Background: an optimization exercise with open tools, aiming at small area. Do not read the settings as production practice. At most, simulation tests tie the RTL to the original design; equivalence was not proved. The series may have gaps, and a smaller design here may also do less where the tests do not look. Function not checked in run 2: the RTL went through the layout flow alone. Power is estimated from default activity; no workload was simulated.

===== flow/config.mk =====
export PLATFORM = sky130hd
export DESIGN_NAME = parking_meter_core
export DESIGN_NICKNAME = parking_meter_core
export VERILOG_FILES = /design/flow/design.v
export SDC_FILE = /design/flow/constraint.sdc
export NUM_CORES = 4
export LEC_CHECK = 0
export ABC_AREA = 1
export CAP_MARGIN = 20
export CORE_MARGIN = 2
export CORE_UTILIZATION = 60
export SLEW_MARGIN = 20

===== flow/constraint.sdc =====
create_clock -name core_clock -period 25.0 [get_ports {clk}]
set_input_delay 5.0000 -clock core_clock [delete_from_list [all_inputs] [get_ports {clk}]]
set_output_delay 5.0000 -clock core_clock [all_outputs]
set_load 0.01 [all_outputs]

===== flow/design.v =====
`timescale 1ns / 1ps
module parking_meter_core(
    input clk,
    input rst,
    input tick,
    input scan,
    input blink,
    input parked,
    input [7:0] sw,
    output [7:0] seg,
    output [3:0] an
    );
	reg [2:0] mt;
	reg [3:0] mo;
	reg [2:0] st;
	reg [3:0] so;
	wire so9 = so[3] & so[0];
	wire st5 = st[2] & st[0];
	wire mo9 = mo[3] & mo[0];
	wire top = mt[2] & mt[1];
	wire [3:0] so_n = {(so[3] ^ (so[2] & so[1] & so[0])) & ~so9, so[2] ^ (so[1] & so[0]), (so[1] ^ so[0]) & ~so9, ~so[0]};
	wire [2:0] st_n = {(st[2] ^ (st[1] & st[0])) & ~st5, (st[1] ^ st[0]) & ~st5, ~st[0] & ~st5};
	wire [3:0] mo_n = {(mo[3] ^ (mo[2] & mo[1] & mo[0])) & ~mo9, mo[2] ^ (mo[1] & mo[0]), (mo[1] ^ mo[0]) & ~mo9, ~mo[0]};
	wire [2:0] mt_n = {mt[2] ^ (mt[1] & mt[0]), mt[1] ^ mt[0], ~mt[0]};
	always @(posedge clk) begin
		if (rst || (tick && !parked && top)) begin
			mt <= 0; mo <= 0; st <= 0; so <= 0;
		end
		else if (tick && !parked) begin
			so <= so_n;
			if (so9) begin
				st <= st_n;
				if (st5) begin
					mo <= mo_n;
					if (mo9)
						mt <= mt_n;
				end
			end
		end
	end
	wire part = |{st, so};
	wire [3:0] cmo = part ? (mo9 ? 4'd0 : mo_n) : mo;
	wire [2:0] cmt = (part & mo9) ? mt_n : mt;
	wire [3:0] rate;
	assign rate[0] = (~sw[5] & ~sw[4] & ~sw[3]) | (sw[5] & ~sw[4] & sw[3]) | (~sw[5] & ~sw[3] & sw[1]) | (sw[5] & sw[4] & ~sw[3] & ~sw[2] & ~sw[1]) | (~sw[5] & ~sw[3] & sw[2]);
	assign rate[1] = (~sw[6] & ~sw[4] & sw[3]) | (~sw[6] & sw[4] & ~sw[3] & ~sw[2] & ~sw[1]) | (~sw[6] & sw[5] & ~sw[3]) | (sw[6] & ~sw[5] & ~sw[4] & ~sw[3]) | (sw[6] & ~sw[5] & ~sw[3] & sw[1]) | (sw[6] & ~sw[5] & ~sw[3] & sw[2]);
	assign rate[2] = (~sw[7] & sw[6] & ~sw[4] & sw[3]) | (~sw[7] & sw[6] & sw[4] & ~sw[3] & ~sw[2] & ~sw[1]) | (sw[7] & ~sw[6] & ~sw[4]) | (sw[7] & ~sw[6] & ~sw[3]) | (sw[7] & ~sw[5] & ~sw[4] & ~sw[3]) | (sw[7] & ~sw[5] & ~sw[3] & sw[1]) | (~sw[7] & sw[6] & sw[5] & ~sw[3]) | (sw[7] & ~sw[5] & ~sw[3] & sw[2]);
	assign rate[3] = (sw[7] & sw[6] & ~sw[4] & sw[3]) | (sw[7] & sw[6] & sw[4] & ~sw[3] & ~sw[2] & ~sw[1]) | (sw[7] & sw[6] & sw[5] & ~sw[3]);
	wire [7:0] x;
	assign x[0] = (rate[0] & cmo[0]);
	assign x[1] = (rate[3] & ~rate[0] & ~cmo[2] & cmo[1] & ~cmo[0]) | (rate[3] & cmo[2] & ~cmo[1] & ~cmo[0]) | (rate[3] & cmo[2] & cmo[1] & cmo[0]) | (rate[3] & ~rate[0] & cmo[3] & cmo[0]) | (~rate[3] & ~rate[2] & ~rate[1] & rate[0] & cmo[1]) | (rate[3] & rate[0] & cmo[3] & ~cmo[0]) | (rate[1] & ~rate[0] & cmo[2] & cmo[1] & ~cmo[0]) | (~rate[2] & rate[1] & ~rate[0] & cmo[3] & ~cmo[0]) | (rate[1] & ~cmo[3] & ~cmo[2] & ~cmo[1] & cmo[0]) | (rate[2] & rate[1] & ~rate[0] & cmo[1] & ~cmo[0]) | (rate[2] & ~rate[1] & ~rate[0] & ~cmo[2] & cmo[1] & cmo[0]) | (rate[2] & ~rate[1] & ~rate[0] & cmo[2] & ~cmo[1] & ~cmo[0]) | (rate[2] & rate[1] & ~rate[0] & cmo[2] & cmo[1]) | (rate[2] & ~rate[1] & ~rate[0] & cmo[3]) | (~rate[2] & rate[1] & rate[0] & cmo[2] & ~cmo[1] & ~cmo[0]) | (rate[2] & rate[1] & cmo[2] & cmo[1] & ~cmo[0]) | (rate[2] & rate[1] & rate[0] & cmo[3]) | (rate[3] & rate[0] & cmo[1] & cmo[0]) | (rate[1] & rate[0] & cmo[3] & cmo[0]) | (~rate[2] & rate[1] & rate[0] & ~cmo[2] & cmo[1] & ~cmo[0]) | (~rate[2] & rate[1] & ~rate[0] & ~cmo[3] & ~cmo[2] & cmo[0]);
	assign x[2] = (rate[3] & ~rate[0] & ~cmo[2] & cmo[1]) | (rate[3] & ~rate[0] & cmo[1] & cmo[0]) | (rate[3] & ~rate[0] & cmo[3] & ~cmo[0]) | (rate[3] & ~cmo[2] & cmo[1] & cmo[0]) | (~rate[2] & rate[1] & ~rate[0] & cmo[1] & cmo[0]) | (~rate[2] & rate[1] & cmo[3] & ~cmo[0]) | (rate[0] & cmo[2] & ~cmo[1] & cmo[0]) | (~rate[2] & rate[1] & rate[0] & cmo[3]) | (rate[2] & ~rate[0] & cmo[2] & ~cmo[0]) | (rate[2] & ~rate[1] & rate[0] & cmo[0]) | (rate[1] & rate[0] & ~cmo[2] & cmo[1] & ~cmo[0]) | (rate[1] & rate[0] & cmo[3] & ~cmo[0]) | (rate[2] & ~rate[0] & ~cmo[2] & ~cmo[1] & cmo[0]) | (~rate[2] & ~rate[1] & rate[0] & cmo[2] & ~cmo[0]) | (~rate[3] & ~rate[2] & ~rate[1] & rate[0] & cmo[2]) | (~rate[2] & rate[1] & ~cmo[2] & cmo[1] & ~cmo[0]) | (rate[2] & rate[0] & ~cmo[3] & ~cmo[1] & cmo[0]);
	assign x[3] = (rate[3] & ~cmo[3] & ~cmo[2] & ~cmo[1] & cmo[0]) | (rate[2] & ~rate[1] & ~rate[0] & ~cmo[2] & cmo[1] & ~cmo[0]) | (rate[2] & rate[1] & ~rate[0] & ~cmo[2] & cmo[1] & cmo[0]) | (~rate[2] & rate[1] & ~rate[0] & cmo[2] & ~cmo[1] & ~cmo[0]) | (rate[3] & ~rate[0] & cmo[2] & cmo[1] & ~cmo[0]) | (rate[2] & ~rate[1] & ~rate[0] & cmo[2] & cmo[1] & cmo[0]) | (rate[2] & rate[1] & ~rate[0] & cmo[3] & ~cmo[0]) | (~rate[2] & rate[1] & ~rate[0] & cmo[3] & cmo[0]) | (rate[3] & rate[0] & ~cmo[2] & cmo[1] & ~cmo[0]) | (~rate[2] & rate[1] & rate[0] & ~cmo[2] & cmo[1] & cmo[0]) | (rate[2] & rate[1] & rate[0] & cmo[2] & ~cmo[1] & ~cmo[0]) | (~rate[3] & ~rate[2] & ~rate[1] & rate[0] & cmo[3]) | (~rate[2] & rate[1] & rate[0] & cmo[2] & cmo[1] & ~cmo[0]) | (rate[2] & rate[1] & rate[0] & cmo[2] & cmo[1] & cmo[0]);
	assign x[4] = (rate[3] & ~cmo[2] & cmo[1] & ~cmo[0]) | (rate[3] & cmo[2] & ~cmo[1] & ~cmo[0]) | (rate[3] & ~rate[0] & cmo[2] & cmo[1] & cmo[0]) | (rate[3] & ~rate[0] & cmo[3] & cmo[0]) | (rate[3] & rate[0] & cmo[3] & ~cmo[0]) | (~rate[2] & rate[1] & ~rate[0] & cmo[3]) | (rate[2] & ~rate[1] & ~rate[0] & cmo[2] & ~cmo[1] & ~cmo[0]) | (rate[2] & ~rate[1] & ~rate[0] & cmo[3]) | (rate[2] & ~rate[1] & rate[0] & cmo[1]) | (rate[1] & cmo[2] & ~cmo[1] & cmo[0]) | (rate[2] & rate[1] & rate[0] & cmo[3] & ~cmo[0]) | (rate[1] & ~rate[0] & cmo[2] & cmo[1] & ~cmo[0]) | (rate[2] & rate[1] & ~rate[0] & ~cmo[2] & cmo[1]) | (~rate[2] & rate[1] & rate[0] & cmo[2] & ~cmo[0]) | (rate[3] & rate[0] & cmo[1] & ~cmo[0]) | (rate[2] & ~rate[0] & cmo[3] & cmo[0]) | (rate[2] & ~rate[1] & ~cmo[2] & cmo[1] & cmo[0]) | (~rate[2] & rate[1] & ~rate[0] & cmo[2] & cmo[1]) | (rate[2] & rate[1] & ~cmo[2] & cmo[1] & ~cmo[0]);
	assign x[5] = (rate[3] & ~cmo[2] & cmo[1] & cmo[0]) | (rate[3] & cmo[2] & ~cmo[1] & ~cmo[0]) | (rate[3] & ~rate[0] & cmo[3]) | (rate[3] & rate[0] & cmo[1] & cmo[0]) | (rate[3] & cmo[3] & ~cmo[0]) | (~rate[2] & rate[1] & rate[0] & cmo[2] & cmo[1] & cmo[0]) | (rate[1] & rate[0] & cmo[3] & cmo[0]) | (rate[2] & ~rate[1] & ~rate[0] & cmo[3]) | (rate[2] & rate[1] & rate[0] & ~cmo[2] & cmo[1] & cmo[0]) | (~rate[2] & rate[1] & rate[0] & cmo[3]) | (rate[2] & ~rate[1] & rate[0] & cmo[2]) | (rate[2] & rate[1] & cmo[2] & ~cmo[1]) | (rate[2] & ~rate[1] & cmo[2] & cmo[1]) | (rate[2] & cmo[2] & ~cmo[1] & cmo[0]) | (rate[2] & rate[1] & ~rate[0] & cmo[2] & ~cmo[0]);
	assign x[6] = (rate[3] & cmo[2] & cmo[0]) | (rate[3] & cmo[2] & cmo[1]) | (rate[2] & rate[0] & cmo[3]) | (rate[2] & rate[1] & cmo[2] & cmo[1] & cmo[0]) | (rate[3] & ~rate[0] & cmo[3]) | (rate[2] & rate[1] & cmo[3]) | (rate[3] & cmo[3] & ~cmo[0]) | (rate[2] & rate[1] & rate[0] & cmo[2] & cmo[1]);
	assign x[7] = (rate[3] & rate[0] & cmo[3] & cmo[0]);
	wire [6:0] z;
	assign z[0] = (rate[0] & cmt[0]);
	assign z[1] = (rate[3] & ~rate[0] & ~cmt[2] & cmt[1] & ~cmt[0]) | (~rate[3] & ~rate[2] & ~rate[1] & rate[0] & cmt[1]) | (rate[2] & ~rate[1] & ~rate[0] & cmt[1] & cmt[0]) | (rate[2] & ~rate[1] & ~rate[0] & cmt[2] & ~cmt[1] & ~cmt[0]) | (rate[3] & cmt[2] & ~cmt[1] & ~cmt[0]) | (rate[2] & rate[1] & ~rate[0] & cmt[1] & ~cmt[0]) | (rate[1] & ~cmt[2] & ~cmt[1] & cmt[0]) | (rate[1] & ~rate[0] & cmt[2] & cmt[1]) | (~rate[2] & rate[1] & rate[0] & cmt[2] & ~cmt[1] & ~cmt[0]) | (rate[2] & rate[1] & cmt[2] & cmt[1]) | (rate[3] & rate[0] & cmt[1] & cmt[0]) | (~rate[2] & rate[1] & ~rate[0] & cmt[1] & cmt[0]) | (~rate[3] & ~rate[2] & rate[0] & ~cmt[2] & cmt[1] & ~cmt[0]);
	assign z[2] = (rate[3] & ~rate[0] & ~cmt[2] & cmt[1]) | (~rate[2] & ~rate[1] & rate[0] & cmt[2]) | (rate[2] & ~cmt[2] & ~cmt[1] & cmt[0]) | (rate[2] & ~rate[0] & cmt[2] & ~cmt[0]) | (rate[1] & rate[0] & ~cmt[2] & cmt[1] & ~cmt[0]) | (rate[3] & cmt[1] & cmt[0]) | (rate[2] & ~rate[1] & rate[0] & cmt[0]) | (rate[0] & cmt[2] & cmt[0]) | (~rate[2] & rate[1] & ~rate[0] & ~cmt[2] & cmt[1]);
	assign z[3] = (rate[3] & ~cmt[2] & ~cmt[1] & cmt[0]) | (rate[2] & ~rate[1] & ~rate[0] & ~cmt[2] & cmt[1] & ~cmt[0]) | (rate[3] & ~rate[0] & cmt[2] & cmt[1]) | (rate[3] & rate[0] & ~cmt[2] & cmt[1] & ~cmt[0]) | (rate[2] & rate[1] & ~rate[0] & cmt[1] & cmt[0]) | (~rate[2] & rate[1] & rate[0] & cmt[1] & cmt[0]) | (~rate[2] & rate[1] & ~rate[0] & cmt[2] & ~cmt[1] & ~cmt[0]) | (rate[2] & rate[1] & rate[0] & cmt[2] & ~cmt[1] & ~cmt[0]) | (~rate[2] & rate[1] & rate[0] & cmt[2] & cmt[1]);
	assign z[4] = (rate[3] & ~cmt[2] & cmt[1] & ~cmt[0]) | (rate[1] & cmt[2] & cmt[0]) | (rate[2] & ~rate[1] & ~rate[0] & cmt[2] & ~cmt[1] & ~cmt[0]) | (rate[3] & cmt[2] & ~cmt[1] & ~cmt[0]) | (rate[2] & ~rate[1] & rate[0] & cmt[1]) | (~rate[2] & rate[1] & rate[0] & cmt[2]) | (rate[2] & rate[1] & ~rate[0] & cmt[1]) | (rate[3] & rate[0] & cmt[1] & ~cmt[0]) | (~rate[2] & rate[1] & cmt[2] & cmt[1]) | (rate[2] & ~rate[0] & cmt[1] & cmt[0]) | (rate[2] & rate[1] & ~cmt[2] & cmt[1] & ~cmt[0]);
	assign z[5] = (rate[3] & cmt[1] & cmt[0]) | (rate[3] & cmt[2] & ~cmt[1] & ~cmt[0]) | (rate[2] & cmt[2] & cmt[0]) | (rate[2] & rate[1] & rate[0] & cmt[1] & cmt[0]) | (rate[2] & ~rate[0] & cmt[2] & cmt[1]) | (rate[2] & rate[0] & cmt[2] & ~cmt[1]) | (rate[2] & ~rate[1] & rate[0] & cmt[2]) | (rate[2] & rate[1] & ~rate[0] & cmt[2]);
	assign z[6] = (rate[3] & cmt[2] & cmt[0]) | (rate[2] & rate[1] & rate[0] & cmt[2] & cmt[1]) | (rate[3] & cmt[2] & cmt[1]);
	wire [4:0] w;
	assign w[0] = (~z[0] & x[4]) | (z[0] & ~x[4]);
	assign w[1] = (z[3] & ~z[0] & x[6] & ~x[5]) | (~z[3] & ~z[2] & ~z[1] & ~z[0] & x[5]) | (z[3] & x[7]) | (z[3] & z[0] & x[5] & x[4]) | (z[3] & x[6] & ~x[5] & ~x[4]) | (~z[3] & ~z[2] & ~z[1] & z[0] & ~x[5] & x[4]) | (~z[3] & ~z[2] & ~z[1] & x[5] & ~x[4]) | (~z[2] & z[1] & z[0] & ~x[6] & x[5] & x[4]) | (z[2] & ~z[1] & x[7]) | (z[2] & z[1] & ~z[0] & x[6] & x[5]) | (z[1] & ~x[7] & ~x[6] & ~x[5] & ~x[4]) | (z[2] & z[1] & z[0] & x[6] & ~x[5] & x[4]) | (z[2] & z[1] & x[6] & x[5] & ~x[4]) | (z[2] & ~z[1] & z[0] & x[6] & x[5] & x[4]) | (~z[2] & z[1] & ~z[0] & ~x[7] & ~x[5]) | (z[2] & ~z[1] & ~x[6] & x[5] & ~x[4]) | (~z[2] & z[1] & x[6] & ~x[5] & ~x[4]) | (z[1] & ~z[0] & ~x[6] & ~x[5] & x[4]) | (z[2] & ~z[1] & ~z[0] & ~x[6] & x[5]) | (z[2] & ~z[1] & z[0] & ~x[6] & ~x[5] & x[4]);
	assign w[2] = (z[3] & x[7]) | (~z[3] & ~z[2] & z[0] & ~x[6] & x[5] & x[4]) | (~z[2] & z[1] & ~x[6] & x[5]) | (~z[2] & z[1] & z[0] & ~x[6] & x[4]) | (z[2] & z[1] & z[0] & x[6] & x[5] & x[4]) | (z[3] & x[6] & x[5]) | (~z[3] & ~z[2] & ~z[1] & x[6] & ~x[4]) | (z[2] & ~z[1] & ~x[7] & ~x[6] & ~x[5]) | (z[2] & z[1] & ~x[6] & ~x[5] & ~x[4]) | (~z[3] & ~z[2] & ~z[0] & x[6] & ~x[5]) | (z[2] & ~z[1] & ~x[6] & x[5] & ~x[4]) | (~z[2] & ~z[1] & z[0] & x[6] & ~x[5] & x[4]) | (~z[2] & ~z[1] & ~z[0] & x[6] & x[5]) | (~z[2] & z[1] & x[6] & ~x[5] & ~x[4]) | (z[2] & ~z[0] & ~x[6] & ~x[5] & x[4]) | (z[2] & ~z[1] & ~z[0] & ~x[7] & ~x[6]);
	assign w[3] = (z[2] & ~z[1] & ~z[0] & x[6] & ~x[5]) | (z[2] & z[1] & ~z[0] & ~x[6] & x[5]) | (~z[2] & z[1] & ~z[0] & x[6] & x[5]) | (~z[3] & ~z[2] & ~z[1] & x[7]) | (z[3] & ~x[7] & ~x[6] & ~x[5] & ~x[4]) | (z[2] & z[1] & z[0] & ~x[6] & ~x[5] & x[4]) | (z[2] & z[1] & ~x[6] & x[5] & ~x[4]) | (z[2] & ~z[1] & z[0] & ~x[6] & x[5] & x[4]) | (z[2] & ~z[1] & x[6] & ~x[5] & ~x[4]) | (~z[2] & z[1] & z[0] & x[6] & ~x[5] & x[4]) | (~z[2] & z[1] & x[6] & x[5] & ~x[4]) | (~z[3] & ~z[2] & ~z[1] & z[0] & x[6] & x[5] & x[4]) | (z[3] & ~z[0] & ~x[6] & ~x[5] & x[4]);
	assign w[4] = (z[3] & x[5]) | (z[3] & x[6]) | (z[3] & x[7]) | (z[3] & z[0] & x[4]) | (z[1] & x[7]) | (z[2] & z[1] & x[6]) | (z[2] & x[6] & x[5]) | (z[2] & x[7]) | (z[2] & z[1] & z[0] & x[5] & x[4]) | (z[2] & z[0] & x[6] & x[4]) | (z[1] & z[0] & x[6] & x[5] & x[4]);
	wire [6:0] pat;
	assign pat[0] = (~code[3] & ~code[2] & ~code[1] & code[0]) | (code[3] & code[1]) | (code[2] & ~code[1] & ~code[0]);
	assign pat[1] = (code[3] & code[1]) | (code[2] & ~code[1] & code[0]) | (code[2] & code[1] & ~code[0]);
	assign pat[2] = (~code[2] & code[1] & ~code[0]) | (code[3] & code[1]);
	assign pat[3] = (~code[3] & ~code[2] & ~code[1] & code[0]) | (code[3] & code[1]) | (code[2] & ~code[1] & ~code[0]) | (code[2] & code[1] & code[0]);
	assign pat[4] = (code[0]) | (code[3] & code[1]) | (code[2] & ~code[1]);
	assign pat[5] = (~code[3] & ~code[2] & code[0]) | (~code[2] & code[1]) | (code[1] & code[0]);
	assign pat[6] = (~code[3] & ~code[2] & ~code[1]) | (code[3] & code[1]) | (code[2] & code[1] & code[0]);
	wire [3:0] f0 = x[3:0];
	wire [3:0] f1 = w[3:0];
	wire [2:0] f2 = w[4] ? {z[6] ^ (z[5] & z[4]), z[5] ^ z[4], ~z[4]} : z[6:4];
	reg [1:0] p;
	reg [3:0] v;
	reg [3:0] code;
	reg dp;
	reg [3:0] d;
	always @* begin
		case (p)
			2'd0: d = parked ? f0 : so;
			2'd1: d = parked ? f1 : {1'b0, st};
			2'd2: d = parked ? {1'b0, f2} : mo;
			default: d = parked ? 4'd0 : {1'b0, mt};
		endcase
	end
	wire rs = code[3] & code[2];
	wire blank = parked & blink;
	always @(posedge clk) begin
		if (rst) begin
			p <= 0;
			code <= 4'd15;
			dp <= 1'b1;
		end
		else if (scan) begin
			p <= {p[1] ^ p[0], ~p[0]};
			code <= blank ? 4'd10 : (rs ? 4'd0 : v);
			dp <= ~(parked & ~blink & p[1] & p[0]);
		end
	end
	always @(posedge clk)
		if (scan)
			v <= d;
	assign seg = {dp, pat};
	assign an = {~(~rs & ~p[1] & p[0]), ~(~rs & ~p[1] & ~p[0]),
	             ~(~rs & p[1] & p[0]), ~(~rs & p[1] & ~p[0])};
endmodule

===== flow/run.sh =====
#!/bin/bash
# synth_recipe.tcl (not shown) runs the flow's synth.tcl, then flattens the netlist and writes it again
# the make line also repeats each setting of config.mk as NAME=value (left out here)
make -C /OpenROAD-flow-scripts/flow DESIGN_CONFIG=/design/flow/config.mk WORK_HOME=/design/flow/orfs CLKGATE_MAP_FILE= SYNTH_SCRIPT=/design/flow/synth_recipe.tcl finish

==> run_1/ff_map.png <==
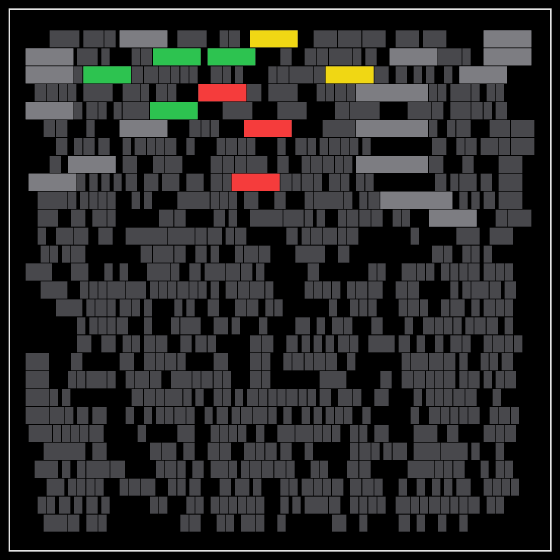
[yellow] p | sequential cells: 2
[green] so | sequential cells: 4
[red] mt | sequential cells: 3
not coloured: 16

==> run_1/layers.png <==
Bar = 20 um.
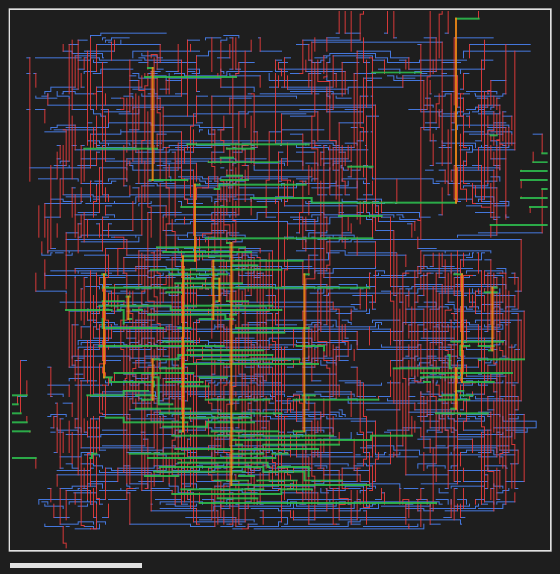
[green] M3 | wire length: 1100 um
[red] M2 | wire length: 4810 um
[orange] M4 | wire length: 213 um
[blue] M1 | wire length: 4720 um

==> run_1/m3.png <==
Cells faint in the background.
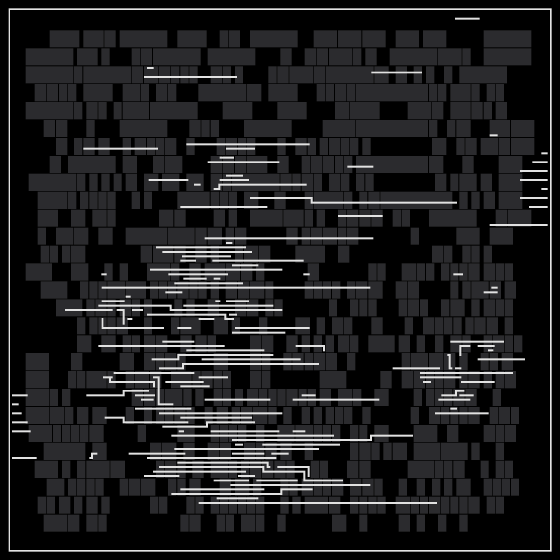
nets with wire on the layer: 110
main direction: horizontal
longest straight run: 40.5 um

==> run_1/closeup.png <==
Bar = 5 um. Window x 31 to 51, y 15 to 35 um. Cells in grey, sequential cells in the stronger grey; small squares are vias.
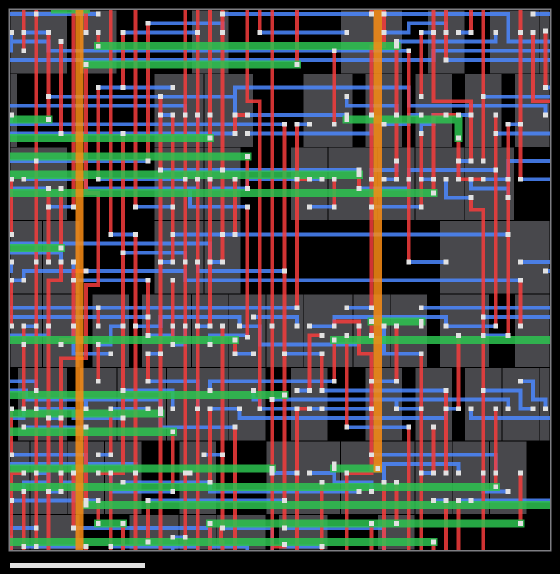
[orange] M4
[red] M2
[blue] M1
[green] M3
most frequent: nand2_1 (24), nand3_1 (11), nor2_1 (6)
sequential cells in the window: 0
cells with their middle in the window: 58

==> summary.txt, run 1 <==
status=finished clean; CP Buf/Inv Count=2; fmax=0.1211 GHz; CP delay by family, top=simple AND/OR/NAND/NOR gates; Initial Util=0.6186; Slew HR=0.5669; Seq/Total Area, Yosys=0.1485; drt total wl=10.84 mm; number of global-route vias before repair=3772; CTS resizes=0; Cell Pwr Density=27.69 nW/um2; Layout Skew=12.01 ps; unrepaired setup endpoints after global routing=no; CP most frequent cell=nand2_1; share of layout cells above drive strength 1=0.08670; Slew Limit Fails=0; post-synthesis register bit count=25; Final Non-Filler Cells=744; ant diodes=0; dpl hpwl=8.368 mm; Post-synth EDFFs=4; Final Cycle Share=0.3303; max cap viols=0; Final #Nets=694; Synthesized Nets=680; remaining antenna violation count=0; worst vdd ir=28.17 uV; final hold vios=0; Max stage delay on crit path=460 ps; Cell Chain, Critical Path=clkdlybuf4s50_1 -> nor2_1 -> nand2_1 -> nand3_4 -> nand2_1 -> nand2_1 -> nand2_1 -> inv_1 -> nand3_1 -> nand3_1 -> nor2_1 -> nand2_1 -> nor2_2 -> nor2_1 -> nand3_1 -> nand3_1 -> nor2_1 -> nand3_1 -> nand2_1 -> nand3_1 -> nand2_1 -> nand2_1; TritonCTS Buffers=3; worst hold-check path type=flop to flop; fillcell total=587; Post-CTS Setup Inserts=0; Yosys warning count=1; Worst Path Class, Setup=input port to flop; Hold Slack=468.6 ps; Max stage delay cell, worst path=clkdlybuf4s50_1; placer congestion estimate=0.9803; # IOs=26; worst slew pin tran=646.7 ps; Final min period=8257 ps; core area=5886 um2; CTS tree=done; Max clock buf depth=2; Synth Instances=656; post-synth top area share=0.1928; area growth from synthesis to layout=7.698%; Synth area leaders=nand2_1 19%, nand3_1 13%, dfxtp_1 12%; clock transition at the registers of the reported paths=80 ps; startpoint type of the worst setup path=input port; Leak Pwr=2.057 nW; Pre-Repair DR Iteration Count=7; initial antenna violation count=0; Die W=81.90 um; gr usage total=0.3337; top_reg_cell synth=dfxtp_1; DRT iter0 DRCs=440; first-pass GRT wire length=17.66 mm; synth unique cells=39; asr flop ratio synth=0; Via density=6.012; WL per Instance=14.57 um; Hold Buf Count CTS=0; die area=6708 um2; CTS H-tree lvls=1; pin count of the biggest net entering global routing=21; area of the mapped netlist=3641 um2; Cell Rows=28; placed cells=740; GRT overflow=0; DR vias=4473; Crit Path Max Fanout=14; Clock Latency Late Sink=280 ps; synth cell count leaders=187 x nand2_1, 92 x nand3_1, 74 x inv_1; Required @ worst endpoint=25030 ps; Sum Neg Setup Slack=0 ps; port bufs=24; Post-route DRC=0; CTS sink cnt=25; CTS root buffer=clkbuf_8; Avg Inst Size Synth=5.550 um2; Chip Height=81.90 um; Yosys top cell by area=nand2_1; Placed Area=3874 um2; Final setup viols=0; Crit. End Element=flop; most numerous cell in the Yosys netlist=nand2_1; Worst Path Arrival=8280 ps; fin area=3921 um2
## run 1: cells by family (layout without fill, tap and decap cells)
| group | after synthesis | in the layout | share of synthesized area |
|---|---|---|---|
| AO/OA/AOI/OAI | 103 | 103 | 0.1632 |
| XOR/XNOR | 4 | 4 | 0.009621 |
| adder cells (fa/ha/maj) | 10 | 10 | 0.03436 |
| buffers and inverters | 100 | 113 | 0.1175 |
| flip-flops | 25 | 25 | 0.1485 |
| AND/OR/NAND/NOR | 414 | 414 | 0.5268 |
## run 1: power breakdown
part | internal (mW) | switching (mW) | total [mW]
registers | 0.0426 | 0.00172 | 0.0444
clock network | 0.0114 | 0.0134 | 0.0248
logic | 0.0137 | 0.0257 | 0.0395
## run 1: state kept, by name (all words and copies together), names as in the netlist
signal,count
code,4
dp,1
mo,4
mt,3
p,2
so,4
st,3
v,4
## run 1: placed cells by master (no fill, tap or decap), drive strengths merged, types with 2 or more instances in the layout
cell type | netlist | layout
inv | 83 | 84
dfxtp | 21 | 21
nand4 | 14 | 14
clkdlybuf4s50 | 0 | 24
xor2 | 4 | 4
o21ai | 40 | 40
clkbuf | 3 | 3
o2111ai | 4 | 4
buf | 14 | 2
nand3b | 2 | 2
edfxtp | 4 | 4
o22ai | 2 | 2
o211ai | 9 | 9
ha | 10 | 10
nor3 | 9 | 9
nand3 | 98 | 98
nor2 | 82 | 82
a211oi | 2 | 2
nand2 | 208 | 208
a31oi | 5 | 5
a21oi | 34 | 34
## run 1: final timing paths
check | startpoint | cells past startpoint | to | slack [ps]
max reg2reg | st[0]$_SDFFE_PP0P_ | 25 | v[2]$_DFFE_PP_ | 21420
min reg2reg | v[1]$_DFFE_PP_ | 2 | code[1]$_SDFFE_PP1P_ | 470
min | v[1]$_DFFE_PP_ | 2 | code[1]$_SDFFE_PP1P_ | 470
max | sw[1] | 22 | v[2]$_DFFE_PP_ | 16740
## run 1: per-stage QoR
| stage | setup slack (ps) | util | total power [mW] |
|---|---|---|---|
| after floorplan | 17830 | - | 0.07079 |
| after global placement | 16630 | 0.6582 | 0.08290 |
| after detailed placement | 16570 | 0.6582 | 0.08360 |
| after CTS | 16860 | 0.6662 | 0.1078 |
| after global routing | 16450 | 0.6662 | 0.1149 |
| final | 16740 | 0.6662 | 0.1086 |
## run 1: tightest hold or removal path, delay by kind of cell (launching register included)
family / cells / cell delay [ps]
flip-flops: 1 / 330
AND/OR/NAND/NOR: 1 / 50
AO/OA/AOI/OAI: 1 / 60
## run 1: metal layers
metal	wire length, um	up-vias	GRT usage
li1	-	2206	-
met1	4718	1988	0.4613
met2	4811	251	0.5341
met3	1100	28	0.07143
met4	212	0	0.06833
met5	0	-	0
## run 1: area by class of cell
type	instances	area, um2	share of cell area
Clock buffer	3	41.29	0.01053
Clock inverter	1	6.256	0.001595
Inverter	83	311.5	0.07945
Multi-Input combinational cell	531	2673	0.6816
Sequential cell	25	540.5	0.1378
Tap cell	75	93.84	0.02393
Timing Repair Buffer	26	255.2	0.06509
--- run 2 (changed files replaced; the others as in run 1) ---
==> flow/design.v <==
`timescale 1ns / 1ps
module second_counter(
    input clk,
    input tick,
    input rst,
    input parked,
    output reg [11:0] sec_count
    );
	always @(posedge clk) begin
		if (rst)
			sec_count <= 0;
		else if (tick && !parked)
			if (sec_count > 3599)
				sec_count <= 0;
			else
				sec_count <= sec_count + 1;
	end
endmodule
`timescale 1ns / 1ps
module cost_convert(
 input [7:0] sw, 
 input [11:0] sec_count,
 output [13:0] cst
);
 reg [13:0] cost;
 assign cst = cost;
 wire [2:0] location;
 assign location = sw[7:5];
 wire [4:0] hour;
 assign hour = sw[4:0];
 reg [11:0] min_count;
 always @* begin
  cost = 0;
  if(sec_count % 60 != 0)
     min_count = sec_count / 60 + 1;
  else
     min_count = sec_count / 60;
   if (location == 'b000) begin
   if (hour >= 'b00000 && hour < 'b01000) begin
      cost = min_count * 1;
   end else if (hour >= 'b01000 && hour < 'b01101) begin
      cost = min_count * 2;
   end else if (hour >= 'b01101 && hour < 'b10010) begin
      cost = min_count * 2;
   end else if (hour >= 'b10010 && hour < 'b11000) begin
      cost = min_count * 1;
   end
   end else if (location == 'b001) begin
   if (hour >= 'b00000 && hour < 'b01000) begin
      cost = min_count * 2;
   end else if (hour >= 'b01000 && hour < 'b01101) begin
      cost = min_count * 3;
   end else if (hour >= 'b01101 && hour < 'b10010) begin
      cost = min_count * 3;
   end else if (hour >= 'b10010 && hour < 'b11000) begin
      cost = min_count * 2;
   end
   end else if (location == 'b010) begin
   if (hour >= 'b00000 && hour < 'b01000) begin
      cost = min_count * 3;
   end else if (hour >= 'b01000 && hour < 'b01101) begin
      cost = min_count * 4;
   end else if (hour >= 'b01101 && hour < 'b10010) begin
      cost = min_count * 4;
   end else if (hour >= 'b10010 && hour < 'b11000) begin
      cost = min_count * 3;
   end
   end else if (location == 'b011) begin
   if (hour >= 'b00000 && hour < 'b01000) begin
      cost = min_count * 4;
   end else if (hour >= 'b01000 && hour < 'b01101) begin
      cost = min_count * 5;
   end else if (hour >= 'b01101 && hour < 'b10010) begin
      cost = min_count * 5;
   end else if (hour >= 'b10010 && hour < 'b11000) begin
      cost = min_count * 4;
   end
   end else if (location == 'b100) begin
   if (hour >= 'b00000 && hour < 'b01000) begin
      cost = min_count * 5;
   end else if (hour >= 'b01000 && hour < 'b01101) begin
      cost = min_count * 6;
   end else if (hour >= 'b01101 && hour < 'b10010) begin
      cost = min_count * 6;
   end else if (hour >= 'b10010 && hour < 'b11000) begin
      cost = min_count * 5;
   end
   end else if (location == 'b101) begin
   if (hour >= 'b00000 && hour < 'b01000) begin
      cost = min_count * 6;
   end else if (hour >= 'b01000 && hour < 'b01101) begin
      cost = min_count * 7;
   end else if (hour >= 'b01101 && hour < 'b10010) begin
      cost = min_count * 7;
   end else if (hour >= 'b10010 && hour < 'b11000) begin
      cost = min_count * 6;
   end
   end else if (location == 'b110) begin
   if (hour >= 'b00000 && hour < 'b01000) begin
      cost = min_count * 7;
   end else if (hour >= 'b01000 && hour < 'b01101) begin
      cost = min_count * 8;
   end else if (hour >= 'b01101 && hour < 'b10010) begin
      cost = min_count * 8;
   end else if (hour >= 'b10010 && hour < 'b11000) begin
      cost = min_count * 7;
   end
   end else if (location == 'b111) begin
   if (hour >= 'b00000 && hour < 'b01000) begin
      cost = min_count * 8;
   end else if (hour >= 'b01000 && hour < 'b01101) begin
      cost = min_count * 9;
   end else if (hour >= 'b01101 && hour < 'b10010) begin
      cost = min_count * 9;
   end else if (hour >= 'b10010 && hour < 'b11000) begin
      cost = min_count * 8;
   end
   end
 end
endmodule
`timescale 1ns / 1ps
module time_display(
    input [11:0] sec_count,
    output [3:0] min_tens,
    output [3:0] min_ones,
    output [3:0] sec_tens,
    output [3:0] sec_ones
    );
	assign min_tens = (sec_count / 600) % 10;
	assign min_ones = (sec_count / 60) % 10;
	assign sec_tens = ((sec_count % 60) / 10) % 10;
	assign sec_ones = sec_count % 10;
endmodule
`timescale 1ns / 1ps
module cost_display(
    input [13:0] cost,
    output [3:0] dol_tens,
    output [3:0] dol_ones,
    output [3:0] cent_tens,
    output [3:0] cent_ones
    );
	assign dol_tens = (cost / 1000) % 10;
	assign dol_ones = (cost / 100) % 10;
	assign cent_tens = (cost / 10) % 10;
	assign cent_ones = cost % 10;
endmodule
`timescale 1ns / 1ps
module display_control(
    input clk,
    input rst,
    input scan,
    input blink,
    input parked,
    input [3:0] digit3,
    input [3:0] digit2,
    input [3:0] digit1,
    input [3:0] digit0,
    output reg [7:0] seg,
    output reg [3:0] an
    );
	reg [1:0] digit;
	reg [3:0] value;
	always @(posedge clk) begin
	if (rst) begin
		digit <= 0;
		value <= 0;
		seg <= 'b11111111;
		an <= 'b1111;
	end
	else if (scan) begin
		case (digit)
			0: value <= digit0;
			1: value <= digit1;
			2: value <= digit2;
			3: value <= digit3;
		endcase
		case (value)
			0: seg <= 'b11000000;
			1: seg <= 'b11111001;
			2: seg <= 'b10100100;
			3: seg <= 'b10110000;
			4: seg <= 'b10011001;
			5: seg <= 'b10010010;
			6: seg <= 'b10000010;
			7: seg <= 'b11111000;
			8: seg <= 'b10000000;
			9: seg <= 'b10010000;
		endcase
		if (parked) begin
			if (blink)
				seg <= 'b11111111;
			else if (digit == 3)
				seg[7] <= 0;
		end
		case (digit)
			0: an <= 'b0111;
			1: an <= 'b1110;
			2: an <= 'b1101;
			3: an <= 'b1011;
		endcase
		digit <= digit + 1;
	end
	end
endmodule
`timescale 1ns / 1ps
module parking_meter_core(
    input clk,
    input rst,
    input tick,
    input scan,
    input blink,
    input parked,
    input [7:0] sw,
    output [7:0] seg,
    output [3:0] an
    );
	wire [11:0] sec_count;
	second_counter second_counter1(
		.clk(clk),
		.tick(tick),
		.rst(rst),
		.parked(parked),
		.sec_count(sec_count)
	);
	wire [13:0] cost;
	cost_convert cost_convert1(.sw(sw), .sec_count(sec_count), .cst(cost));
	wire [3:0] min_tens;
	wire [3:0] min_ones;
	wire [3:0] sec_tens;
	wire [3:0] sec_ones;
	time_display time_display1(
		.sec_count(sec_count),
		.min_tens(min_tens),
		.min_ones(min_ones),
		.sec_tens(sec_tens),
		.sec_ones(sec_ones)
	);
	wire [3:0] dol_tens;
	wire [3:0] dol_ones;
	wire [3:0] cent_tens;
	wire [3:0] cent_ones;
	cost_display cost_display1(
		.cost(cost),
		.dol_tens(dol_tens),
		.dol_ones(dol_ones),
		.cent_tens(cent_tens),
		.cent_ones(cent_ones)
	);
	reg [3:0] digit3;
	reg [3:0] digit2;
	reg [3:0] digit1;
	reg [3:0] digit0;
	always @* begin
		if (parked) begin
			digit3 = dol_tens;
			digit2 = dol_ones;
			digit1 = cent_tens;
			digit0 = cent_ones;
		end
		else begin
			digit3 = min_tens;
			digit2 = min_ones;
			digit1 = sec_tens;
			digit0 = sec_ones;
		end	
	end
	display_control display_control1(
		.clk(clk),
		.rst(rst),
		.scan(scan),
		.blink(blink),
		.parked(parked),
		.digit3(digit3),
		.digit2(digit2),
		.digit1(digit1),
		.digit0(digit0),
		.seg(seg),
		.an(an)
	);
endmodule
==> flow/config.mk <==
export PLATFORM = sky130hd
export DESIGN_NAME = parking_meter_core
export DESIGN_NICKNAME = parking_meter_core
export VERILOG_FILES = /design/flow/design.v
export SDC_FILE = /design/flow/constraint.sdc
export NUM_CORES = 4
export LEC_CHECK = 0
export CAP_MARGIN = 20
export CORE_MARGIN = 2
export CORE_UTILIZATION = 40
export SLEW_MARGIN = 20
==> run_2/layers.png <==
Bar = 50 um.
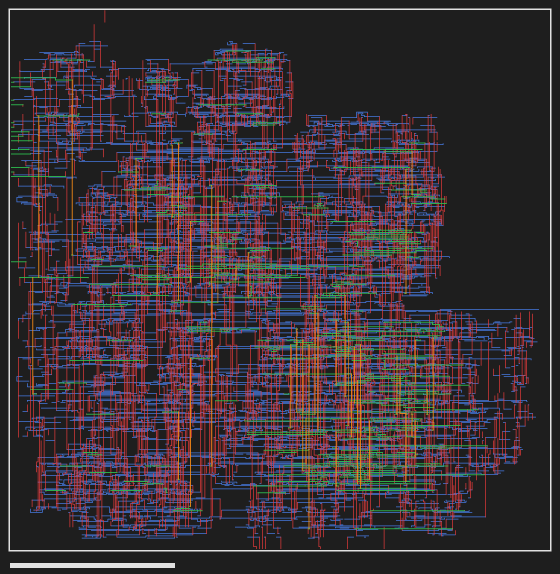
[blue] M1 | wire length: 16600 um
[red] M2 | wire length: 15800 um
[orange] M4 | wire length: 1100 um
[green] M3 | wire length: 2840 um

==> summary.txt, run 2 <==
Cell Rows=58; drt total wl=36.33 mm; Final Cycle Share=0.6599; grt met2 use=0.4249; Required @ worst endpoint=25180 ps; Post-synth EDFFs=0; gr usage total=0.2662; Crit. End Element=flop; dpl hpwl=27.60 mm; Max clock buf depth=2; share of layout cells above drive strength 1=0.06903; Final setup viols=0; Post-Synth XOR/XNOR Area=0.04292; most frequent cells in the layout=154 x nor2_1, 153 x nand2_1, 116 x o21ai_0; post-synthesis register bit count=30; Max stage delay on crit path=850 ps; Synthesized Nets=1617; placer congestion estimate=0.9996; clock transition at the registers of the reported paths=50 ps; final hold vios=0; CTS H-tree lvls=2; Post-route DRC=0; first-pass GRT wire length=58.29 mm; worst hold-check path type=flop to flop; compound-cell area share of the yosys netlist=0.4221; GRT met1 Usage=0.3773; status=finished clean; ant diodes=0; Clock Latency Late Sink=280 ps; synth unique cells=112; Sum Neg Setup Slack=0 ps; Initial Util=0.4063; R2R cell count=54; Slew HR=0.3096; routing usage on met3=0.02298; Yosys top cell by area=ha_1; Final #Nets=1571; hold path start=display_control1.seg[3]$_SDFFE_PP1P_; Layout Skew=6.388 ps; Cell Pwr Density=28.90 nW/um2; asr flop ratio synth=0; Hold Slack=465.1 ps; fillcell total=2752; pin count of the biggest net entering global routing=60; # IOs=26; Slew Limit Fails=0; Chip Height=163.7 um; Avg Inst Size Synth=6.638 um2; CTS tree=done; die area=26800 um2; most numerous cell in the Yosys netlist=nor2_1; Worst Hold End=display_control1.seg[3]$_SDFFE_PP1P_; core area=25110 um2; Adder-Cell Fraction of Synth Area=0.09198; Max stage delay cell, worst path=dfxtp_1; commonest non-fill, non-tap cell in the layout=nor2_1; Hold Buf Count CTS=0; worst slew pin tran=1009 ps; startpoint type of the worst setup path=flop; worst hold stages=1; WL per Instance=19.94 um; Crit Path Max Fanout=22; flop2flop setup slack=8500 ps; Worst R2R End=display_control1.value[2]$_SDFFE_PP0P_; global routing's busiest layer=met2; port bufs=24; top_reg_cell synth=dfxtp_1; CTS sink cnt=30; Pre-Repair DR Iteration Count=5; Die W=163.7 um; DRT iter0 DRCs=1374; Seq/Total Area, Yosys=0.05887; Final min period=16500 ps; area growth from synthesis to layout=5.298%; synth cell count leaders=154 x nor2_1, 153 x nand2_1, 116 x o21ai_0; Largest regs=second_counter1.sec_count x12, display_control1.seg x8; Synth Instances=1537; area of the mapped netlist=10200 um2; CTS root buffer=clkbuf_16; CTS resizes=0
==> run_2/m3.png <==
Cells faint in the background.
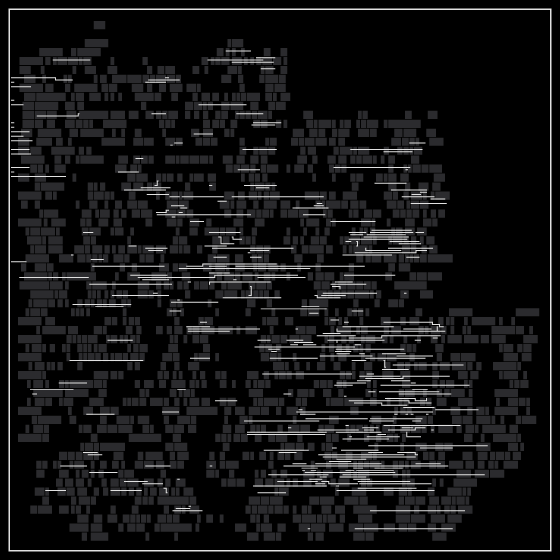
main direction: horizontal
longest straight run: 49.7 um
share of all routed wire: 7.8%
wire length on this layer: 2840 um
nets with wire on the layer: 210

## run 2: cell types whose count changed after synthesis, sizes merged, moves of 24 or more
cell,change
a211oi,+28
a21oi,+84
and2,+28
and3,+24
clkbuf,+61
ha,+45
inv,-25
nand2,-55
nand2b,+24
nand3,-40
nor2,+74
nor3,+53
o21ai,+91
xnor2,+37
## run 2: cells by family (layout without fill, tap and decap cells)
| kind of cell | Yosys count | after routing |
|---|---|---|
| DFF | 30 | 30 |
| buffers and inverters | 153 | 108 |
| muxes | 27 | 27 |
| xor gates and xnor gates | 50 | 50 |
| and+or+nand+nor | 612 | 612 |
| AOI/OAI and AO/OA | 596 | 596 |
| adders and majority gates | 69 | 69 |
## run 2: stage by stage
| step | setup WS [ps] | std cells | power (mW) | util |
|---|---|---|---|---|
| finish | 8504 | 1822 | 0.3104 | 0.4278 |
| global route | 7404 | 1822 | 0.3335 | 0.4278 |
| CTS | 8853 | 1822 | 0.3082 | 0.4276 |
| detailed placement | 8908 | 1814 | 0.2460 | 0.4217 |
| global placement | 8979 | 1814 | 0.2447 | 0.4217 |
| floorplan | 12260 | 1537 | 0.2026 | - |
## run 2: report_power, final
group          switching [mW]  total, mW  internal, mW
Clock                  0.0203     0.0596        0.0393
Combinational           0.121      0.193        0.0717
Sequential            0.00532     0.0581        0.0528
Total                   0.147      0.310         0.164
## run 2: how the worst max path moves through the flow
stage,start,end,depth (start not counted)
after detailed placement,second_counter1.sec_count[9]$_SDFFE_PP0P_,display_control1.value[2]$_SDFFE_PP0P_,54
after global placement,second_counter1.sec_count[9]$_SDFFE_PP0P_,display_control1.value[3]$_SDFFE_PP0P_,53
after global routing,second_counter1.sec_count[9]$_SDFFE_PP0P_,display_control1.value[2]$_SDFFE_PP0P_,54
final,second_counter1.sec_count[9]$_SDFFE_PP0P_,display_control1.value[2]$_SDFFE_PP0P_,54
after CTS,second_counter1.sec_count[9]$_SDFFE_PP0P_,display_control1.value[2]$_SDFFE_PP0P_,54
after floorplan,sw[3],display_control1.value[3]$_SDFFE_PP0P_,42
## run 2: layout make-up
type / instances / area, um2 / share of cell area
repair buffers: 40 / 355.3 / 0.03308
inverters: 60 / 225.2 / 0.02096
clock inverters: 1 / 5.005 / 0.0004659
clock buffers: 7 / 142.6 / 0.01328
flip-flops and latches: 30 / 600.6 / 0.05590
multi-input cells: 1354 / 9001 / 0.8379
well taps: 330 / 412.9 / 0.03843
## run 2: metal layers
layer | share of wire | up-vias
li1 | - | 5786
met1 | 0.46 | 5706
met2 | 0.44 | 551
met3 | 0.078 | 83
met4 | 0.030 | 0
met5 | 0 | -
## run 2: worst max-delay path, delay by kind of cell (launching register included)
| kind | cells | cell delay, ps |
|---|---|---|
| flops | 1 | 850 |
| fa+ha+maj | 6 | 1880 |
| simple gates | 15 | 5250 |
| mux | 1 | 320 |
| buf+inv | 5 | 1130 |
| xor+xnor | 1 | 120 |
| compound gates | 26 | 6800 |
==> run_2/closeup.png <==
Bar = 5 um. Window x 72 to 92, y 39 to 59 um. Cells in grey, sequential cells in the stronger grey; small squares are vias.
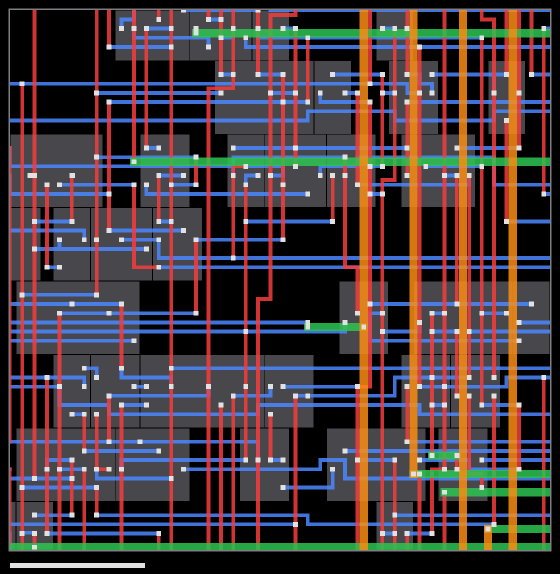

--- run 3 (changed files replaced; the others as in run 2) ---
==> flow/design.v <==
module parking_meter_core(clk, rst, tick, scan, blink, parked, sw, seg, an);
  input clk;
  wire clk;
  input rst;
  wire rst;
  input tick;
  wire tick;
  input scan;
  wire scan;
  input blink;
  wire blink;
  input parked;
  wire parked;
  input [7:0] sw;
  wire [7:0] sw;
  output [7:0] seg;
  wire [7:0] seg;
  output [3:0] an;
  wire [3:0] an;
  reg [3:0] code;
  wire [3:0] d;
  reg dp;
  reg [3:0] mo;
  wire [3:0] mo_n;
  reg [2:0] mt;
  wire [2:0] mt_n;
  wire n0;
  wire n1;
  wire n10;
  wire n100;
  wire n101;
  wire n102;
  wire n103;
  wire n104;
  wire n105;
  wire n106;
  wire n107;
  wire n108;
  wire n109;
  wire n11;
  wire n110;
  wire n111;
  wire n112;
  wire n113;
  wire n114;
  wire n115;
  wire n116;
  wire n117;
  wire n118;
  wire n119;
  wire n12;
  wire n120;
  wire n121;
  wire n122;
  wire n123;
  wire n124;
  wire n125;
  wire n126;
  wire n127;
  wire n128;
  wire n129;
  wire n13;
  wire n130;
  wire n131;
  wire n132;
  wire n133;
  wire n134;
  wire n135;
  wire n136;
  wire n137;
  wire n138;
  wire n139;
  wire n14;
  wire n140;
  wire n141;
  wire n142;
  wire n143;
  wire n144;
  wire n145;
  wire n146;
  wire n147;
  wire n148;
  wire n149;
  wire n15;
  wire n150;
  wire n151;
  wire n152;
  wire n153;
  wire n154;
  wire n155;
  wire n156;
  wire n157;
  wire n158;
  wire n159;
  wire n16;
  wire n160;
  wire n161;
  wire n162;
  wire n163;
  wire n164;
  wire n165;
  wire n166;
  wire n167;
  wire n168;
  wire n169;
  wire n17;
  wire n170;
  wire n171;
  wire n172;
  wire n173;
  wire n174;
  wire n175;
  wire n176;
  wire n177;
  wire n178;
  wire n179;
  wire n18;
  wire n180;
  wire n181;
  wire n182;
  wire n183;
  wire n184;
  wire n185;
  wire n186;
  wire n187;
  wire n188;
  wire n189;
  wire n19;
  wire n190;
  wire n191;
  wire n192;
  wire n193;
  wire n194;
  wire n195;
  wire n196;
  wire n197;
  wire n198;
  wire n199;
  wire n2;
  wire n20;
  wire n200;
  wire n201;
  wire n202;
  wire n203;
  wire n204;
  wire n205;
  wire n206;
  wire n207;
  wire n208;
  wire n209;
  wire n21;
  wire n210;
  wire n211;
  wire n212;
  wire n213;
  wire n214;
  wire n215;
  wire n216;
  wire n217;
  wire n218;
  wire n219;
  wire n22;
  wire n220;
  wire n221;
  wire n222;
  wire n223;
  wire n224;
  wire n225;
  wire n226;
  wire n227;
  wire n228;
  wire n229;
  wire n23;
  wire n230;
  wire n231;
  wire n232;
  wire n233;
  wire n234;
  wire n235;
  wire n236;
  wire n237;
  wire n238;
  wire n239;
  wire n24;
  wire n240;
  wire n241;
  wire n242;
  wire n243;
  wire n244;
  wire n245;
  wire n246;
  wire n247;
  wire n248;
  wire n249;
  wire n25;
  wire n250;
  wire n251;
  wire n252;
  wire n253;
  wire n254;
  wire n255;
  wire n256;
  wire n257;
  wire n258;
  wire n259;
  wire n26;
  wire n260;
  wire n261;
  wire n262;
  wire n263;
  wire n264;
  wire n265;
  wire n266;
  wire n267;
  wire n268;
  wire n269;
  wire n27;
  wire n270;
  wire n271;
  wire n272;
  wire n273;
  wire n274;
  wire n275;
  wire n276;
  wire n277;
  wire n278;
  wire n279;
  wire n28;
  wire n280;
  wire n281;
  wire n282;
  wire n283;
  wire n284;
  wire n285;
  wire n286;
  wire n287;
  wire n288;
  wire n289;
  wire n29;
  wire n290;
  wire n291;
  wire n292;
  wire n293;
  wire n294;
  wire n295;
  wire n296;
  wire n297;
  wire n298;
  wire n299;
  wire n3;
  wire n30;
  wire n300;
  wire n301;
  wire n302;
  wire n303;
  wire n304;
  wire n305;
  wire n306;
  wire n307;
  wire n308;
  wire n309;
  wire n31;
  wire n310;
  wire n311;
  wire n312;
  wire n313;
  wire n314;
  wire n315;
  wire n316;
  wire n317;
  wire n318;
  wire n319;
  wire n32;
  wire n320;
  wire n321;
  wire n322;
  wire n323;
  wire n324;
  wire n325;
  wire n326;
  wire n327;
  wire n328;
  wire n329;
  wire n33;
  wire n330;
  wire n331;
  wire n332;
  wire n333;
  wire n334;
  wire n335;
  wire n336;
  wire n337;
  wire n338;
  wire n339;
  wire n34;
  wire n340;
  wire n341;
  wire n342;
  wire n343;
  wire n344;
  wire n345;
  wire n346;
  wire n347;
  wire n348;
  wire n349;
  wire n35;
  wire n350;
  wire n351;
  wire n352;
  wire n353;
  wire n354;
  wire n355;
  wire n356;
  wire n357;
  wire n358;
  wire n359;
  wire n36;
  wire n360;
  wire n37;
  wire n38;
  wire n39;
  wire n4;
  wire n40;
  wire n41;
  wire n42;
  wire n43;
  wire n44;
  wire n45;
  wire n46;
  wire n47;
  wire n48;
  wire n49;
  wire n5;
  wire n50;
  wire n51;
  wire n52;
  wire n53;
  wire n54;
  wire n55;
  wire n56;
  wire n57;
  wire n58;
  wire n59;
  wire n6;
  wire n60;
  wire n61;
  wire n62;
  wire n63;
  wire n64;
  wire n65;
  wire n66;
  wire n67;
  wire n68;
  wire n69;
  wire n7;
  wire n70;
  wire n71;
  wire n72;
  wire n73;
  wire n74;
  wire n75;
  wire n76;
  wire n77;
  wire n78;
  wire n79;
  wire n8;
  wire n80;
  wire n81;
  wire n82;
  wire n83;
  wire n84;
  wire n85;
  wire n86;
  wire n87;
  wire n88;
  wire n89;
  wire n9;
  wire n90;
  wire n91;
  wire n92;
  wire n93;
  wire n94;
  wire n95;
  wire n96;
  wire n97;
  wire n98;
  wire n99;
  reg [1:0] p;
  reg [3:0] so;
  wire [3:0] so_n;
  reg [2:0] st;
  wire [2:0] st_n;
  reg [3:0] v;
  assign n272 = mt[1] & mt[0];
  assign n271 = ~mt[1] & ~mt[0];
  assign mt_n[1] = ~n271 & ~n272;
  assign n270 = sw[3] & sw[4];
  assign n269 = ~sw[1] & sw[4];
  assign n268 = n269 & ~sw[2];
  assign n267 = ~n268 & ~sw[3];
  assign n266 = n267 & ~sw[5];
  assign n265 = ~n266 & sw[6];
  assign n264 = n266 & ~sw[6];
  assign n263 = ~n264 & ~n265;
  assign n262 = n263 & ~n270;
  assign n261 = ~st[2] & ~so[0];
  assign n260 = n261 & ~so[2];
  assign n259 = ~so[3] & ~so[1];
  assign n258 = ~st[1] & ~st[0];
  assign n257 = n258 & n259;
  assign n256 = n257 & n260;
  assign n255 = mo[0] & mo[3];
  assign n254 = n255 & ~n256;
  assign n253 = n254 & mt[0];
  assign n252 = ~n253 & ~mt[1];
  assign n251 = n253 & mt[1];
  assign n250 = ~n251 & ~n252;
  assign n249 = n250 & n262;
  assign n248 = ~n265 & sw[7];
  assign n247 = ~n267 & sw[5];
  assign n246 = ~n247 & ~sw[6];
  assign n245 = ~n246 & ~n248;
  assign n244 = n245 & n249;
  assign n243 = n265 & ~sw[7];
  assign n242 = ~n243 & ~n248;
  assign n241 = ~n242 & ~n270;
  assign n240 = n247 & ~n270;
  assign n239 = ~n240 & ~n266;
  assign n238 = ~n254 & ~mt[0];
  assign n237 = ~n238 & ~n253;
  assign n236 = n237 & ~n239;
  assign n235 = ~n236 & ~n250;
  assign n234 = ~n235 & n263;
  assign n233 = ~n234 & n241;
  assign n232 = ~n233 & ~n244;
  assign n231 = ~n251 & ~mt[2];
  assign n230 = mt[1] & mt[2];
  assign n229 = n230 & n253;
  assign n228 = ~n229 & ~n231;
  assign n227 = n228 & ~n232;
  assign n226 = ~n270 & sw[7];
  assign n225 = n226 & n265;
  assign n224 = n262 & sw[7];
  assign n223 = n224 & n237;
  assign n222 = ~n223 & ~n225;
  assign n221 = ~n222 & n250;
  assign n220 = ~n221 & ~n227;
  assign n219 = ~n256 & mo[0];
  assign n218 = n256 & ~mo[0];
  assign n217 = ~n218 & ~n219;
  assign n216 = mo[1] & mo[0];
  assign n215 = n216 & mo[2];
  assign n214 = ~n215 & ~mo[3];
  assign mo_n[3] = ~n214 & ~n255;
  assign n213 = mo_n[3] & ~n217;
  assign n212 = n217 & mo[3];
  assign n211 = ~n212 & ~n213;
  assign n210 = ~n211 & n241;
  assign n209 = mo[1] & ~mo[0];
  assign n208 = mo[0] & ~mo[3];
  assign n207 = n208 & ~mo[1];
  assign mo_n[1] = n207 | n209;
  assign n206 = mo_n[1] & ~n217;
  assign n205 = n206 & mo[2];
  assign n204 = n205 & n224;
  assign n203 = ~n204 & ~n210;
  assign n202 = ~n203 & ~n239;
  assign n201 = ~mo_n[1] & ~n217;
  assign n200 = ~n219 & mo[2];
  assign n199 = n217 & mo[1];
  assign n198 = ~n216 & ~mo[2];
  assign mo_n[2] = ~n198 & ~n215;
  assign n197 = mo_n[2] & ~n209;
  assign n196 = n197 & ~n199;
  assign n195 = n196 & ~mo[3];
  assign n194 = ~n195 & ~n200;
  assign n193 = ~n194 & n225;
  assign n192 = n193 & ~n201;
  assign n191 = n199 & mo[2];
  assign n190 = ~n191 & n211;
  assign n189 = ~n190 & n224;
  assign n188 = n217 & ~n239;
  assign n187 = ~n188 & n225;
  assign n186 = n187 & ~n211;
  assign n185 = ~n186 & ~n189;
  assign n184 = n185 & ~n192;
  assign n183 = n184 & ~n202;
  assign n182 = n237 & n241;
  assign n181 = n228 & ~n239;
  assign n180 = n181 & ~n249;
  assign n179 = ~n236 & n249;
  assign n178 = n179 & ~n181;
  assign n177 = ~n178 & ~n180;
  assign n176 = n177 & ~n182;
  assign n175 = n182 & ~n230;
  assign n174 = n175 & ~n177;
  assign n173 = ~n174 & ~n176;
  assign n172 = n173 & ~n183;
  assign n171 = n183 & n210;
  assign n170 = ~n171 & ~n193;
  assign n169 = ~n170 & ~n192;
  assign n168 = ~n217 & n239;
  assign n167 = ~n168 & ~n188;
  assign n166 = n167 & ~n190;
  assign n165 = n168 & ~n194;
  assign n164 = ~n165 & n206;
  assign n163 = ~n164 & ~n166;
  assign n162 = n194 & ~n217;
  assign n161 = ~n162 & ~n213;
  assign n160 = ~n161 & n224;
  assign n159 = ~n160 & ~n225;
  assign n158 = ~n159 & ~n163;
  assign n157 = n167 & ~n194;
  assign n156 = ~n211 & n239;
  assign n155 = ~n156 & ~n157;
  assign n154 = ~n155 & ~sw[7];
  assign n153 = n196 & n217;
  assign n152 = n165 & mo_n[1];
  assign n151 = ~n152 & ~n153;
  assign n150 = n151 & ~n154;
  assign n149 = ~n150 & n262;
  assign n148 = ~n199 & ~n206;
  assign n147 = n148 & ~n262;
  assign n146 = n147 & n165;
  assign n145 = ~n239 & ~n262;
  assign n144 = n145 & ~n148;
  assign n143 = n199 & ~mo[2];
  assign n142 = ~n143 & ~n212;
  assign n141 = ~n142 & n239;
  assign n140 = ~n141 & ~n144;
  assign n139 = n140 & ~n146;
  assign n138 = ~n139 & n241;
  assign n137 = ~n138 & ~n149;
  assign n136 = n137 & ~n158;
  assign n135 = n136 & ~n169;
  assign n134 = ~n135 & n236;
  assign n133 = ~n148 & n262;
  assign n132 = n133 & ~n165;
  assign n131 = ~n194 & n241;
  assign n130 = n131 & ~n146;
  assign n129 = n130 & ~n132;
  assign n128 = ~n212 & sw[7];
  assign n127 = ~n128 & n262;
  assign n126 = n127 & ~n190;
  assign n125 = n247 & sw[6];
  assign n124 = ~n125 & ~n194;
  assign n123 = n199 & n226;
  assign n122 = n123 & ~n124;
  assign n121 = ~n122 & ~n126;
  assign n120 = ~n121 & ~n246;
  assign n119 = ~n120 & ~n186;
  assign n118 = n119 & ~n129;
  assign n117 = n118 & ~n169;
  assign n116 = n117 & ~n134;
  assign n115 = ~n117 & n134;
  assign n114 = ~n115 & ~n116;
  assign n113 = n237 & n262;
  assign n112 = ~n239 & n250;
  assign n111 = ~n112 & n113;
  assign n110 = n112 & ~n113;
  assign n109 = ~n110 & ~n111;
  assign n108 = n109 & n114;
  assign n107 = ~n108 & ~n116;
  assign n106 = ~n173 & n183;
  assign n105 = ~n106 & ~n172;
  assign n104 = n105 & n107;
  assign n103 = ~n104 & ~n172;
  assign n102 = n228 & n236;
  assign n101 = ~n102 & ~n250;
  assign n100 = ~n101 & n241;
  assign n99 = n228 & n262;
  assign n98 = n99 & ~n112;
  assign n97 = ~n98 & ~n113;
  assign n96 = n97 & n100;
  assign n95 = n98 & ~n100;
  assign n94 = ~n225 & ~n244;
  assign n93 = ~n94 & n237;
  assign n92 = ~n93 & ~n95;
  assign n91 = n92 & ~n96;
  assign n90 = n91 & n103;
  assign n89 = ~n91 & ~n103;
  assign n88 = ~n89 & ~n90;
  assign n87 = n125 & n226;
  assign n86 = n87 & n212;
  assign n85 = ~n86 & n88;
  assign n84 = ~n85 & ~n90;
  assign n83 = n84 & ~n220;
  assign n82 = ~n84 & n220;
  assign n81 = ~n82 & ~n83;
  assign n80 = ~n105 & ~n107;
  assign n79 = ~n80 & ~n104;
  assign n78 = ~n79 & n81;
  assign n77 = n226 & n228;
  assign n76 = n77 & ~n233;
  assign n75 = n76 & ~n83;
  assign n74 = ~n76 & n83;
  assign n73 = ~n74 & ~n75;
  assign n72 = n86 & ~n88;
  assign n71 = ~n72 & ~n85;
  assign n70 = ~n71 & n73;
  assign n69 = n70 & ~n78;
  assign n68 = n71 & ~n73;
  assign n67 = n79 & ~n81;
  assign n66 = ~n67 & n68;
  assign n65 = ~n66 & ~n69;
  assign n64 = ~n109 & ~n114;
  assign n63 = ~n64 & ~n108;
  assign n62 = ~n70 & n78;
  assign n61 = ~n62 & ~n68;
  assign n60 = n61 & ~n69;
  assign n59 = ~n60 & ~n63;
  assign n58 = n59 & n65;
  assign n57 = ~n67 & ~n68;
  assign n56 = ~n57 & ~n78;
  assign n55 = ~n68 & n78;
  assign n54 = ~n55 & ~n56;
  assign n53 = n63 & ~n65;
  assign n52 = ~n53 & ~n54;
  assign n51 = n52 & ~n58;
  assign n50 = ~n51 & parked;
  assign n49 = ~st[2] & ~parked;
  assign n48 = p[0] & ~p[1];
  assign n47 = n48 & ~n49;
  assign n46 = n47 & ~n50;
  assign n45 = n68 & ~n81;
  assign n44 = ~p[0] & p[1];
  assign n43 = n44 & parked;
  assign n42 = n43 & ~n73;
  assign n41 = n42 & ~n45;
  assign n40 = ~p[0] & ~p[1];
  assign n39 = n40 & parked;
  assign n38 = n39 & n188;
  assign n37 = ~mo_n[1] & ~mo_n[3];
  assign n36 = n37 & ~n161;
  assign n35 = ~n239 & n241;
  assign n34 = ~n145 & ~n241;
  assign n33 = ~n34 & ~n35;
  assign n32 = ~n225 & ~n262;
  assign n31 = n32 & ~n33;
  assign n30 = ~n31 & ~n153;
  assign n29 = n30 & ~n36;
  assign n28 = n161 & ~n199;
  assign n27 = n28 & n33;
  assign n26 = ~n28 & ~n33;
  assign n25 = ~n26 & ~n27;
  assign n24 = ~n201 & ~mo[3];
  assign n23 = n24 & ~n143;
  assign n22 = ~n23 & n245;
  assign n21 = n23 & ~n245;
  assign n20 = ~n21 & ~n22;
  assign n19 = ~n20 & n25;
  assign n18 = ~n19 & n29;
  assign n17 = ~n18 & n38;
  assign n16 = ~n25 & ~n188;
  assign n15 = n29 & n39;
  assign n14 = n15 & n16;
  assign n13 = p[0] & p[1];
  assign n12 = n13 & mt[2];
  assign n11 = n44 & mo[2];
  assign n10 = n40 & so[2];
  assign n9 = ~n10 & ~n11;
  assign n8 = n9 & ~n12;
  assign n7 = ~n8 & ~parked;
  assign n6 = ~n7 & ~n14;
  assign n5 = n6 & ~n17;
  assign n4 = n5 & ~n41;
  assign d[2] = ~n4 | n46;
  assign n3 = n53 & ~n56;
  assign n2 = ~n3 & ~n60;
  assign n1 = ~n2 & n63;
  assign n0 = n48 & parked;
  assign n360 = n0 & ~n59;
  assign n359 = n360 & ~n1;
  assign n358 = n61 & n81;
  assign n357 = ~n358 & ~n45;
  assign n356 = ~n357 & n43;
  assign n355 = n13 & mt[1];
  assign n354 = n48 & st[1];
  assign n353 = ~n354 & ~n355;
  assign n352 = n44 & mo[1];
  assign n351 = n40 & so[1];
  assign n350 = ~n351 & ~n352;
  assign n349 = n350 & n353;
  assign n348 = ~n349 & ~parked;
  assign n347 = n25 & n188;
  assign n346 = ~n20 & n26;
  assign n345 = n20 & ~n26;
  assign n344 = ~n345 & ~n346;
  assign n343 = ~n344 & ~n347;
  assign n342 = ~n25 & n188;
  assign n341 = ~n342 & n15;
  assign n340 = n341 & ~n343;
  assign n339 = ~n340 & ~n348;
  assign n338 = n339 & ~n356;
  assign d[1] = ~n338 | n359;
  assign n337 = n2 & n43;
  assign n336 = n135 & ~n236;
  assign n335 = n0 & ~n134;
  assign n334 = n335 & ~n336;
  assign n333 = n48 & st[0];
  assign n332 = n40 & so[0];
  assign n331 = ~n332 & ~n333;
  assign n330 = n13 & mt[0];
  assign n329 = n44 & mo[0];
  assign n328 = ~n329 & ~n330;
  assign n327 = n328 & n331;
  assign n326 = ~n327 & ~parked;
  assign n325 = ~n326 & ~n38;
  assign n324 = n325 & ~n334;
  assign d[0] = ~n324 | n337;
  assign n323 = ~n3 & ~n58;
  assign n322 = ~n323 & n0;
  assign n321 = n44 & mo[3];
  assign n320 = n40 & so[3];
  assign n319 = ~n320 & ~n321;
  assign n318 = ~n319 & ~parked;
  assign n317 = n15 & ~n16;
  assign n315 = n317 & n343;
  assign n311 = ~n315 & ~n318;
  assign d[3] = ~n311 | n322;
  assign n310 = blink & parked;
  assign n314 = ~n310 & v[2];
  assign n313 = n310 | v[1];
  assign n312 = ~n310 & v[0];
  assign n306 = tick & ~parked;
  assign n309 = so[3] & so[0];
  assign n303 = n309 & n306;
  assign n308 = st[2] & st[0];
  assign n304 = n308 & n303;
  assign n305 = n304 & n255;
  assign n307 = code[2] & code[3];
  assign an[3] = n307 | ~n48;
  assign an[2] = n307 | ~n40;
  assign n302 = ~code[2] & ~code[3];
  assign n301 = n302 & code[0];
  assign n300 = ~code[0] & code[2];
  assign n299 = ~n300 & ~n301;
  assign n298 = ~n299 & ~code[1];
  assign n294 = code[1] & code[3];
  assign seg[0] = n294 | n298;
  assign an[1] = n307 | ~n13;
  assign an[0] = n307 | ~n44;
  assign n293 = ~blink & parked;
  assign n297 = ~n293 | ~n13;
  assign n296 = n310 | v[3];
  assign n295 = n44 | n48;
  assign n292 = n302 & ~code[1];
  assign n291 = ~n300 & code[1];
  assign n290 = n291 & code[2];
  assign n289 = ~n290 & ~n294;
  assign seg[6] = ~n289 | n292;
  assign n288 = n291 & ~code[0];
  assign seg[2] = n288 | n294;
  assign seg[5] = n291 | n301;
  assign seg[3] = ~n289 | n298;
  assign n287 = ~seg[3] & code[2];
  assign seg[1] = n287 | n294;
  assign seg[4] = seg[0] | code[0];
  assign n285 = ~n272 & ~mt[2];
  assign n284 = n272 & mt[2];
  assign mt_n[2] = ~n284 & ~n285;
  assign n283 = n306 & n230;
  assign n286 = n283 | rst;
  assign n282 = st[1] & st[0];
  assign n281 = n282 & ~st[2];
  assign n280 = st[2] & ~st[0];
  assign st_n[2] = n280 | n281;
  assign n279 = ~n308 & ~n258;
  assign st_n[1] = n279 & ~n281;
  assign n278 = so[1] & so[0];
  assign n277 = n278 & so[2];
  assign n276 = ~n277 & ~so[3];
  assign so_n[3] = ~n276 & ~n309;
  assign n275 = ~n278 & ~so[2];
  assign so_n[2] = ~n275 & ~n277;
  assign n274 = so[1] & ~so[0];
  assign n273 = n259 & so[0];
  assign so_n[1] = n273 | n274;
  assign mt_n[0] = ~mt[0];
  assign mo_n[0] = ~mo[0];
  assign so_n[0] = ~so[0];
  assign n316 = ~p[0];
  assign st_n[0] = ~st[0];
  always @(posedge clk)
    if (n286) so[0] <= 1'h0;
    else if (n306) so[0] <= so_n[0];
  always @(posedge clk)
    if (n286) so[1] <= 1'h0;
    else if (n306) so[1] <= so_n[1];
  always @(posedge clk)
    if (n286) so[2] <= 1'h0;
    else if (n306) so[2] <= so_n[2];
  always @(posedge clk)
    if (n286) so[3] <= 1'h0;
    else if (n306) so[3] <= so_n[3];
  always @(posedge clk)
    if (n286) st[0] <= 1'h0;
    else if (n303) st[0] <= st_n[0];
  always @(posedge clk)
    if (n286) st[1] <= 1'h0;
    else if (n303) st[1] <= st_n[1];
  always @(posedge clk)
    if (n286) st[2] <= 1'h0;
    else if (n303) st[2] <= st_n[2];
  always @(posedge clk)
    if (n286) mo[0] <= 1'h0;
    else if (n304) mo[0] <= mo_n[0];
  always @(posedge clk)
    if (n286) mo[1] <= 1'h0;
    else if (n304) mo[1] <= mo_n[1];
  always @(posedge clk)
    if (n286) mo[2] <= 1'h0;
    else if (n304) mo[2] <= mo_n[2];
  always @(posedge clk)
    if (n286) mo[3] <= 1'h0;
    else if (n304) mo[3] <= mo_n[3];
  always @(posedge clk)
    if (n286) mt[0] <= 1'h0;
    else if (n305) mt[0] <= mt_n[0];
  always @(posedge clk)
    if (n286) mt[1] <= 1'h0;
    else if (n305) mt[1] <= mt_n[1];
  always @(posedge clk)
    if (n286) mt[2] <= 1'h0;
    else if (n305) mt[2] <= mt_n[2];
  always @(posedge clk)
    if (rst) dp <= 1'h1;
    else if (scan) dp <= n297;
  always @(posedge clk)
    if (rst) code[0] <= 1'h1;
    else if (scan) code[0] <= n312;
  always @(posedge clk)
    if (rst) code[1] <= 1'h1;
    else if (scan) code[1] <= n313;
  always @(posedge clk)
    if (rst) code[2] <= 1'h1;
    else if (scan) code[2] <= n314;
  always @(posedge clk)
    if (rst) code[3] <= 1'h1;
    else if (scan) code[3] <= n296;
  always @(posedge clk)
    if (rst) p[0] <= 1'h0;
    else if (scan) p[0] <= n316;
  always @(posedge clk)
    if (rst) p[1] <= 1'h0;
    else if (scan) p[1] <= n295;
  always @(posedge clk)
    if (rst) v[0] <= 1'h0;
    else if (scan) v[0] <= d[0];
  always @(posedge clk)
    if (rst) v[1] <= 1'h0;
    else if (scan) v[1] <= d[1];
  always @(posedge clk)
    if (rst) v[2] <= 1'h0;
    else if (scan) v[2] <= d[2];
  always @(posedge clk)
    if (rst) v[3] <= 1'h0;
    else if (scan) v[3] <= d[3];
  assign seg[7] = dp;
endmodule
==> flow/config.mk <==
export PLATFORM = sky130hd
export DESIGN_NAME = parking_meter_core
export DESIGN_NICKNAME = parking_meter_core
export VERILOG_FILES = /design/flow/design.v
export SDC_FILE = /design/flow/constraint.sdc
export NUM_CORES = 4
export LEC_CHECK = 0
export ABC_AREA = 1
export CAP_MARGIN = 20
export CORE_MARGIN = 2
export CORE_UTILIZATION = 60
export SLEW_MARGIN = 20
==> run_3/closeup.png <==
Bar = 5 um. Window x 24 to 44, y 11 to 31 um. Cells in grey, sequential cells in the stronger grey; small squares are vias.
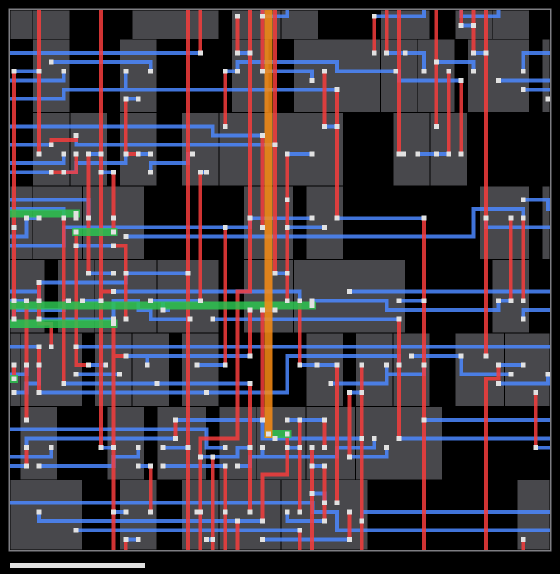
[green] M3
[red] M2
[orange] M4
[blue] M1
sequential cells in the window: 0
most frequent: nand2_1 (13), inv_1 (9), nor2_1 (5)
cells with their middle in the window: 47

==> run_3/ff_map.png <==
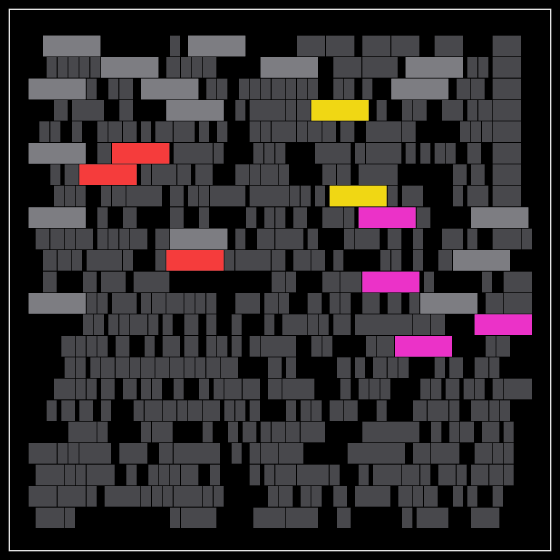
[magenta] v | sequential cells: 4 | where: east
[red] mt | sequential cells: 3
[yellow] p | sequential cells: 2
not coloured: 16
post-layout util: 0.7053
register area: 500.5 um2

==> summary.txt, run 3 <==
status=finished clean; DR vias=2588; routing usage on met3=0.03947; Largest regs=code x4, mo x4, v x4; placer congestion estimate=0.9837; max cap viols=0; Placed Area=2775 um2; Max clock buf depth=2; Final #Nets=464; TritonCTS Buffers=3; top_reg_cell synth=dfxtp_1; GRT met1 Usage=0.3813; first-pass GRT wire length=9.922 mm; Final min period=9418 ps; CP delay by family, top=simple AND/OR/NAND/NOR gates; Synth Instances=408; hold path start=v[1]$_SDFFE_PP0P_; post-synth top area share=0.2006; worst setup path startpoint=sw[2]; final hold vios=0; area growth from synthesis to layout=13.09%; Max stage delay on crit path=450 ps; Clock Latency Late Sink=270 ps; Crit. End Element=flop; asr flop ratio synth=0; Worst Path Arrival=9630 ps; global routing's busiest layer=met2; fmax=0.1062 GHz; ant diodes=0; placed cells=478; Initial Util=0.6237; CP Buf/Inv Count=8; Sum Neg Setup Slack=0 ps; Die W=68.49 um; fin area=2821 um2; synth cell count leaders=110 x nand2_1, 63 x inv_1, 30 x nor2_1; Yosys warning count=1; remaining antenna violation count=0; R2R cell count=30; share of layout cells above drive strength 1=0.09259; Slew HR=0.5838; Pre-Repair DR Iteration Count=4; WL per Instance=12.06 um; drt total wl=5.811 mm; CTS tree=done; initial antenna violation count=0; unrepaired setup endpoints after global routing=no; Chip Height=68.49 um; commonest non-fill, non-tap cell in the layout=nand2_1; worst slew pin tran=620.2 ps; Post-synth EDFFs=0; area of the mapped netlist=2495 um2; post-route setup slack=15580 ps; Crit Path Max Fanout=8; dpl ws=15350 ps; Yosys top cell by area=dfxtp_1; pin count of the biggest net entering global routing=15; startpoint type of the worst setup path=input port; Final Cycle Share=0.3767; Required @ worst endpoint=25210 ps; clock transition at the registers of the reported paths=80 ps; CTS root buffer=clkbuf_8; Avg Inst Size Synth=6.115 um2; Layout Skew=6.257 ps; Max stage delay cell, worst path=clkdlybuf4s50_1; Worst Path Class, Setup=input port to flop; number of global-route vias before repair=2277; Leak Pwr=1.361 nW; Synthesized Nets=439; total power=92.64 uW; Synth area leaders=dfxtp_1 20%, nand2_1 17%, inv_1 9.5%; grt met2 use=0.4447; Seq/Total Area, Yosys=0.2006; port bufs=24; most numerous cell in the Yosys netlist=nand2_1; Cell Pwr Density=32.83 nW/um2; die area=4690 um2; number of stages on the worst setup path=32; dpl hpwl=4.727 mm; gr usage total=0.2735; CTS resizes=0; synth unique cells=40; Post-route DRC=0; reg2reg start=so[2]$_SDFFE_PP0P_; Final setup viols=0; CP most frequent cell=nand2_1; CTS H-tree lvls=1; most frequent cells in the layout=110 x nand2_1, 63 x inv_1, 30 x nor2_1; Via density=5.369; core area=4000 um2; worst vdd ir=41.29 uV; Cell Rows=23; CTS sink cnt=25; Post-CTS Setup Inserts=0; worst hold-check path type=flop to flop; worst hold stages=2; DRT iter0 DRCs=105; Hold Buf Count CTS=0; GRT overflow=0; post-synthesis register bit count=25; Slew Limit Fails=0; Final Non-Filler Cells=482; # IOs=26
## run 3: cell types whose count changed in the layout (fill, tap and decap cells not counted), sizes merged, moves of 24 or more
cell / before / now
o21ai: 131 / 30
nor2: 156 / 35
nand2: 153 / 120
nand2b: 24 / 0
ha: 55 / 14
a21oi: 118 / 23
nor3: 62 / 9
xnor2: 37 / 2
a211oi: 30 / 1
and2: 28 / 0
## run 3: report_power, final
part / switching (mW) / total, mW / internal (mW)
Clock: 0.0130 / 0.0242 / 0.0112
Combinational: 0.0154 / 0.0261 / 0.0108
Sequential: 0.00118 / 0.0423 / 0.0411
Total: 0.0296 / 0.0926 / 0.0631
## run 3: worst paths after layout
kind	end	slack, ps
worst min-delay path	code[1]$_SDFFE_PP1P_	490
worst max-delay path	v[2]$_SDFFE_PP0P_	15580
worst max register to register	v[2]$_SDFFE_PP0P_	20240
worst min register to register	code[1]$_SDFFE_PP1P_	490
## run 3: through the flow
step / hold WS (ps) / utilization
global placement: 449.4 / 0.6938
finish: 488.6 / 0.7053
detailed placement: 460.6 / 0.6938
CTS: 481.3 / 0.7053
floorplan: 438.8 / -
global route: 488.6 / 0.7053
## run 3: worst reg2reg max path, delay by kind of cell (launching register included)
kind                     cells  cell delay [ps]
flip-flops                   1              350
AND/OR/NAND/NOR             18             2140
AO/OA/AOI/OAI                3              380
adder cells (fa/ha/maj)      5             1610
buffers and inverters        4              240
## run 3: per-layer routing
| layer | share of wire | routed length [um] |
|---|---|---|
| met5 | 0 | 0 |
| met4 | 0.0084 | 49 |
| met3 | 0.046 | 267 |
| met2 | 0.47 | 2709 |
| met1 | 0.48 | 2785 |
## run 3: area by class of cell
cell class / instances / area (um2)
Multi-Input combinational cell: 308 / 1705
Tap cell: 50 / 62.56
Clock buffer: 3 / 41.29
Sequential cell: 25 / 500.5
Timing Repair Buffer: 24 / 240.2
Fill cell: 361 / 1179
Inverter: 71 / 266.5
Clock inverter: 1 / 5.005
## run 3: kinds of logic after synthesis
logic type      count (synthesis)  synth area share
simple gates                  214            0.4077
compound gates                 73            0.1675
flops                          25            0.2006
fa+ha+maj                      17           0.09428
buf+inv                        75            0.1158
xor+xnor                        4           0.01404
==> run_3/layers.png <==
Bar = 20 um.
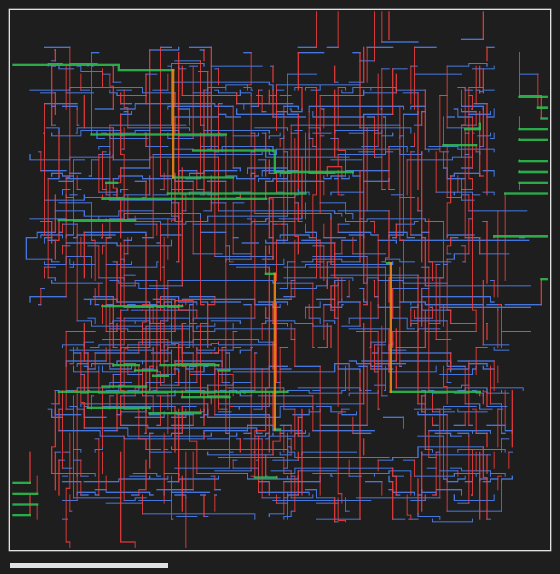

--- run 4 (diff from run 3) ---
==> flow/flow/run.sh (new file) <==
#!/bin/bash
# The standard layout with two changes to how it is made:
# 1. After the standard synthesis, flow/remap.tcl re-maps the combinational
#    logic of its netlist with an area-oriented ABC script (flow/abc.script).
#    Every register keeps its instance, name and cell type; only the gates
#    between registers and ports change.
# 2. The port buffers are the smallest buffer, sky130_fd_sc_hd__buf_1.
# Each tool's output goes to a log file of its own in this folder.
set -euo pipefail
RES="$PWD/orfs/results/sky130hd/parking_meter_core/base"
LIB="$FLOW_HOME/platforms/sky130hd/lib/sky130_fd_sc_hd__tt_025C_1v80.lib"

bash standard.sh synth > synth.log 2>&1
cp "$RES/1_2_yosys.v" standard_1_2_yosys.v

REMAP_LIB="$LIB" REMAP_IN=standard_1_2_yosys.v REMAP_OUT=remapped.v \
  REMAP_SCRIPT="$PWD/flow/abc.script" yosys -c flow/remap.tcl > remap.log 2>&1
cp remapped.v "$RES/1_2_yosys.v"
touch "$RES/1_2_yosys.v"
rm -f "$RES/1_synth.odb"

export BUFFER_PORTS_ARGS="-buffer_cell sky130_fd_sc_hd__buf_1"
bash standard.sh finish > standard.log 2>&1
==> flow/flow/abc.script (new file) <==
strash
dch
amap
topo
==> flow/flow/remap.tcl (new file) <==
# Re-maps the combinational logic of the standard synthesis netlist with an
# area-oriented ABC script. Registers (and every sequential cell) stay the same
# instances with the same names; only the logic between them is re-mapped.
yosys -import
set lib $::env(REMAP_LIB)
set net $::env(REMAP_IN)
read_liberty -overwrite -ignore_miss_func -setattr liberty_cell $lib
foreach pat {df* edf* sdf* sedf* dl* sdl*} {
  setattr -mod -set keep_hierarchy 1 sky130_fd_sc_hd__$pat
}
read_verilog -overwrite $net
hierarchy -top parking_meter_core
flatten
opt_clean -purge
opt -purge
abc -liberty $lib -dont_use *lpflow* -dont_use *probe* -script $::env(REMAP_SCRIPT)
opt_clean -purge
hilomap -singleton -hicell sky130_fd_sc_hd__conb_1 HI -locell sky130_fd_sc_hd__conb_1 LO
insbuf -buf sky130_fd_sc_hd__buf_4 A X
splitnets
opt_clean -purge
stat -liberty $lib
select parking_meter_core
write_verilog -noattr -nohex -nodec -selected $::env(REMAP_OUT)
==> flow/standard.sh (new file) <==
#!/bin/bash
# synth_recipe.tcl (not shown) runs the flow's synth.tcl, then flattens the netlist and writes it again
# the make line also repeats each setting of config.mk as NAME=value (left out here)
make -C /OpenROAD-flow-scripts/flow DESIGN_CONFIG=/design/flow/config.mk WORK_HOME=/design/flow/orfs CLKGATE_MAP_FILE= SYNTH_SCRIPT=/design/flow/synth_recipe.tcl "${@:-finish}"
--- a/flow/config.mk
+++ b/flow/config.mk
@@ -11,2 +11,3 @@
 export CORE_UTILIZATION = 60
+export CTS_BUF_LIST = sky130_fd_sc_hd__clkbuf_8
 export SLEW_MARGIN = 20
removed: flow/run.sh
==> run_4/layers.png <==
Bar = 20 um.
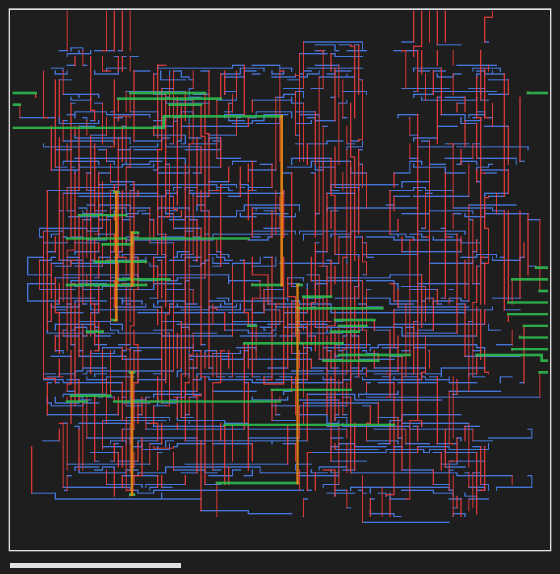
[blue] M1 | wire length: 2470 um
[green] M3 | wire length: 271 um
[red] M2 | wire length: 2530 um
[orange] M4 | wire length: 78.2 um
DR vias: 2473
WL per Instance: 12.61 um
gr usage total: 0.2856
drt total wl: 5.348 mm

==> run_4/closeup.png <==
Bar = 5 um. Window x 22 to 42, y 9 to 29 um. Cells in grey, sequential cells in the stronger grey; small squares are vias.
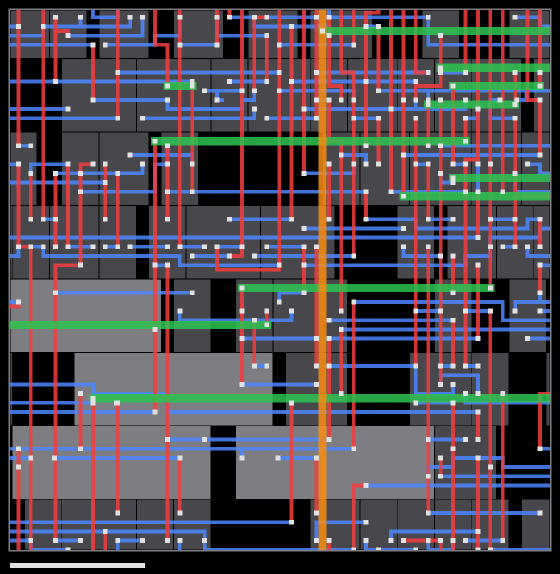
[red] M2
[orange] M4
[green] M3
[blue] M1
most frequent: nor2_1 (17), clkinv_1 (6)
sequential cells in the window: 4
netlist names of flops here include: mt (2)
cells with their middle in the window: 57

==> summary.txt, run 4 <==
CP most frequent cell=o21ai_0; Chip Height=63.07 um; worst slew pin tran=717.2 ps; area growth from synthesis to layout=9.026%; Pre-Repair DR Iteration Count=5; Leak Pwr=0.7059 nW; worst setup path startpoint=sw[1]; CTS root buffer=clkbuf_8; port bufs=24; CP delay by family, top=compound AO/OA/AOI/OAI gates; Required @ worst endpoint=25200 ps; Synthesized Nets=365; GRT overflow=0; pin count of the biggest net entering global routing=16; core area=3337 um2; Sw Share=0.3333; P_sw=29.13 uW; share of layout cells above drive strength 1=0.01058; Cell Rows=21; R2R cell count=32; area of the mapped netlist=2093 um2; Final setup viols=0; status=finished clean; # IOs=26; Synth Instances=351; Layout Skew=1.665 ps; TritonCTS Buffers=3; number of global-route vias before repair=2267; CTS sink cnt=25; worst hold-check path type=flop to flop; Comb power frac=0.230; clock transition at the registers of the reported paths=90 ps; Sum Neg Setup Slack=0 ps; Final Cycle Share=0.3989; Die W=63.07 um; ant diodes=0; Crit Path Max Fanout=8; hold path start=v[2]$_SDFFE_PP0P_; part of the power in registers=0.481; max cap viols=0; CP Buf/Inv Count=4; CTS tree=done; die area=3977 um2; startpoint type of the worst setup path=input port; Initial Util=0.6273; final hold vios=0; Avg Inst Size Synth=5.964 um2; Final #Nets=393; commonest non-fill, non-tap cell in the layout=nor2_1; Via density=5.833; remaining antenna violation count=0; fmax=0.1003 GHz; Largest regs=code x4, mo x4, v x4; first-pass GRT wire length=9.425 mm; placer congestion estimate=0.9219; most frequent cells in the layout=94 x nor2_1, 46 x clkinv_1, 40 x o21ai_0; Slew Limit Fails=0; Max clock buf depth=2; Final min period=9972 ps; Clk pwr share=0.289; Power Internal=58.28 uW; number of stages on the worst setup path=28; worst vdd ir=29.22 uV; unrepaired setup endpoints after global routing=no; DRT iter0 DRCs=184; Slew HR=0.5218; Hold Slack=472.4 ps; Max stage delay on crit path=470 ps; Hold Buf Count CTS=0; Max stage delay cell, worst path=o21ai_0; Yosys warning count=1; CTS resizes=0; CTS H-tree lvls=1; Clock Latency Late Sink=280 ps; worst hold stages=2; Cell Pwr Density=38.30 nW/um2; Post-route DRC=0; Crit. End Element=flop; initial antenna violation count=0; Post-CTS Setup Inserts=0; Worst Path Arrival=10170 ps; reg2reg start=so[3]$_SDFFE_PP0P_; dpl hpwl=4.205 mm; Worst Path Class, Setup=input port to flop
==> run 4: changes by cell type in the layout (fill, tap and decap cells not counted), sizes merged, moves of 6 or more <==
cell	before	now
clkinv	2	46
inv	70	0
ha	14	0
o21ai	30	40
nand3	35	4
nor3	9	19
clkdlybuf4s50	24	0
nor4	0	6
nor2	35	94
buf	0	24
a211oi	1	9
nand2	120	30
==> run 4: area by class of cell <==
cell class	count	area, um2
clock buffer	3	41.29
sequential	25	500.5
multi-input combinational	279	1413
tap	46	57.56
inverter	46	172.7
clock inverter	1	7.507
fill	327	1055
timing repair buffer	24	90.09
==> run 4: path summary, 6_finish.rpt <==
path,endpoint,slack [ps]
min reg2reg,v[2]$_SDFFE_PP0P_,470
min,v[2]$_SDFFE_PP0P_,470
max,v[2]$_SDFFE_PP0P_,15030
max reg2reg,v[2]$_SDFFE_PP0P_,19240
==> run 4: stage by stage <==
stage	std cells	util	cell area (um2)	total power, mW	setup slack (ps)
finish	424	0.6839	2282	0.08742	15030
floorplan	351	-	2093	0.05688	15870
global route	424	0.6839	2282	0.09238	14280
detailed placement	420	0.6693	2233	0.06253	14870
CTS	424	0.6839	2282	0.08773	15090
global placement	420	0.6693	2233	0.06222	14960
==> run 4: power groups by stage <==
stage	Clock, mW	Combinational, mW	Sequential [mW]
2_1_floorplan	0	0.0142	0.0427
3_3_place_gp	0	0.0193	0.0430
3_5_place_dp	0	0.0196	0.0430
4_1_cts	0.0259	0.0198	0.0420
5_1_grt	0.0270	0.0231	0.0423
6_report	0.0253	0.0201	0.0421
==> run 4: tightest hold or removal path, delay by kind of cell, from the launching register on <==
kind	cells	cell delay, ps
AOI/OAI and AO/OA	1	70
DFF	1	310
buffers and inverters	1	50
==> run 4: routing by layer <==
layer	global-route usage	routed length [um]	up-vias
met5	0	0	-
met4	0.09444	78	0
met2	0.4934	2525	69
met1	0.3588	2473	1089
met3	0.04821	271	11
li1	-	-	1304
==> run_4/ff_map.png <==
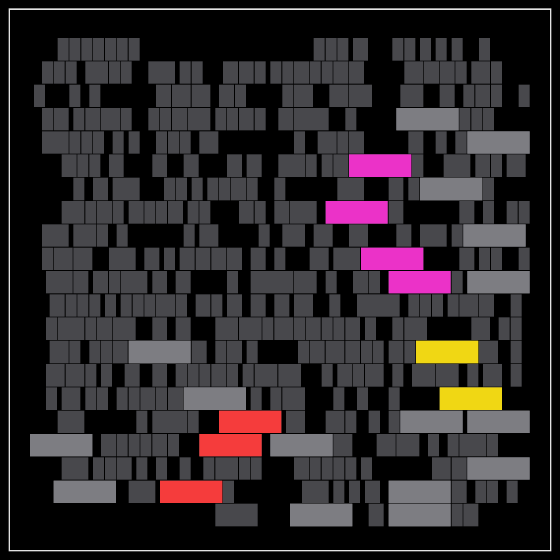

--- run 5: outline of the changes from run 4 ---
flow/design.v: 860 -> 904 lines; modules unchanged: 0
  parking_meter_core: edited, 860 -> 904 lines
--- a/flow/flow/run.sh
+++ b/flow/flow/run.sh
@@ -2,5 +2,5 @@
 # The standard layout with two changes to how it is made:
 # 1. After the standard synthesis, flow/remap.tcl re-maps the combinational
-#    logic of its netlist with an area-oriented ABC script (flow/abc.script).
+#    logic of its netlist with an area-oriented ABC script (flow/abc.script: &deepsyn, then amap).
 #    Every register keeps its instance, name and cell type; only the gates
 #    between registers and ports change.
==> flow/flow/abc.script (replaced) <==
strash
&get -n
&deepsyn -T 120
&put
dch
amap
topo
--- a/flow/config.mk
+++ b/flow/config.mk
@@ -11,3 +11,4 @@
 export CORE_UTILIZATION = 60
 export CTS_BUF_LIST = sky130_fd_sc_hd__clkbuf_8
+export CTS_CLUSTER_SIZE = 30
 export SLEW_MARGIN = 20
==> run_5/ff_map.png <==
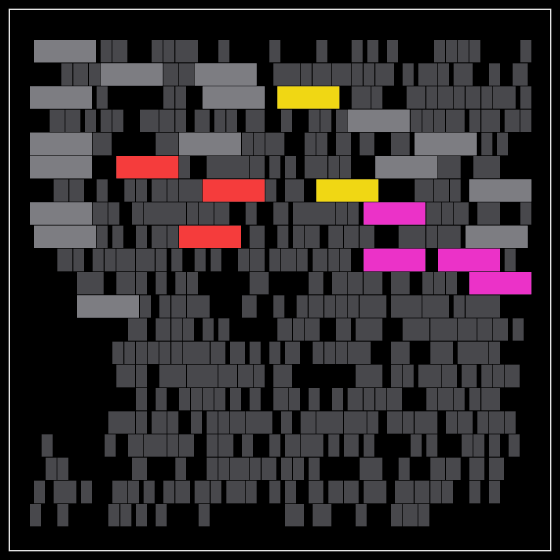
[red] mt | sequential cells: 3
[yellow] p | sequential cells: 2
[magenta] v | sequential cells: 4 | where: east
not coloured: 16

==> run_5/layers.png <==
Bar = 20 um.
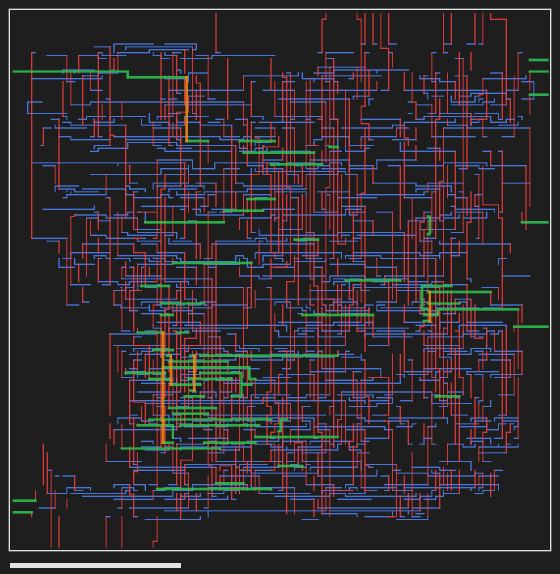
[red] M2 | wire length: 2420 um
[blue] M1 | wire length: 2520 um
[green] M3 | wire length: 308 um
[orange] M4 | wire length: 31.3 um
WL per Instance: 12.24 um
DR vias: 2573
drt total wl: 5.286 mm
gr usage total: 0.2810

==> summary.txt, run 5 <==
Via density=5.956; post-layout util=0.6853; Comb power frac=0.232; Synth Instances=358; Yosys warning count=1; Final setup viols=0; Cell Pwr Density=36.87 nW/um2; CP delay by family, top=compound AO/OA/AOI/OAI gates; CTS sink cnt=25; Pre-Repair DR Iteration Count=4; area growth from synthesis to layout=9.188%; max cap viols=0; CTS root buffer=clkbuf_8; Synthesized Nets=372; # IOs=26; TritonCTS Buffers=3; total power=84.98 uW; die area=4008 um2; Max stage delay cell, worst path=nor2_1; status=finished clean; Clk pwr share=0.269; first-pass GRT wire length=9.542 mm; number of global-route vias before repair=2308; Hold Buf Count CTS=0; placer congestion estimate=0.9570; worst hold-check path type=flop to flop; Required @ worst endpoint=25180 ps; Leak Pwr=0.7548 nW; CP Buf/Inv Count=6; Worst Path Class, Setup=input port to flop; Crit Path Max Fanout=7; hold path start=v[2]$_SDFFE_PP0P_; Layout Skew=2.038 ps; worst setup path startpoint=sw[4]; GRT overflow=0; fillcell total=328; core area=3363 um2; Cell Rows=21; CTS H-tree lvls=1; Sum Neg Setup Slack=0 ps; worst vdd ir=47.84 uV; CP most frequent cell=nor2_1; reg2reg start=st[0]$_SDFFE_PP0P_; remaining antenna violation count=0; clock transition at the registers of the reported paths=80 ps; worst slew pin tran=752.0 ps; Largest regs=code x4, mo x4, v x4; commonest non-fill, non-tap cell in the layout=nor2_1; Slew Limit Fails=0; DRT iter0 DRCs=258; part of the power in registers=0.499; ant diodes=0; final hold vios=0; Avg Inst Size Synth=5.896 um2; CTS resizes=0; port bufs=24; Die W=63.31 um; Chip Height=63.31 um; Slew HR=0.4934; Max clock buf depth=2; Clock Latency Late Sink=260 ps; unrepaired setup endpoints after global routing=no; share of layout cells above drive strength 1=0.01036; dpl hpwl=4.300 mm; Max stage delay on crit path=390 ps; P_sw=26.30 uW; initial antenna violation count=0; startpoint type of the worst setup path=input port; CTS tree=done; fmax=0.09735 GHz; Initial Util=0.6276; Sw Share=0.3095; Power Internal=58.68 uW; area of the mapped netlist=2111 um2; Final Cycle Share=0.4109; Final min period=10270 ps; Post-route DRC=0; most frequent cells in the layout=93 x nor2_1, 53 x clkinv_1, 35 x o21ai_0; Post-CTS Setup Inserts=0; Worst Path Arrival=10450 ps; Final #Nets=401; Crit. End Element=flop; pin count of the biggest net entering global routing=15
-- run 5: cell type report --
class	count	area (um2)	area share
clock buffers	3	41.29	0.01792
repair buffers	24	90.09	0.03909
flip-flops and latches	25	500.5	0.2172
clock inverters	1	5.005	0.002172
well taps	46	57.56	0.02497
multi-input cells	280	1411	0.6124
inverters	53	198.9	0.08632
-- run 5: routing by layer --
layer | track usage | vias to the layer above | wire, um
met4 | 0.03804 | 0 | 31
met3 | 0.03036 | 11 | 308
met5 | 0 | - | 0
li1 | - | 1317 | -
met2 | 0.4854 | 102 | 2422
met1 | 0.3874 | 1143 | 2524
-- run 5: path summary, 6_finish.rpt --
| kind | end | slack [ps] | depth (start not counted) |
|---|---|---|---|
| worst max-delay path | v[2]$_SDFFE_PP0P_ | 14730 | 37 |
| worst min-delay path | v[2]$_SDFFE_PP0P_ | 460 | 2 |
| worst max register to register | v[2]$_SDFFE_PP0P_ | 18460 | 38 |
| worst min register to register | v[2]$_SDFFE_PP0P_ | 460 | 2 |
-- run 5: power groups by stage --
stage                     Combinational (mW)  Sequential, mW  Clock [mW]
after detailed placement              0.0193          0.0434           0
after global routing                  0.0225          0.0426      0.0250
final                                 0.0197          0.0424      0.0229
after CTS                             0.0194          0.0424      0.0234
after floorplan                       0.0140          0.0430           0
after global placement                0.0192          0.0433           0
-- run 5: worst min-delay path: cells and delay by family (launching register included) --
family | cells | cell delay [ps]
buffers and inverters | 1 | 50
flip-flops | 1 | 310
AO/OA/AOI/OAI | 1 | 60
-- run 5: stage by stage --
step	hold slack, ps	std cells	setup WS [ps]	area, um2
6_report	461.2	432	14730	2305
5_1_grt	484.0	432	13800	2305
4_1_cts	458.4	432	14850	2305
3_5_place_dp	445.5	428	14590	2258
3_3_place_gp	444.3	428	14600	2258
2_1_floorplan	423.0	358	15460	2111
--- run 6 (diff from run 5) ---
--- a/flow/config.mk
+++ b/flow/config.mk
@@ -12,3 +12,2 @@
 export CTS_BUF_LIST = sky130_fd_sc_hd__clkbuf_8
-export CTS_CLUSTER_SIZE = 30
 export SLEW_MARGIN = 20
==> run_6/closeup.png <==
Bar = 5 um. Window x 22 to 42, y 9 to 29 um. Cells in grey, sequential cells in the stronger grey; small squares are vias.
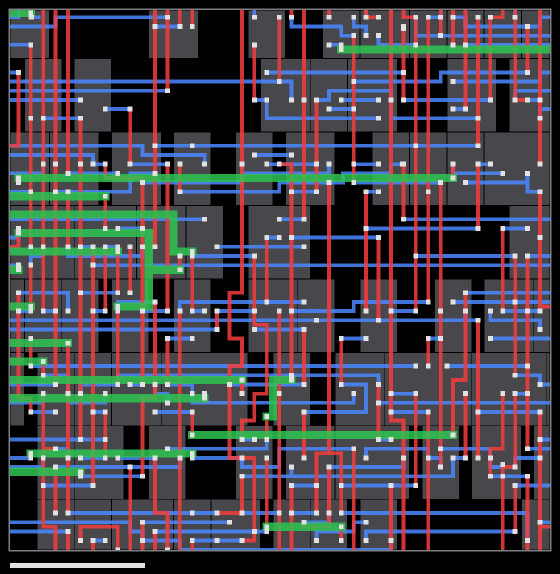
[blue] M1
[green] M3
[red] M2
cells with their middle in the window: 61
most frequent: nor2_1 (22), clkinv_1 (9), a21oi_1 (8)
sequential cells in the window: 0

==> summary.txt, run 6 <==
CTS tree=done; worst slew pin tran=752.0 ps; Hold Buf Count CTS=0; Power Internal=58.68 uW; Worst Path Class, Setup=input port to flop; gr usage total=0.2810; Yosys warning count=1; Post-CTS Setup Inserts=0; Slew Limit Fails=0; final hold vios=0; fillcell total=328; CTS root buffer=clkbuf_8; core area=3363 um2; CTS H-tree lvls=1; Worst Path Arrival=10450 ps; post-route setup slack=14730 ps; P_sw=26.30 uW; WL per Instance=12.24 um; Sw Share=0.3095; unrepaired setup endpoints after global routing=no; CP delay by family, top=compound AO/OA/AOI/OAI gates; pin count of the biggest net entering global routing=15; DRT iter0 DRCs=258; Final Cycle Share=0.4109; CP most frequent cell=nor2_1; port bufs=24; Max stage delay cell, worst path=nor2_1; Slew HR=0.4934; Cell Pwr Density=36.87 nW/um2; part of the power in registers=0.499; Post-route DRC=0; most frequent cells in the layout=93 x nor2_1, 53 x clkinv_1, 35 x o21ai_0; Final #Nets=401; GRT overflow=0; commonest non-fill, non-tap cell in the layout=nor2_1; number of global-route vias before repair=2308; Largest regs=code x4, mo x4, v x4; Chip Height=63.31 um; Clk pwr share=0.269; remaining antenna violation count=0; area of the mapped netlist=2111 um2; Leak Pwr=0.7548 nW; fmax=0.09735 GHz; Clock Latency Late Sink=260 ps; ant diodes=0; startpoint type of the worst setup path=input port; # IOs=26; Via density=5.956; post-layout util=0.6853; CTS resizes=0; placer congestion estimate=0.9570; Initial Util=0.6276; CP Buf/Inv Count=6; TritonCTS Buffers=3; share of layout cells above drive strength 1=0.01036; initial antenna violation count=0; Crit Path Max Fanout=7; Avg Inst Size Synth=5.896 um2; Max clock buf depth=2; worst hold-check path type=flop to flop; area growth from synthesis to layout=9.188%; status=finished clean; Required @ worst endpoint=25180 ps; Layout Skew=2.038 ps; dpl ws=14590 ps; Comb power frac=0.232; clock transition at the registers of the reported paths=80 ps; Crit. End Element=flop; Synthesized Nets=372; worst vdd ir=47.84 uV; max cap viols=0; Synth Instances=358; drt total wl=5.286 mm; die area=4008 um2; Final min period=10270 ps; dpl hpwl=4.300 mm; Max stage delay on crit path=390 ps; Sum Neg Setup Slack=0 ps; Final setup viols=0; first-pass GRT wire length=9.542 mm; DR vias=2573; Pre-Repair DR Iteration Count=4; CTS sink cnt=25; Cell Rows=21; Die W=63.31 um
==> run_6/m3.png <==
Cells faint in the background.
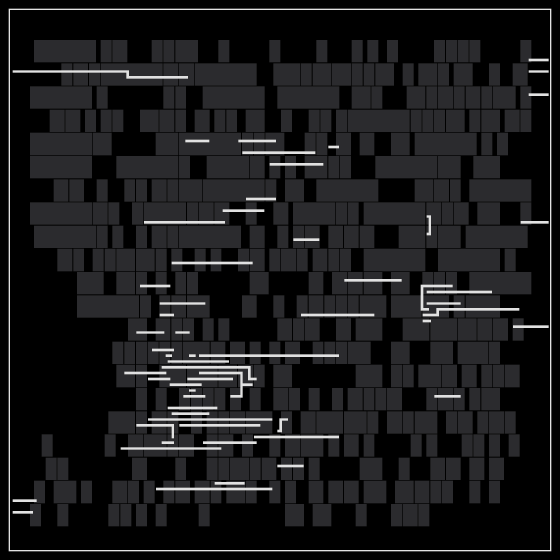
nets with wire on the layer: 48
wire length on this layer: 308 um
main direction: horizontal

[run 6: path summary, 6_finish.rpt]
check | start | endpoint | slack [ps] | cells after the start
setup / recovery | sw[4] | v[2]$_SDFFE_PP0P_ | 14730 | 37
hold / removal | v[2]$_SDFFE_PP0P_ | v[2]$_SDFFE_PP0P_ | 460 | 2
setup reg to reg | st[0]$_SDFFE_PP0P_ | v[2]$_SDFFE_PP0P_ | 18460 | 38
hold reg to reg | v[2]$_SDFFE_PP0P_ | v[2]$_SDFFE_PP0P_ | 460 | 2
[run 6: layout make-up]
cell class	count	area, um2	area share
clock inverters	1	5.005	0.002172
multi-input cells	280	1411	0.6124
repair buffers	24	90.09	0.03909
flip-flops and latches	25	500.5	0.2172
inverters	53	198.9	0.08632
clock buffers	3	41.29	0.01792
well taps	46	57.56	0.02497
[run 6: metal layers]
metal,part of all wire,global-route usage
met5,0,0
met4,0.0059,0.03804
met3,0.058,0.03036
met2,0.46,0.4854
met1,0.48,0.3874
[run 6: power by group through the flow]
stage               clock network (mW)  registers [mW]  logic (mW)
global placement                     0          0.0433      0.0192
finish                          0.0229          0.0424      0.0197
global route                    0.0250          0.0426      0.0225
detailed placement                   0          0.0434      0.0193
floorplan                            0          0.0430      0.0140
CTS                             0.0234          0.0424      0.0194
[run 6: worst reg2reg max path: cells and delay by family, from the launching register on]
family | cells | cell delay, ps
compound gates | 16 | 3190
buf+inv | 5 | 630
simple gates | 17 | 2230
flops | 1 | 410
[run 6: through the flow]
step | area (um2) | instances | hold WS, ps | power (mW)
after floorplan | 2111 | 358 | 423.0 | 0.05706
after global placement | 2258 | 428 | 444.3 | 0.06243
after detailed placement | 2258 | 428 | 445.5 | 0.06268
after CTS | 2305 | 432 | 458.4 | 0.08525
after global routing | 2305 | 432 | 484.0 | 0.09012
final | 2305 | 432 | 461.2 | 0.08498
--- run 7 (diff from run 6) ---
==> flow/flow/abc.script (replaced) <==
strash
&get -n
&deepsyn -T 300
&put
dch
amap
topo
==> run_7/ff_map.png <==
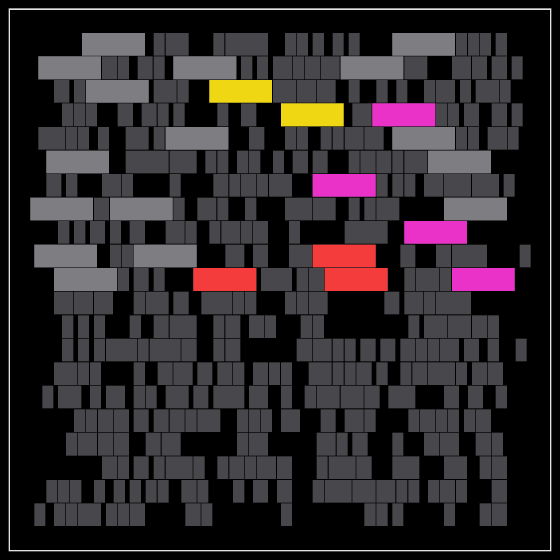
[magenta] v | sequential cells: 4
[red] mt | sequential cells: 3
[yellow] p | sequential cells: 2
not coloured: 16
fraction of area in registers: 0.2225
post-layout util: 0.6795
seq pwr: 42.6 uW

==> run_7/m3.png <==
Cells faint in the background.
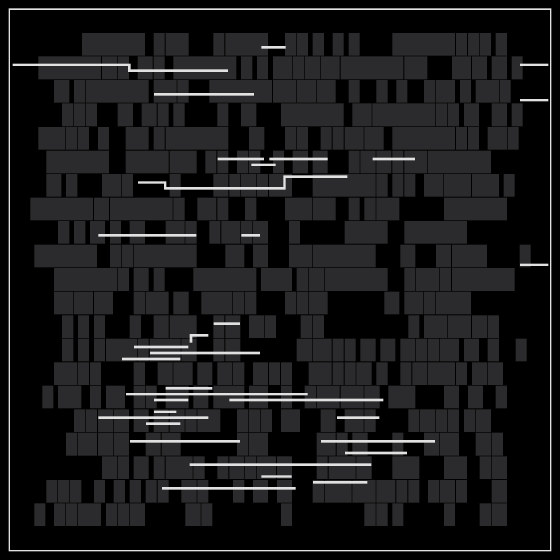
nets with wire on the layer: 30
wire length on this layer: 283 um
routing usage on met3: 0.04324
DR vias: 2455
drt total wl: 5.339 mm

==> summary.txt, run 7 <==
area of the mapped netlist=2049 um2; status=finished clean; TritonCTS Buffers=3; gr usage total=0.2884; Avg Inst Size Synth=6.118 um2; Clock Latency Late Sink=270 ps; number of global-route vias before repair=2237; Final min period=11440 ps; first-pass GRT wire length=9.480 mm; Pre-Repair DR Iteration Count=4; Sum Neg Setup Slack=0 ps; fmax=0.08740 GHz; reg2reg start=st[0]$_SDFFE_PP0P_; unrepaired setup endpoints after global routing=no; total power=89.56 uW; commonest non-fill, non-tap cell in the layout=nor2_1; Final #Nets=379; worst hold stages=2; Required @ worst endpoint=25160 ps; CP most frequent cell=nor2_1; Max stage delay on crit path=590 ps; Worst R2R End=v[0]$_SDFFE_PP0P_; worst hold-check path type=flop to flop; Slew HR=0.5128; core area=3311 um2; die area=3899 um2; initial antenna violation count=0; final hold vios=0; ant diodes=0; most frequent cells in the layout=73 x nor2_1, 51 x clkinv_1, 35 x o21ai_0; Crit Path Max Fanout=9; CP Buf/Inv Count=7; flop2flop setup slack=17970 ps; Cell Rows=21; clock transition at the registers of the reported paths=80 ps; Cell Pwr Density=39.81 nW/um2; Chip Height=62.45 um; dpl hpwl=4.272 mm; CP delay by family, top=compound AO/OA/AOI/OAI gates; Worst Path Arrival=11600 ps; Die W=62.45 um; Final Cycle Share=0.4577; GRT overflow=0; Synth Instances=335; Crit. End Element=flop; post-route setup slack=13560 ps; Initial Util=0.6190; placer congestion estimate=0.9692; Synthesized Nets=349; Hold Slack=458.8 ps; Via density=5.988; dpl ws=13370 ps; CTS root buffer=clkbuf_8; CTS H-tree lvls=1; CTS resizes=0; port bufs=24; worst slew pin tran=730.9 ps; WL per Instance=13.02 um; remaining antenna violation count=0; pin count of the biggest net entering global routing=14; hold path start=v[0]$_SDFFE_PP0P_; Post-CTS Setup Inserts=0; startpoint type of the worst setup path=input port; area growth from synthesis to layout=9.768%; Largest regs=code x4, mo x4, v x4; Leak Pwr=0.7403 nW; Final setup viols=0; # IOs=26; Worst Hold End=v[0]$_SDFFE_PP0P_; CTS sink cnt=25; max cap viols=0; Layout Skew=2.553 ps; Worst Path Class, Setup=input port to flop; Slew Limit Fails=0; share of layout cells above drive strength 1=0.01099; DRT iter0 DRCs=220; Yosys warning count=1; number of stages on the worst setup path=38; Max clock buf depth=2; R2R cell count=40; Post-route DRC=0
[run 7: power by group]
| part | internal (mW) | leakage [nW] | total [mW] | switching, mW |
|---|---|---|---|---|
| clock | 0.0110 | 0.0269 | 0.0236 | 0.0126 |
| combinational | 0.00768 | 0.509 | 0.0234 | 0.0157 |
| sequential | 0.0413 | 0.204 | 0.0426 | 0.00126 |
[run 7: final cells by class]
| cell class | count | area (um2) |
|---|---|---|
| inverter | 51 | 191.4 |
| multi-input combinational | 259 | 1358 |
| clock inverter | 1 | 3.754 |
| clock buffer | 3 | 41.29 |
| tap | 46 | 57.56 |
| fill | 328 | 1061 |
| timing repair buffer | 25 | 97.59 |
| sequential | 25 | 500.5 |
[run 7: per-stage QoR]
step	instances	instance area (um2)	utilization
floorplan	335	2049	-
global placement	406	2205	0.6659
detailed placement	406	2205	0.6659
CTS	410	2250	0.6795
global route	410	2250	0.6795
finish	410	2250	0.6795
[run 7: worst register-to-register path, delay by kind of cell, from the launching register on]
| family | cells | cell delay (ps) |
|---|---|---|
| buffers and inverters | 7 | 790 |
| AND/OR/NAND/NOR | 15 | 2270 |
| flip-flops | 1 | 340 |
| AO/OA/AOI/OAI | 18 | 3490 |
[run 7: metal layers]
metal / vias up / GRT usage / wire length (um)
met2: 67 / 0.4745 / 2519
met1: 1116 / 0.3998 / 2513
met3: 4 / 0.04324 / 282
met4: 0 / 0.06667 / 23
li1: 1268 / - / -
met5: - / 0 / 0
[run 7: worst max path at each step]
stage	startpoint	endpoint	slack (ps)
finish	sw[4]	v[0]$_SDFFE_PP0P_	13560
global route	sw[4]	v[0]$_SDFFE_PP0P_	12510
CTS	sw[4]	v[0]$_SDFFE_PP0P_	13600
detailed placement	sw[4]	v[0]$_SDFFE_PP0P_	13370
global placement	sw[4]	v[0]$_SDFFE_PP0P_	13400
floorplan	sw[4]	v[1]$_SDFFE_PP0P_	14590

==> what the ideal ports hide <==
The flow's constraints put no driver on any port. The routed layouts listed below were extracted and timed again, unchanged, in two steps.
Step 1 (the two cells are an assumption about what drives the block):
set clk [get_ports {clk}]
set_driving_cell -lib_cell sky130_fd_sc_hd__clkbuf_16 $clk
set_driving_cell -lib_cell sky130_fd_sc_hd__buf_2 [delete_from_list [all_inputs] $clk]
Step 2 adds t to the input delays and takes it off the output delays; t is the mean of the earliest and latest rising clock arrival at the registers after step 1. Input paths then give back, and output paths get back, about the clock's delay inside the block.
Slacks: no drivers / after step 1 / after step 2; pairs: no drivers / after step 1.
run	t (ns)	setup slack, ns	worst setup path at the end	clock arrival spread, ns	slew at the worst register clock pin (ns)
run 1	0.298	16.743 / 16.750 / 16.452	input to register	0.012 / 0.012	0.10 / 0.10
run 2	0.313	8.504 / 8.504 / 8.504	register to register	0.006 / 0.006	0.05 / 0.05
run 3	0.292	15.582 / 15.584 / 15.292	input to register	0.007 / 0.006	0.09 / 0.09
run 4	0.304	15.028 / 15.037 / 14.732	input to register	0.001 / 0.001	0.09 / 0.09
run 5	0.282	14.728 / 14.728 / 14.446	input to register	0.003 / 0.002	0.08 / 0.08
run 6	0.282	14.728 / 14.728 / 14.446	input to register	0.003 / 0.002	0.08 / 0.08
run 7	0.291	13.558 / 13.555 / 13.264	input to register	0.003 / 0.002	0.08 / 0.08
After both steps every run listed still meets setup and hold. The setup slack of run 4, which loses most, moves by +0.009 ns with the drivers and by -0.296 ns with both steps.
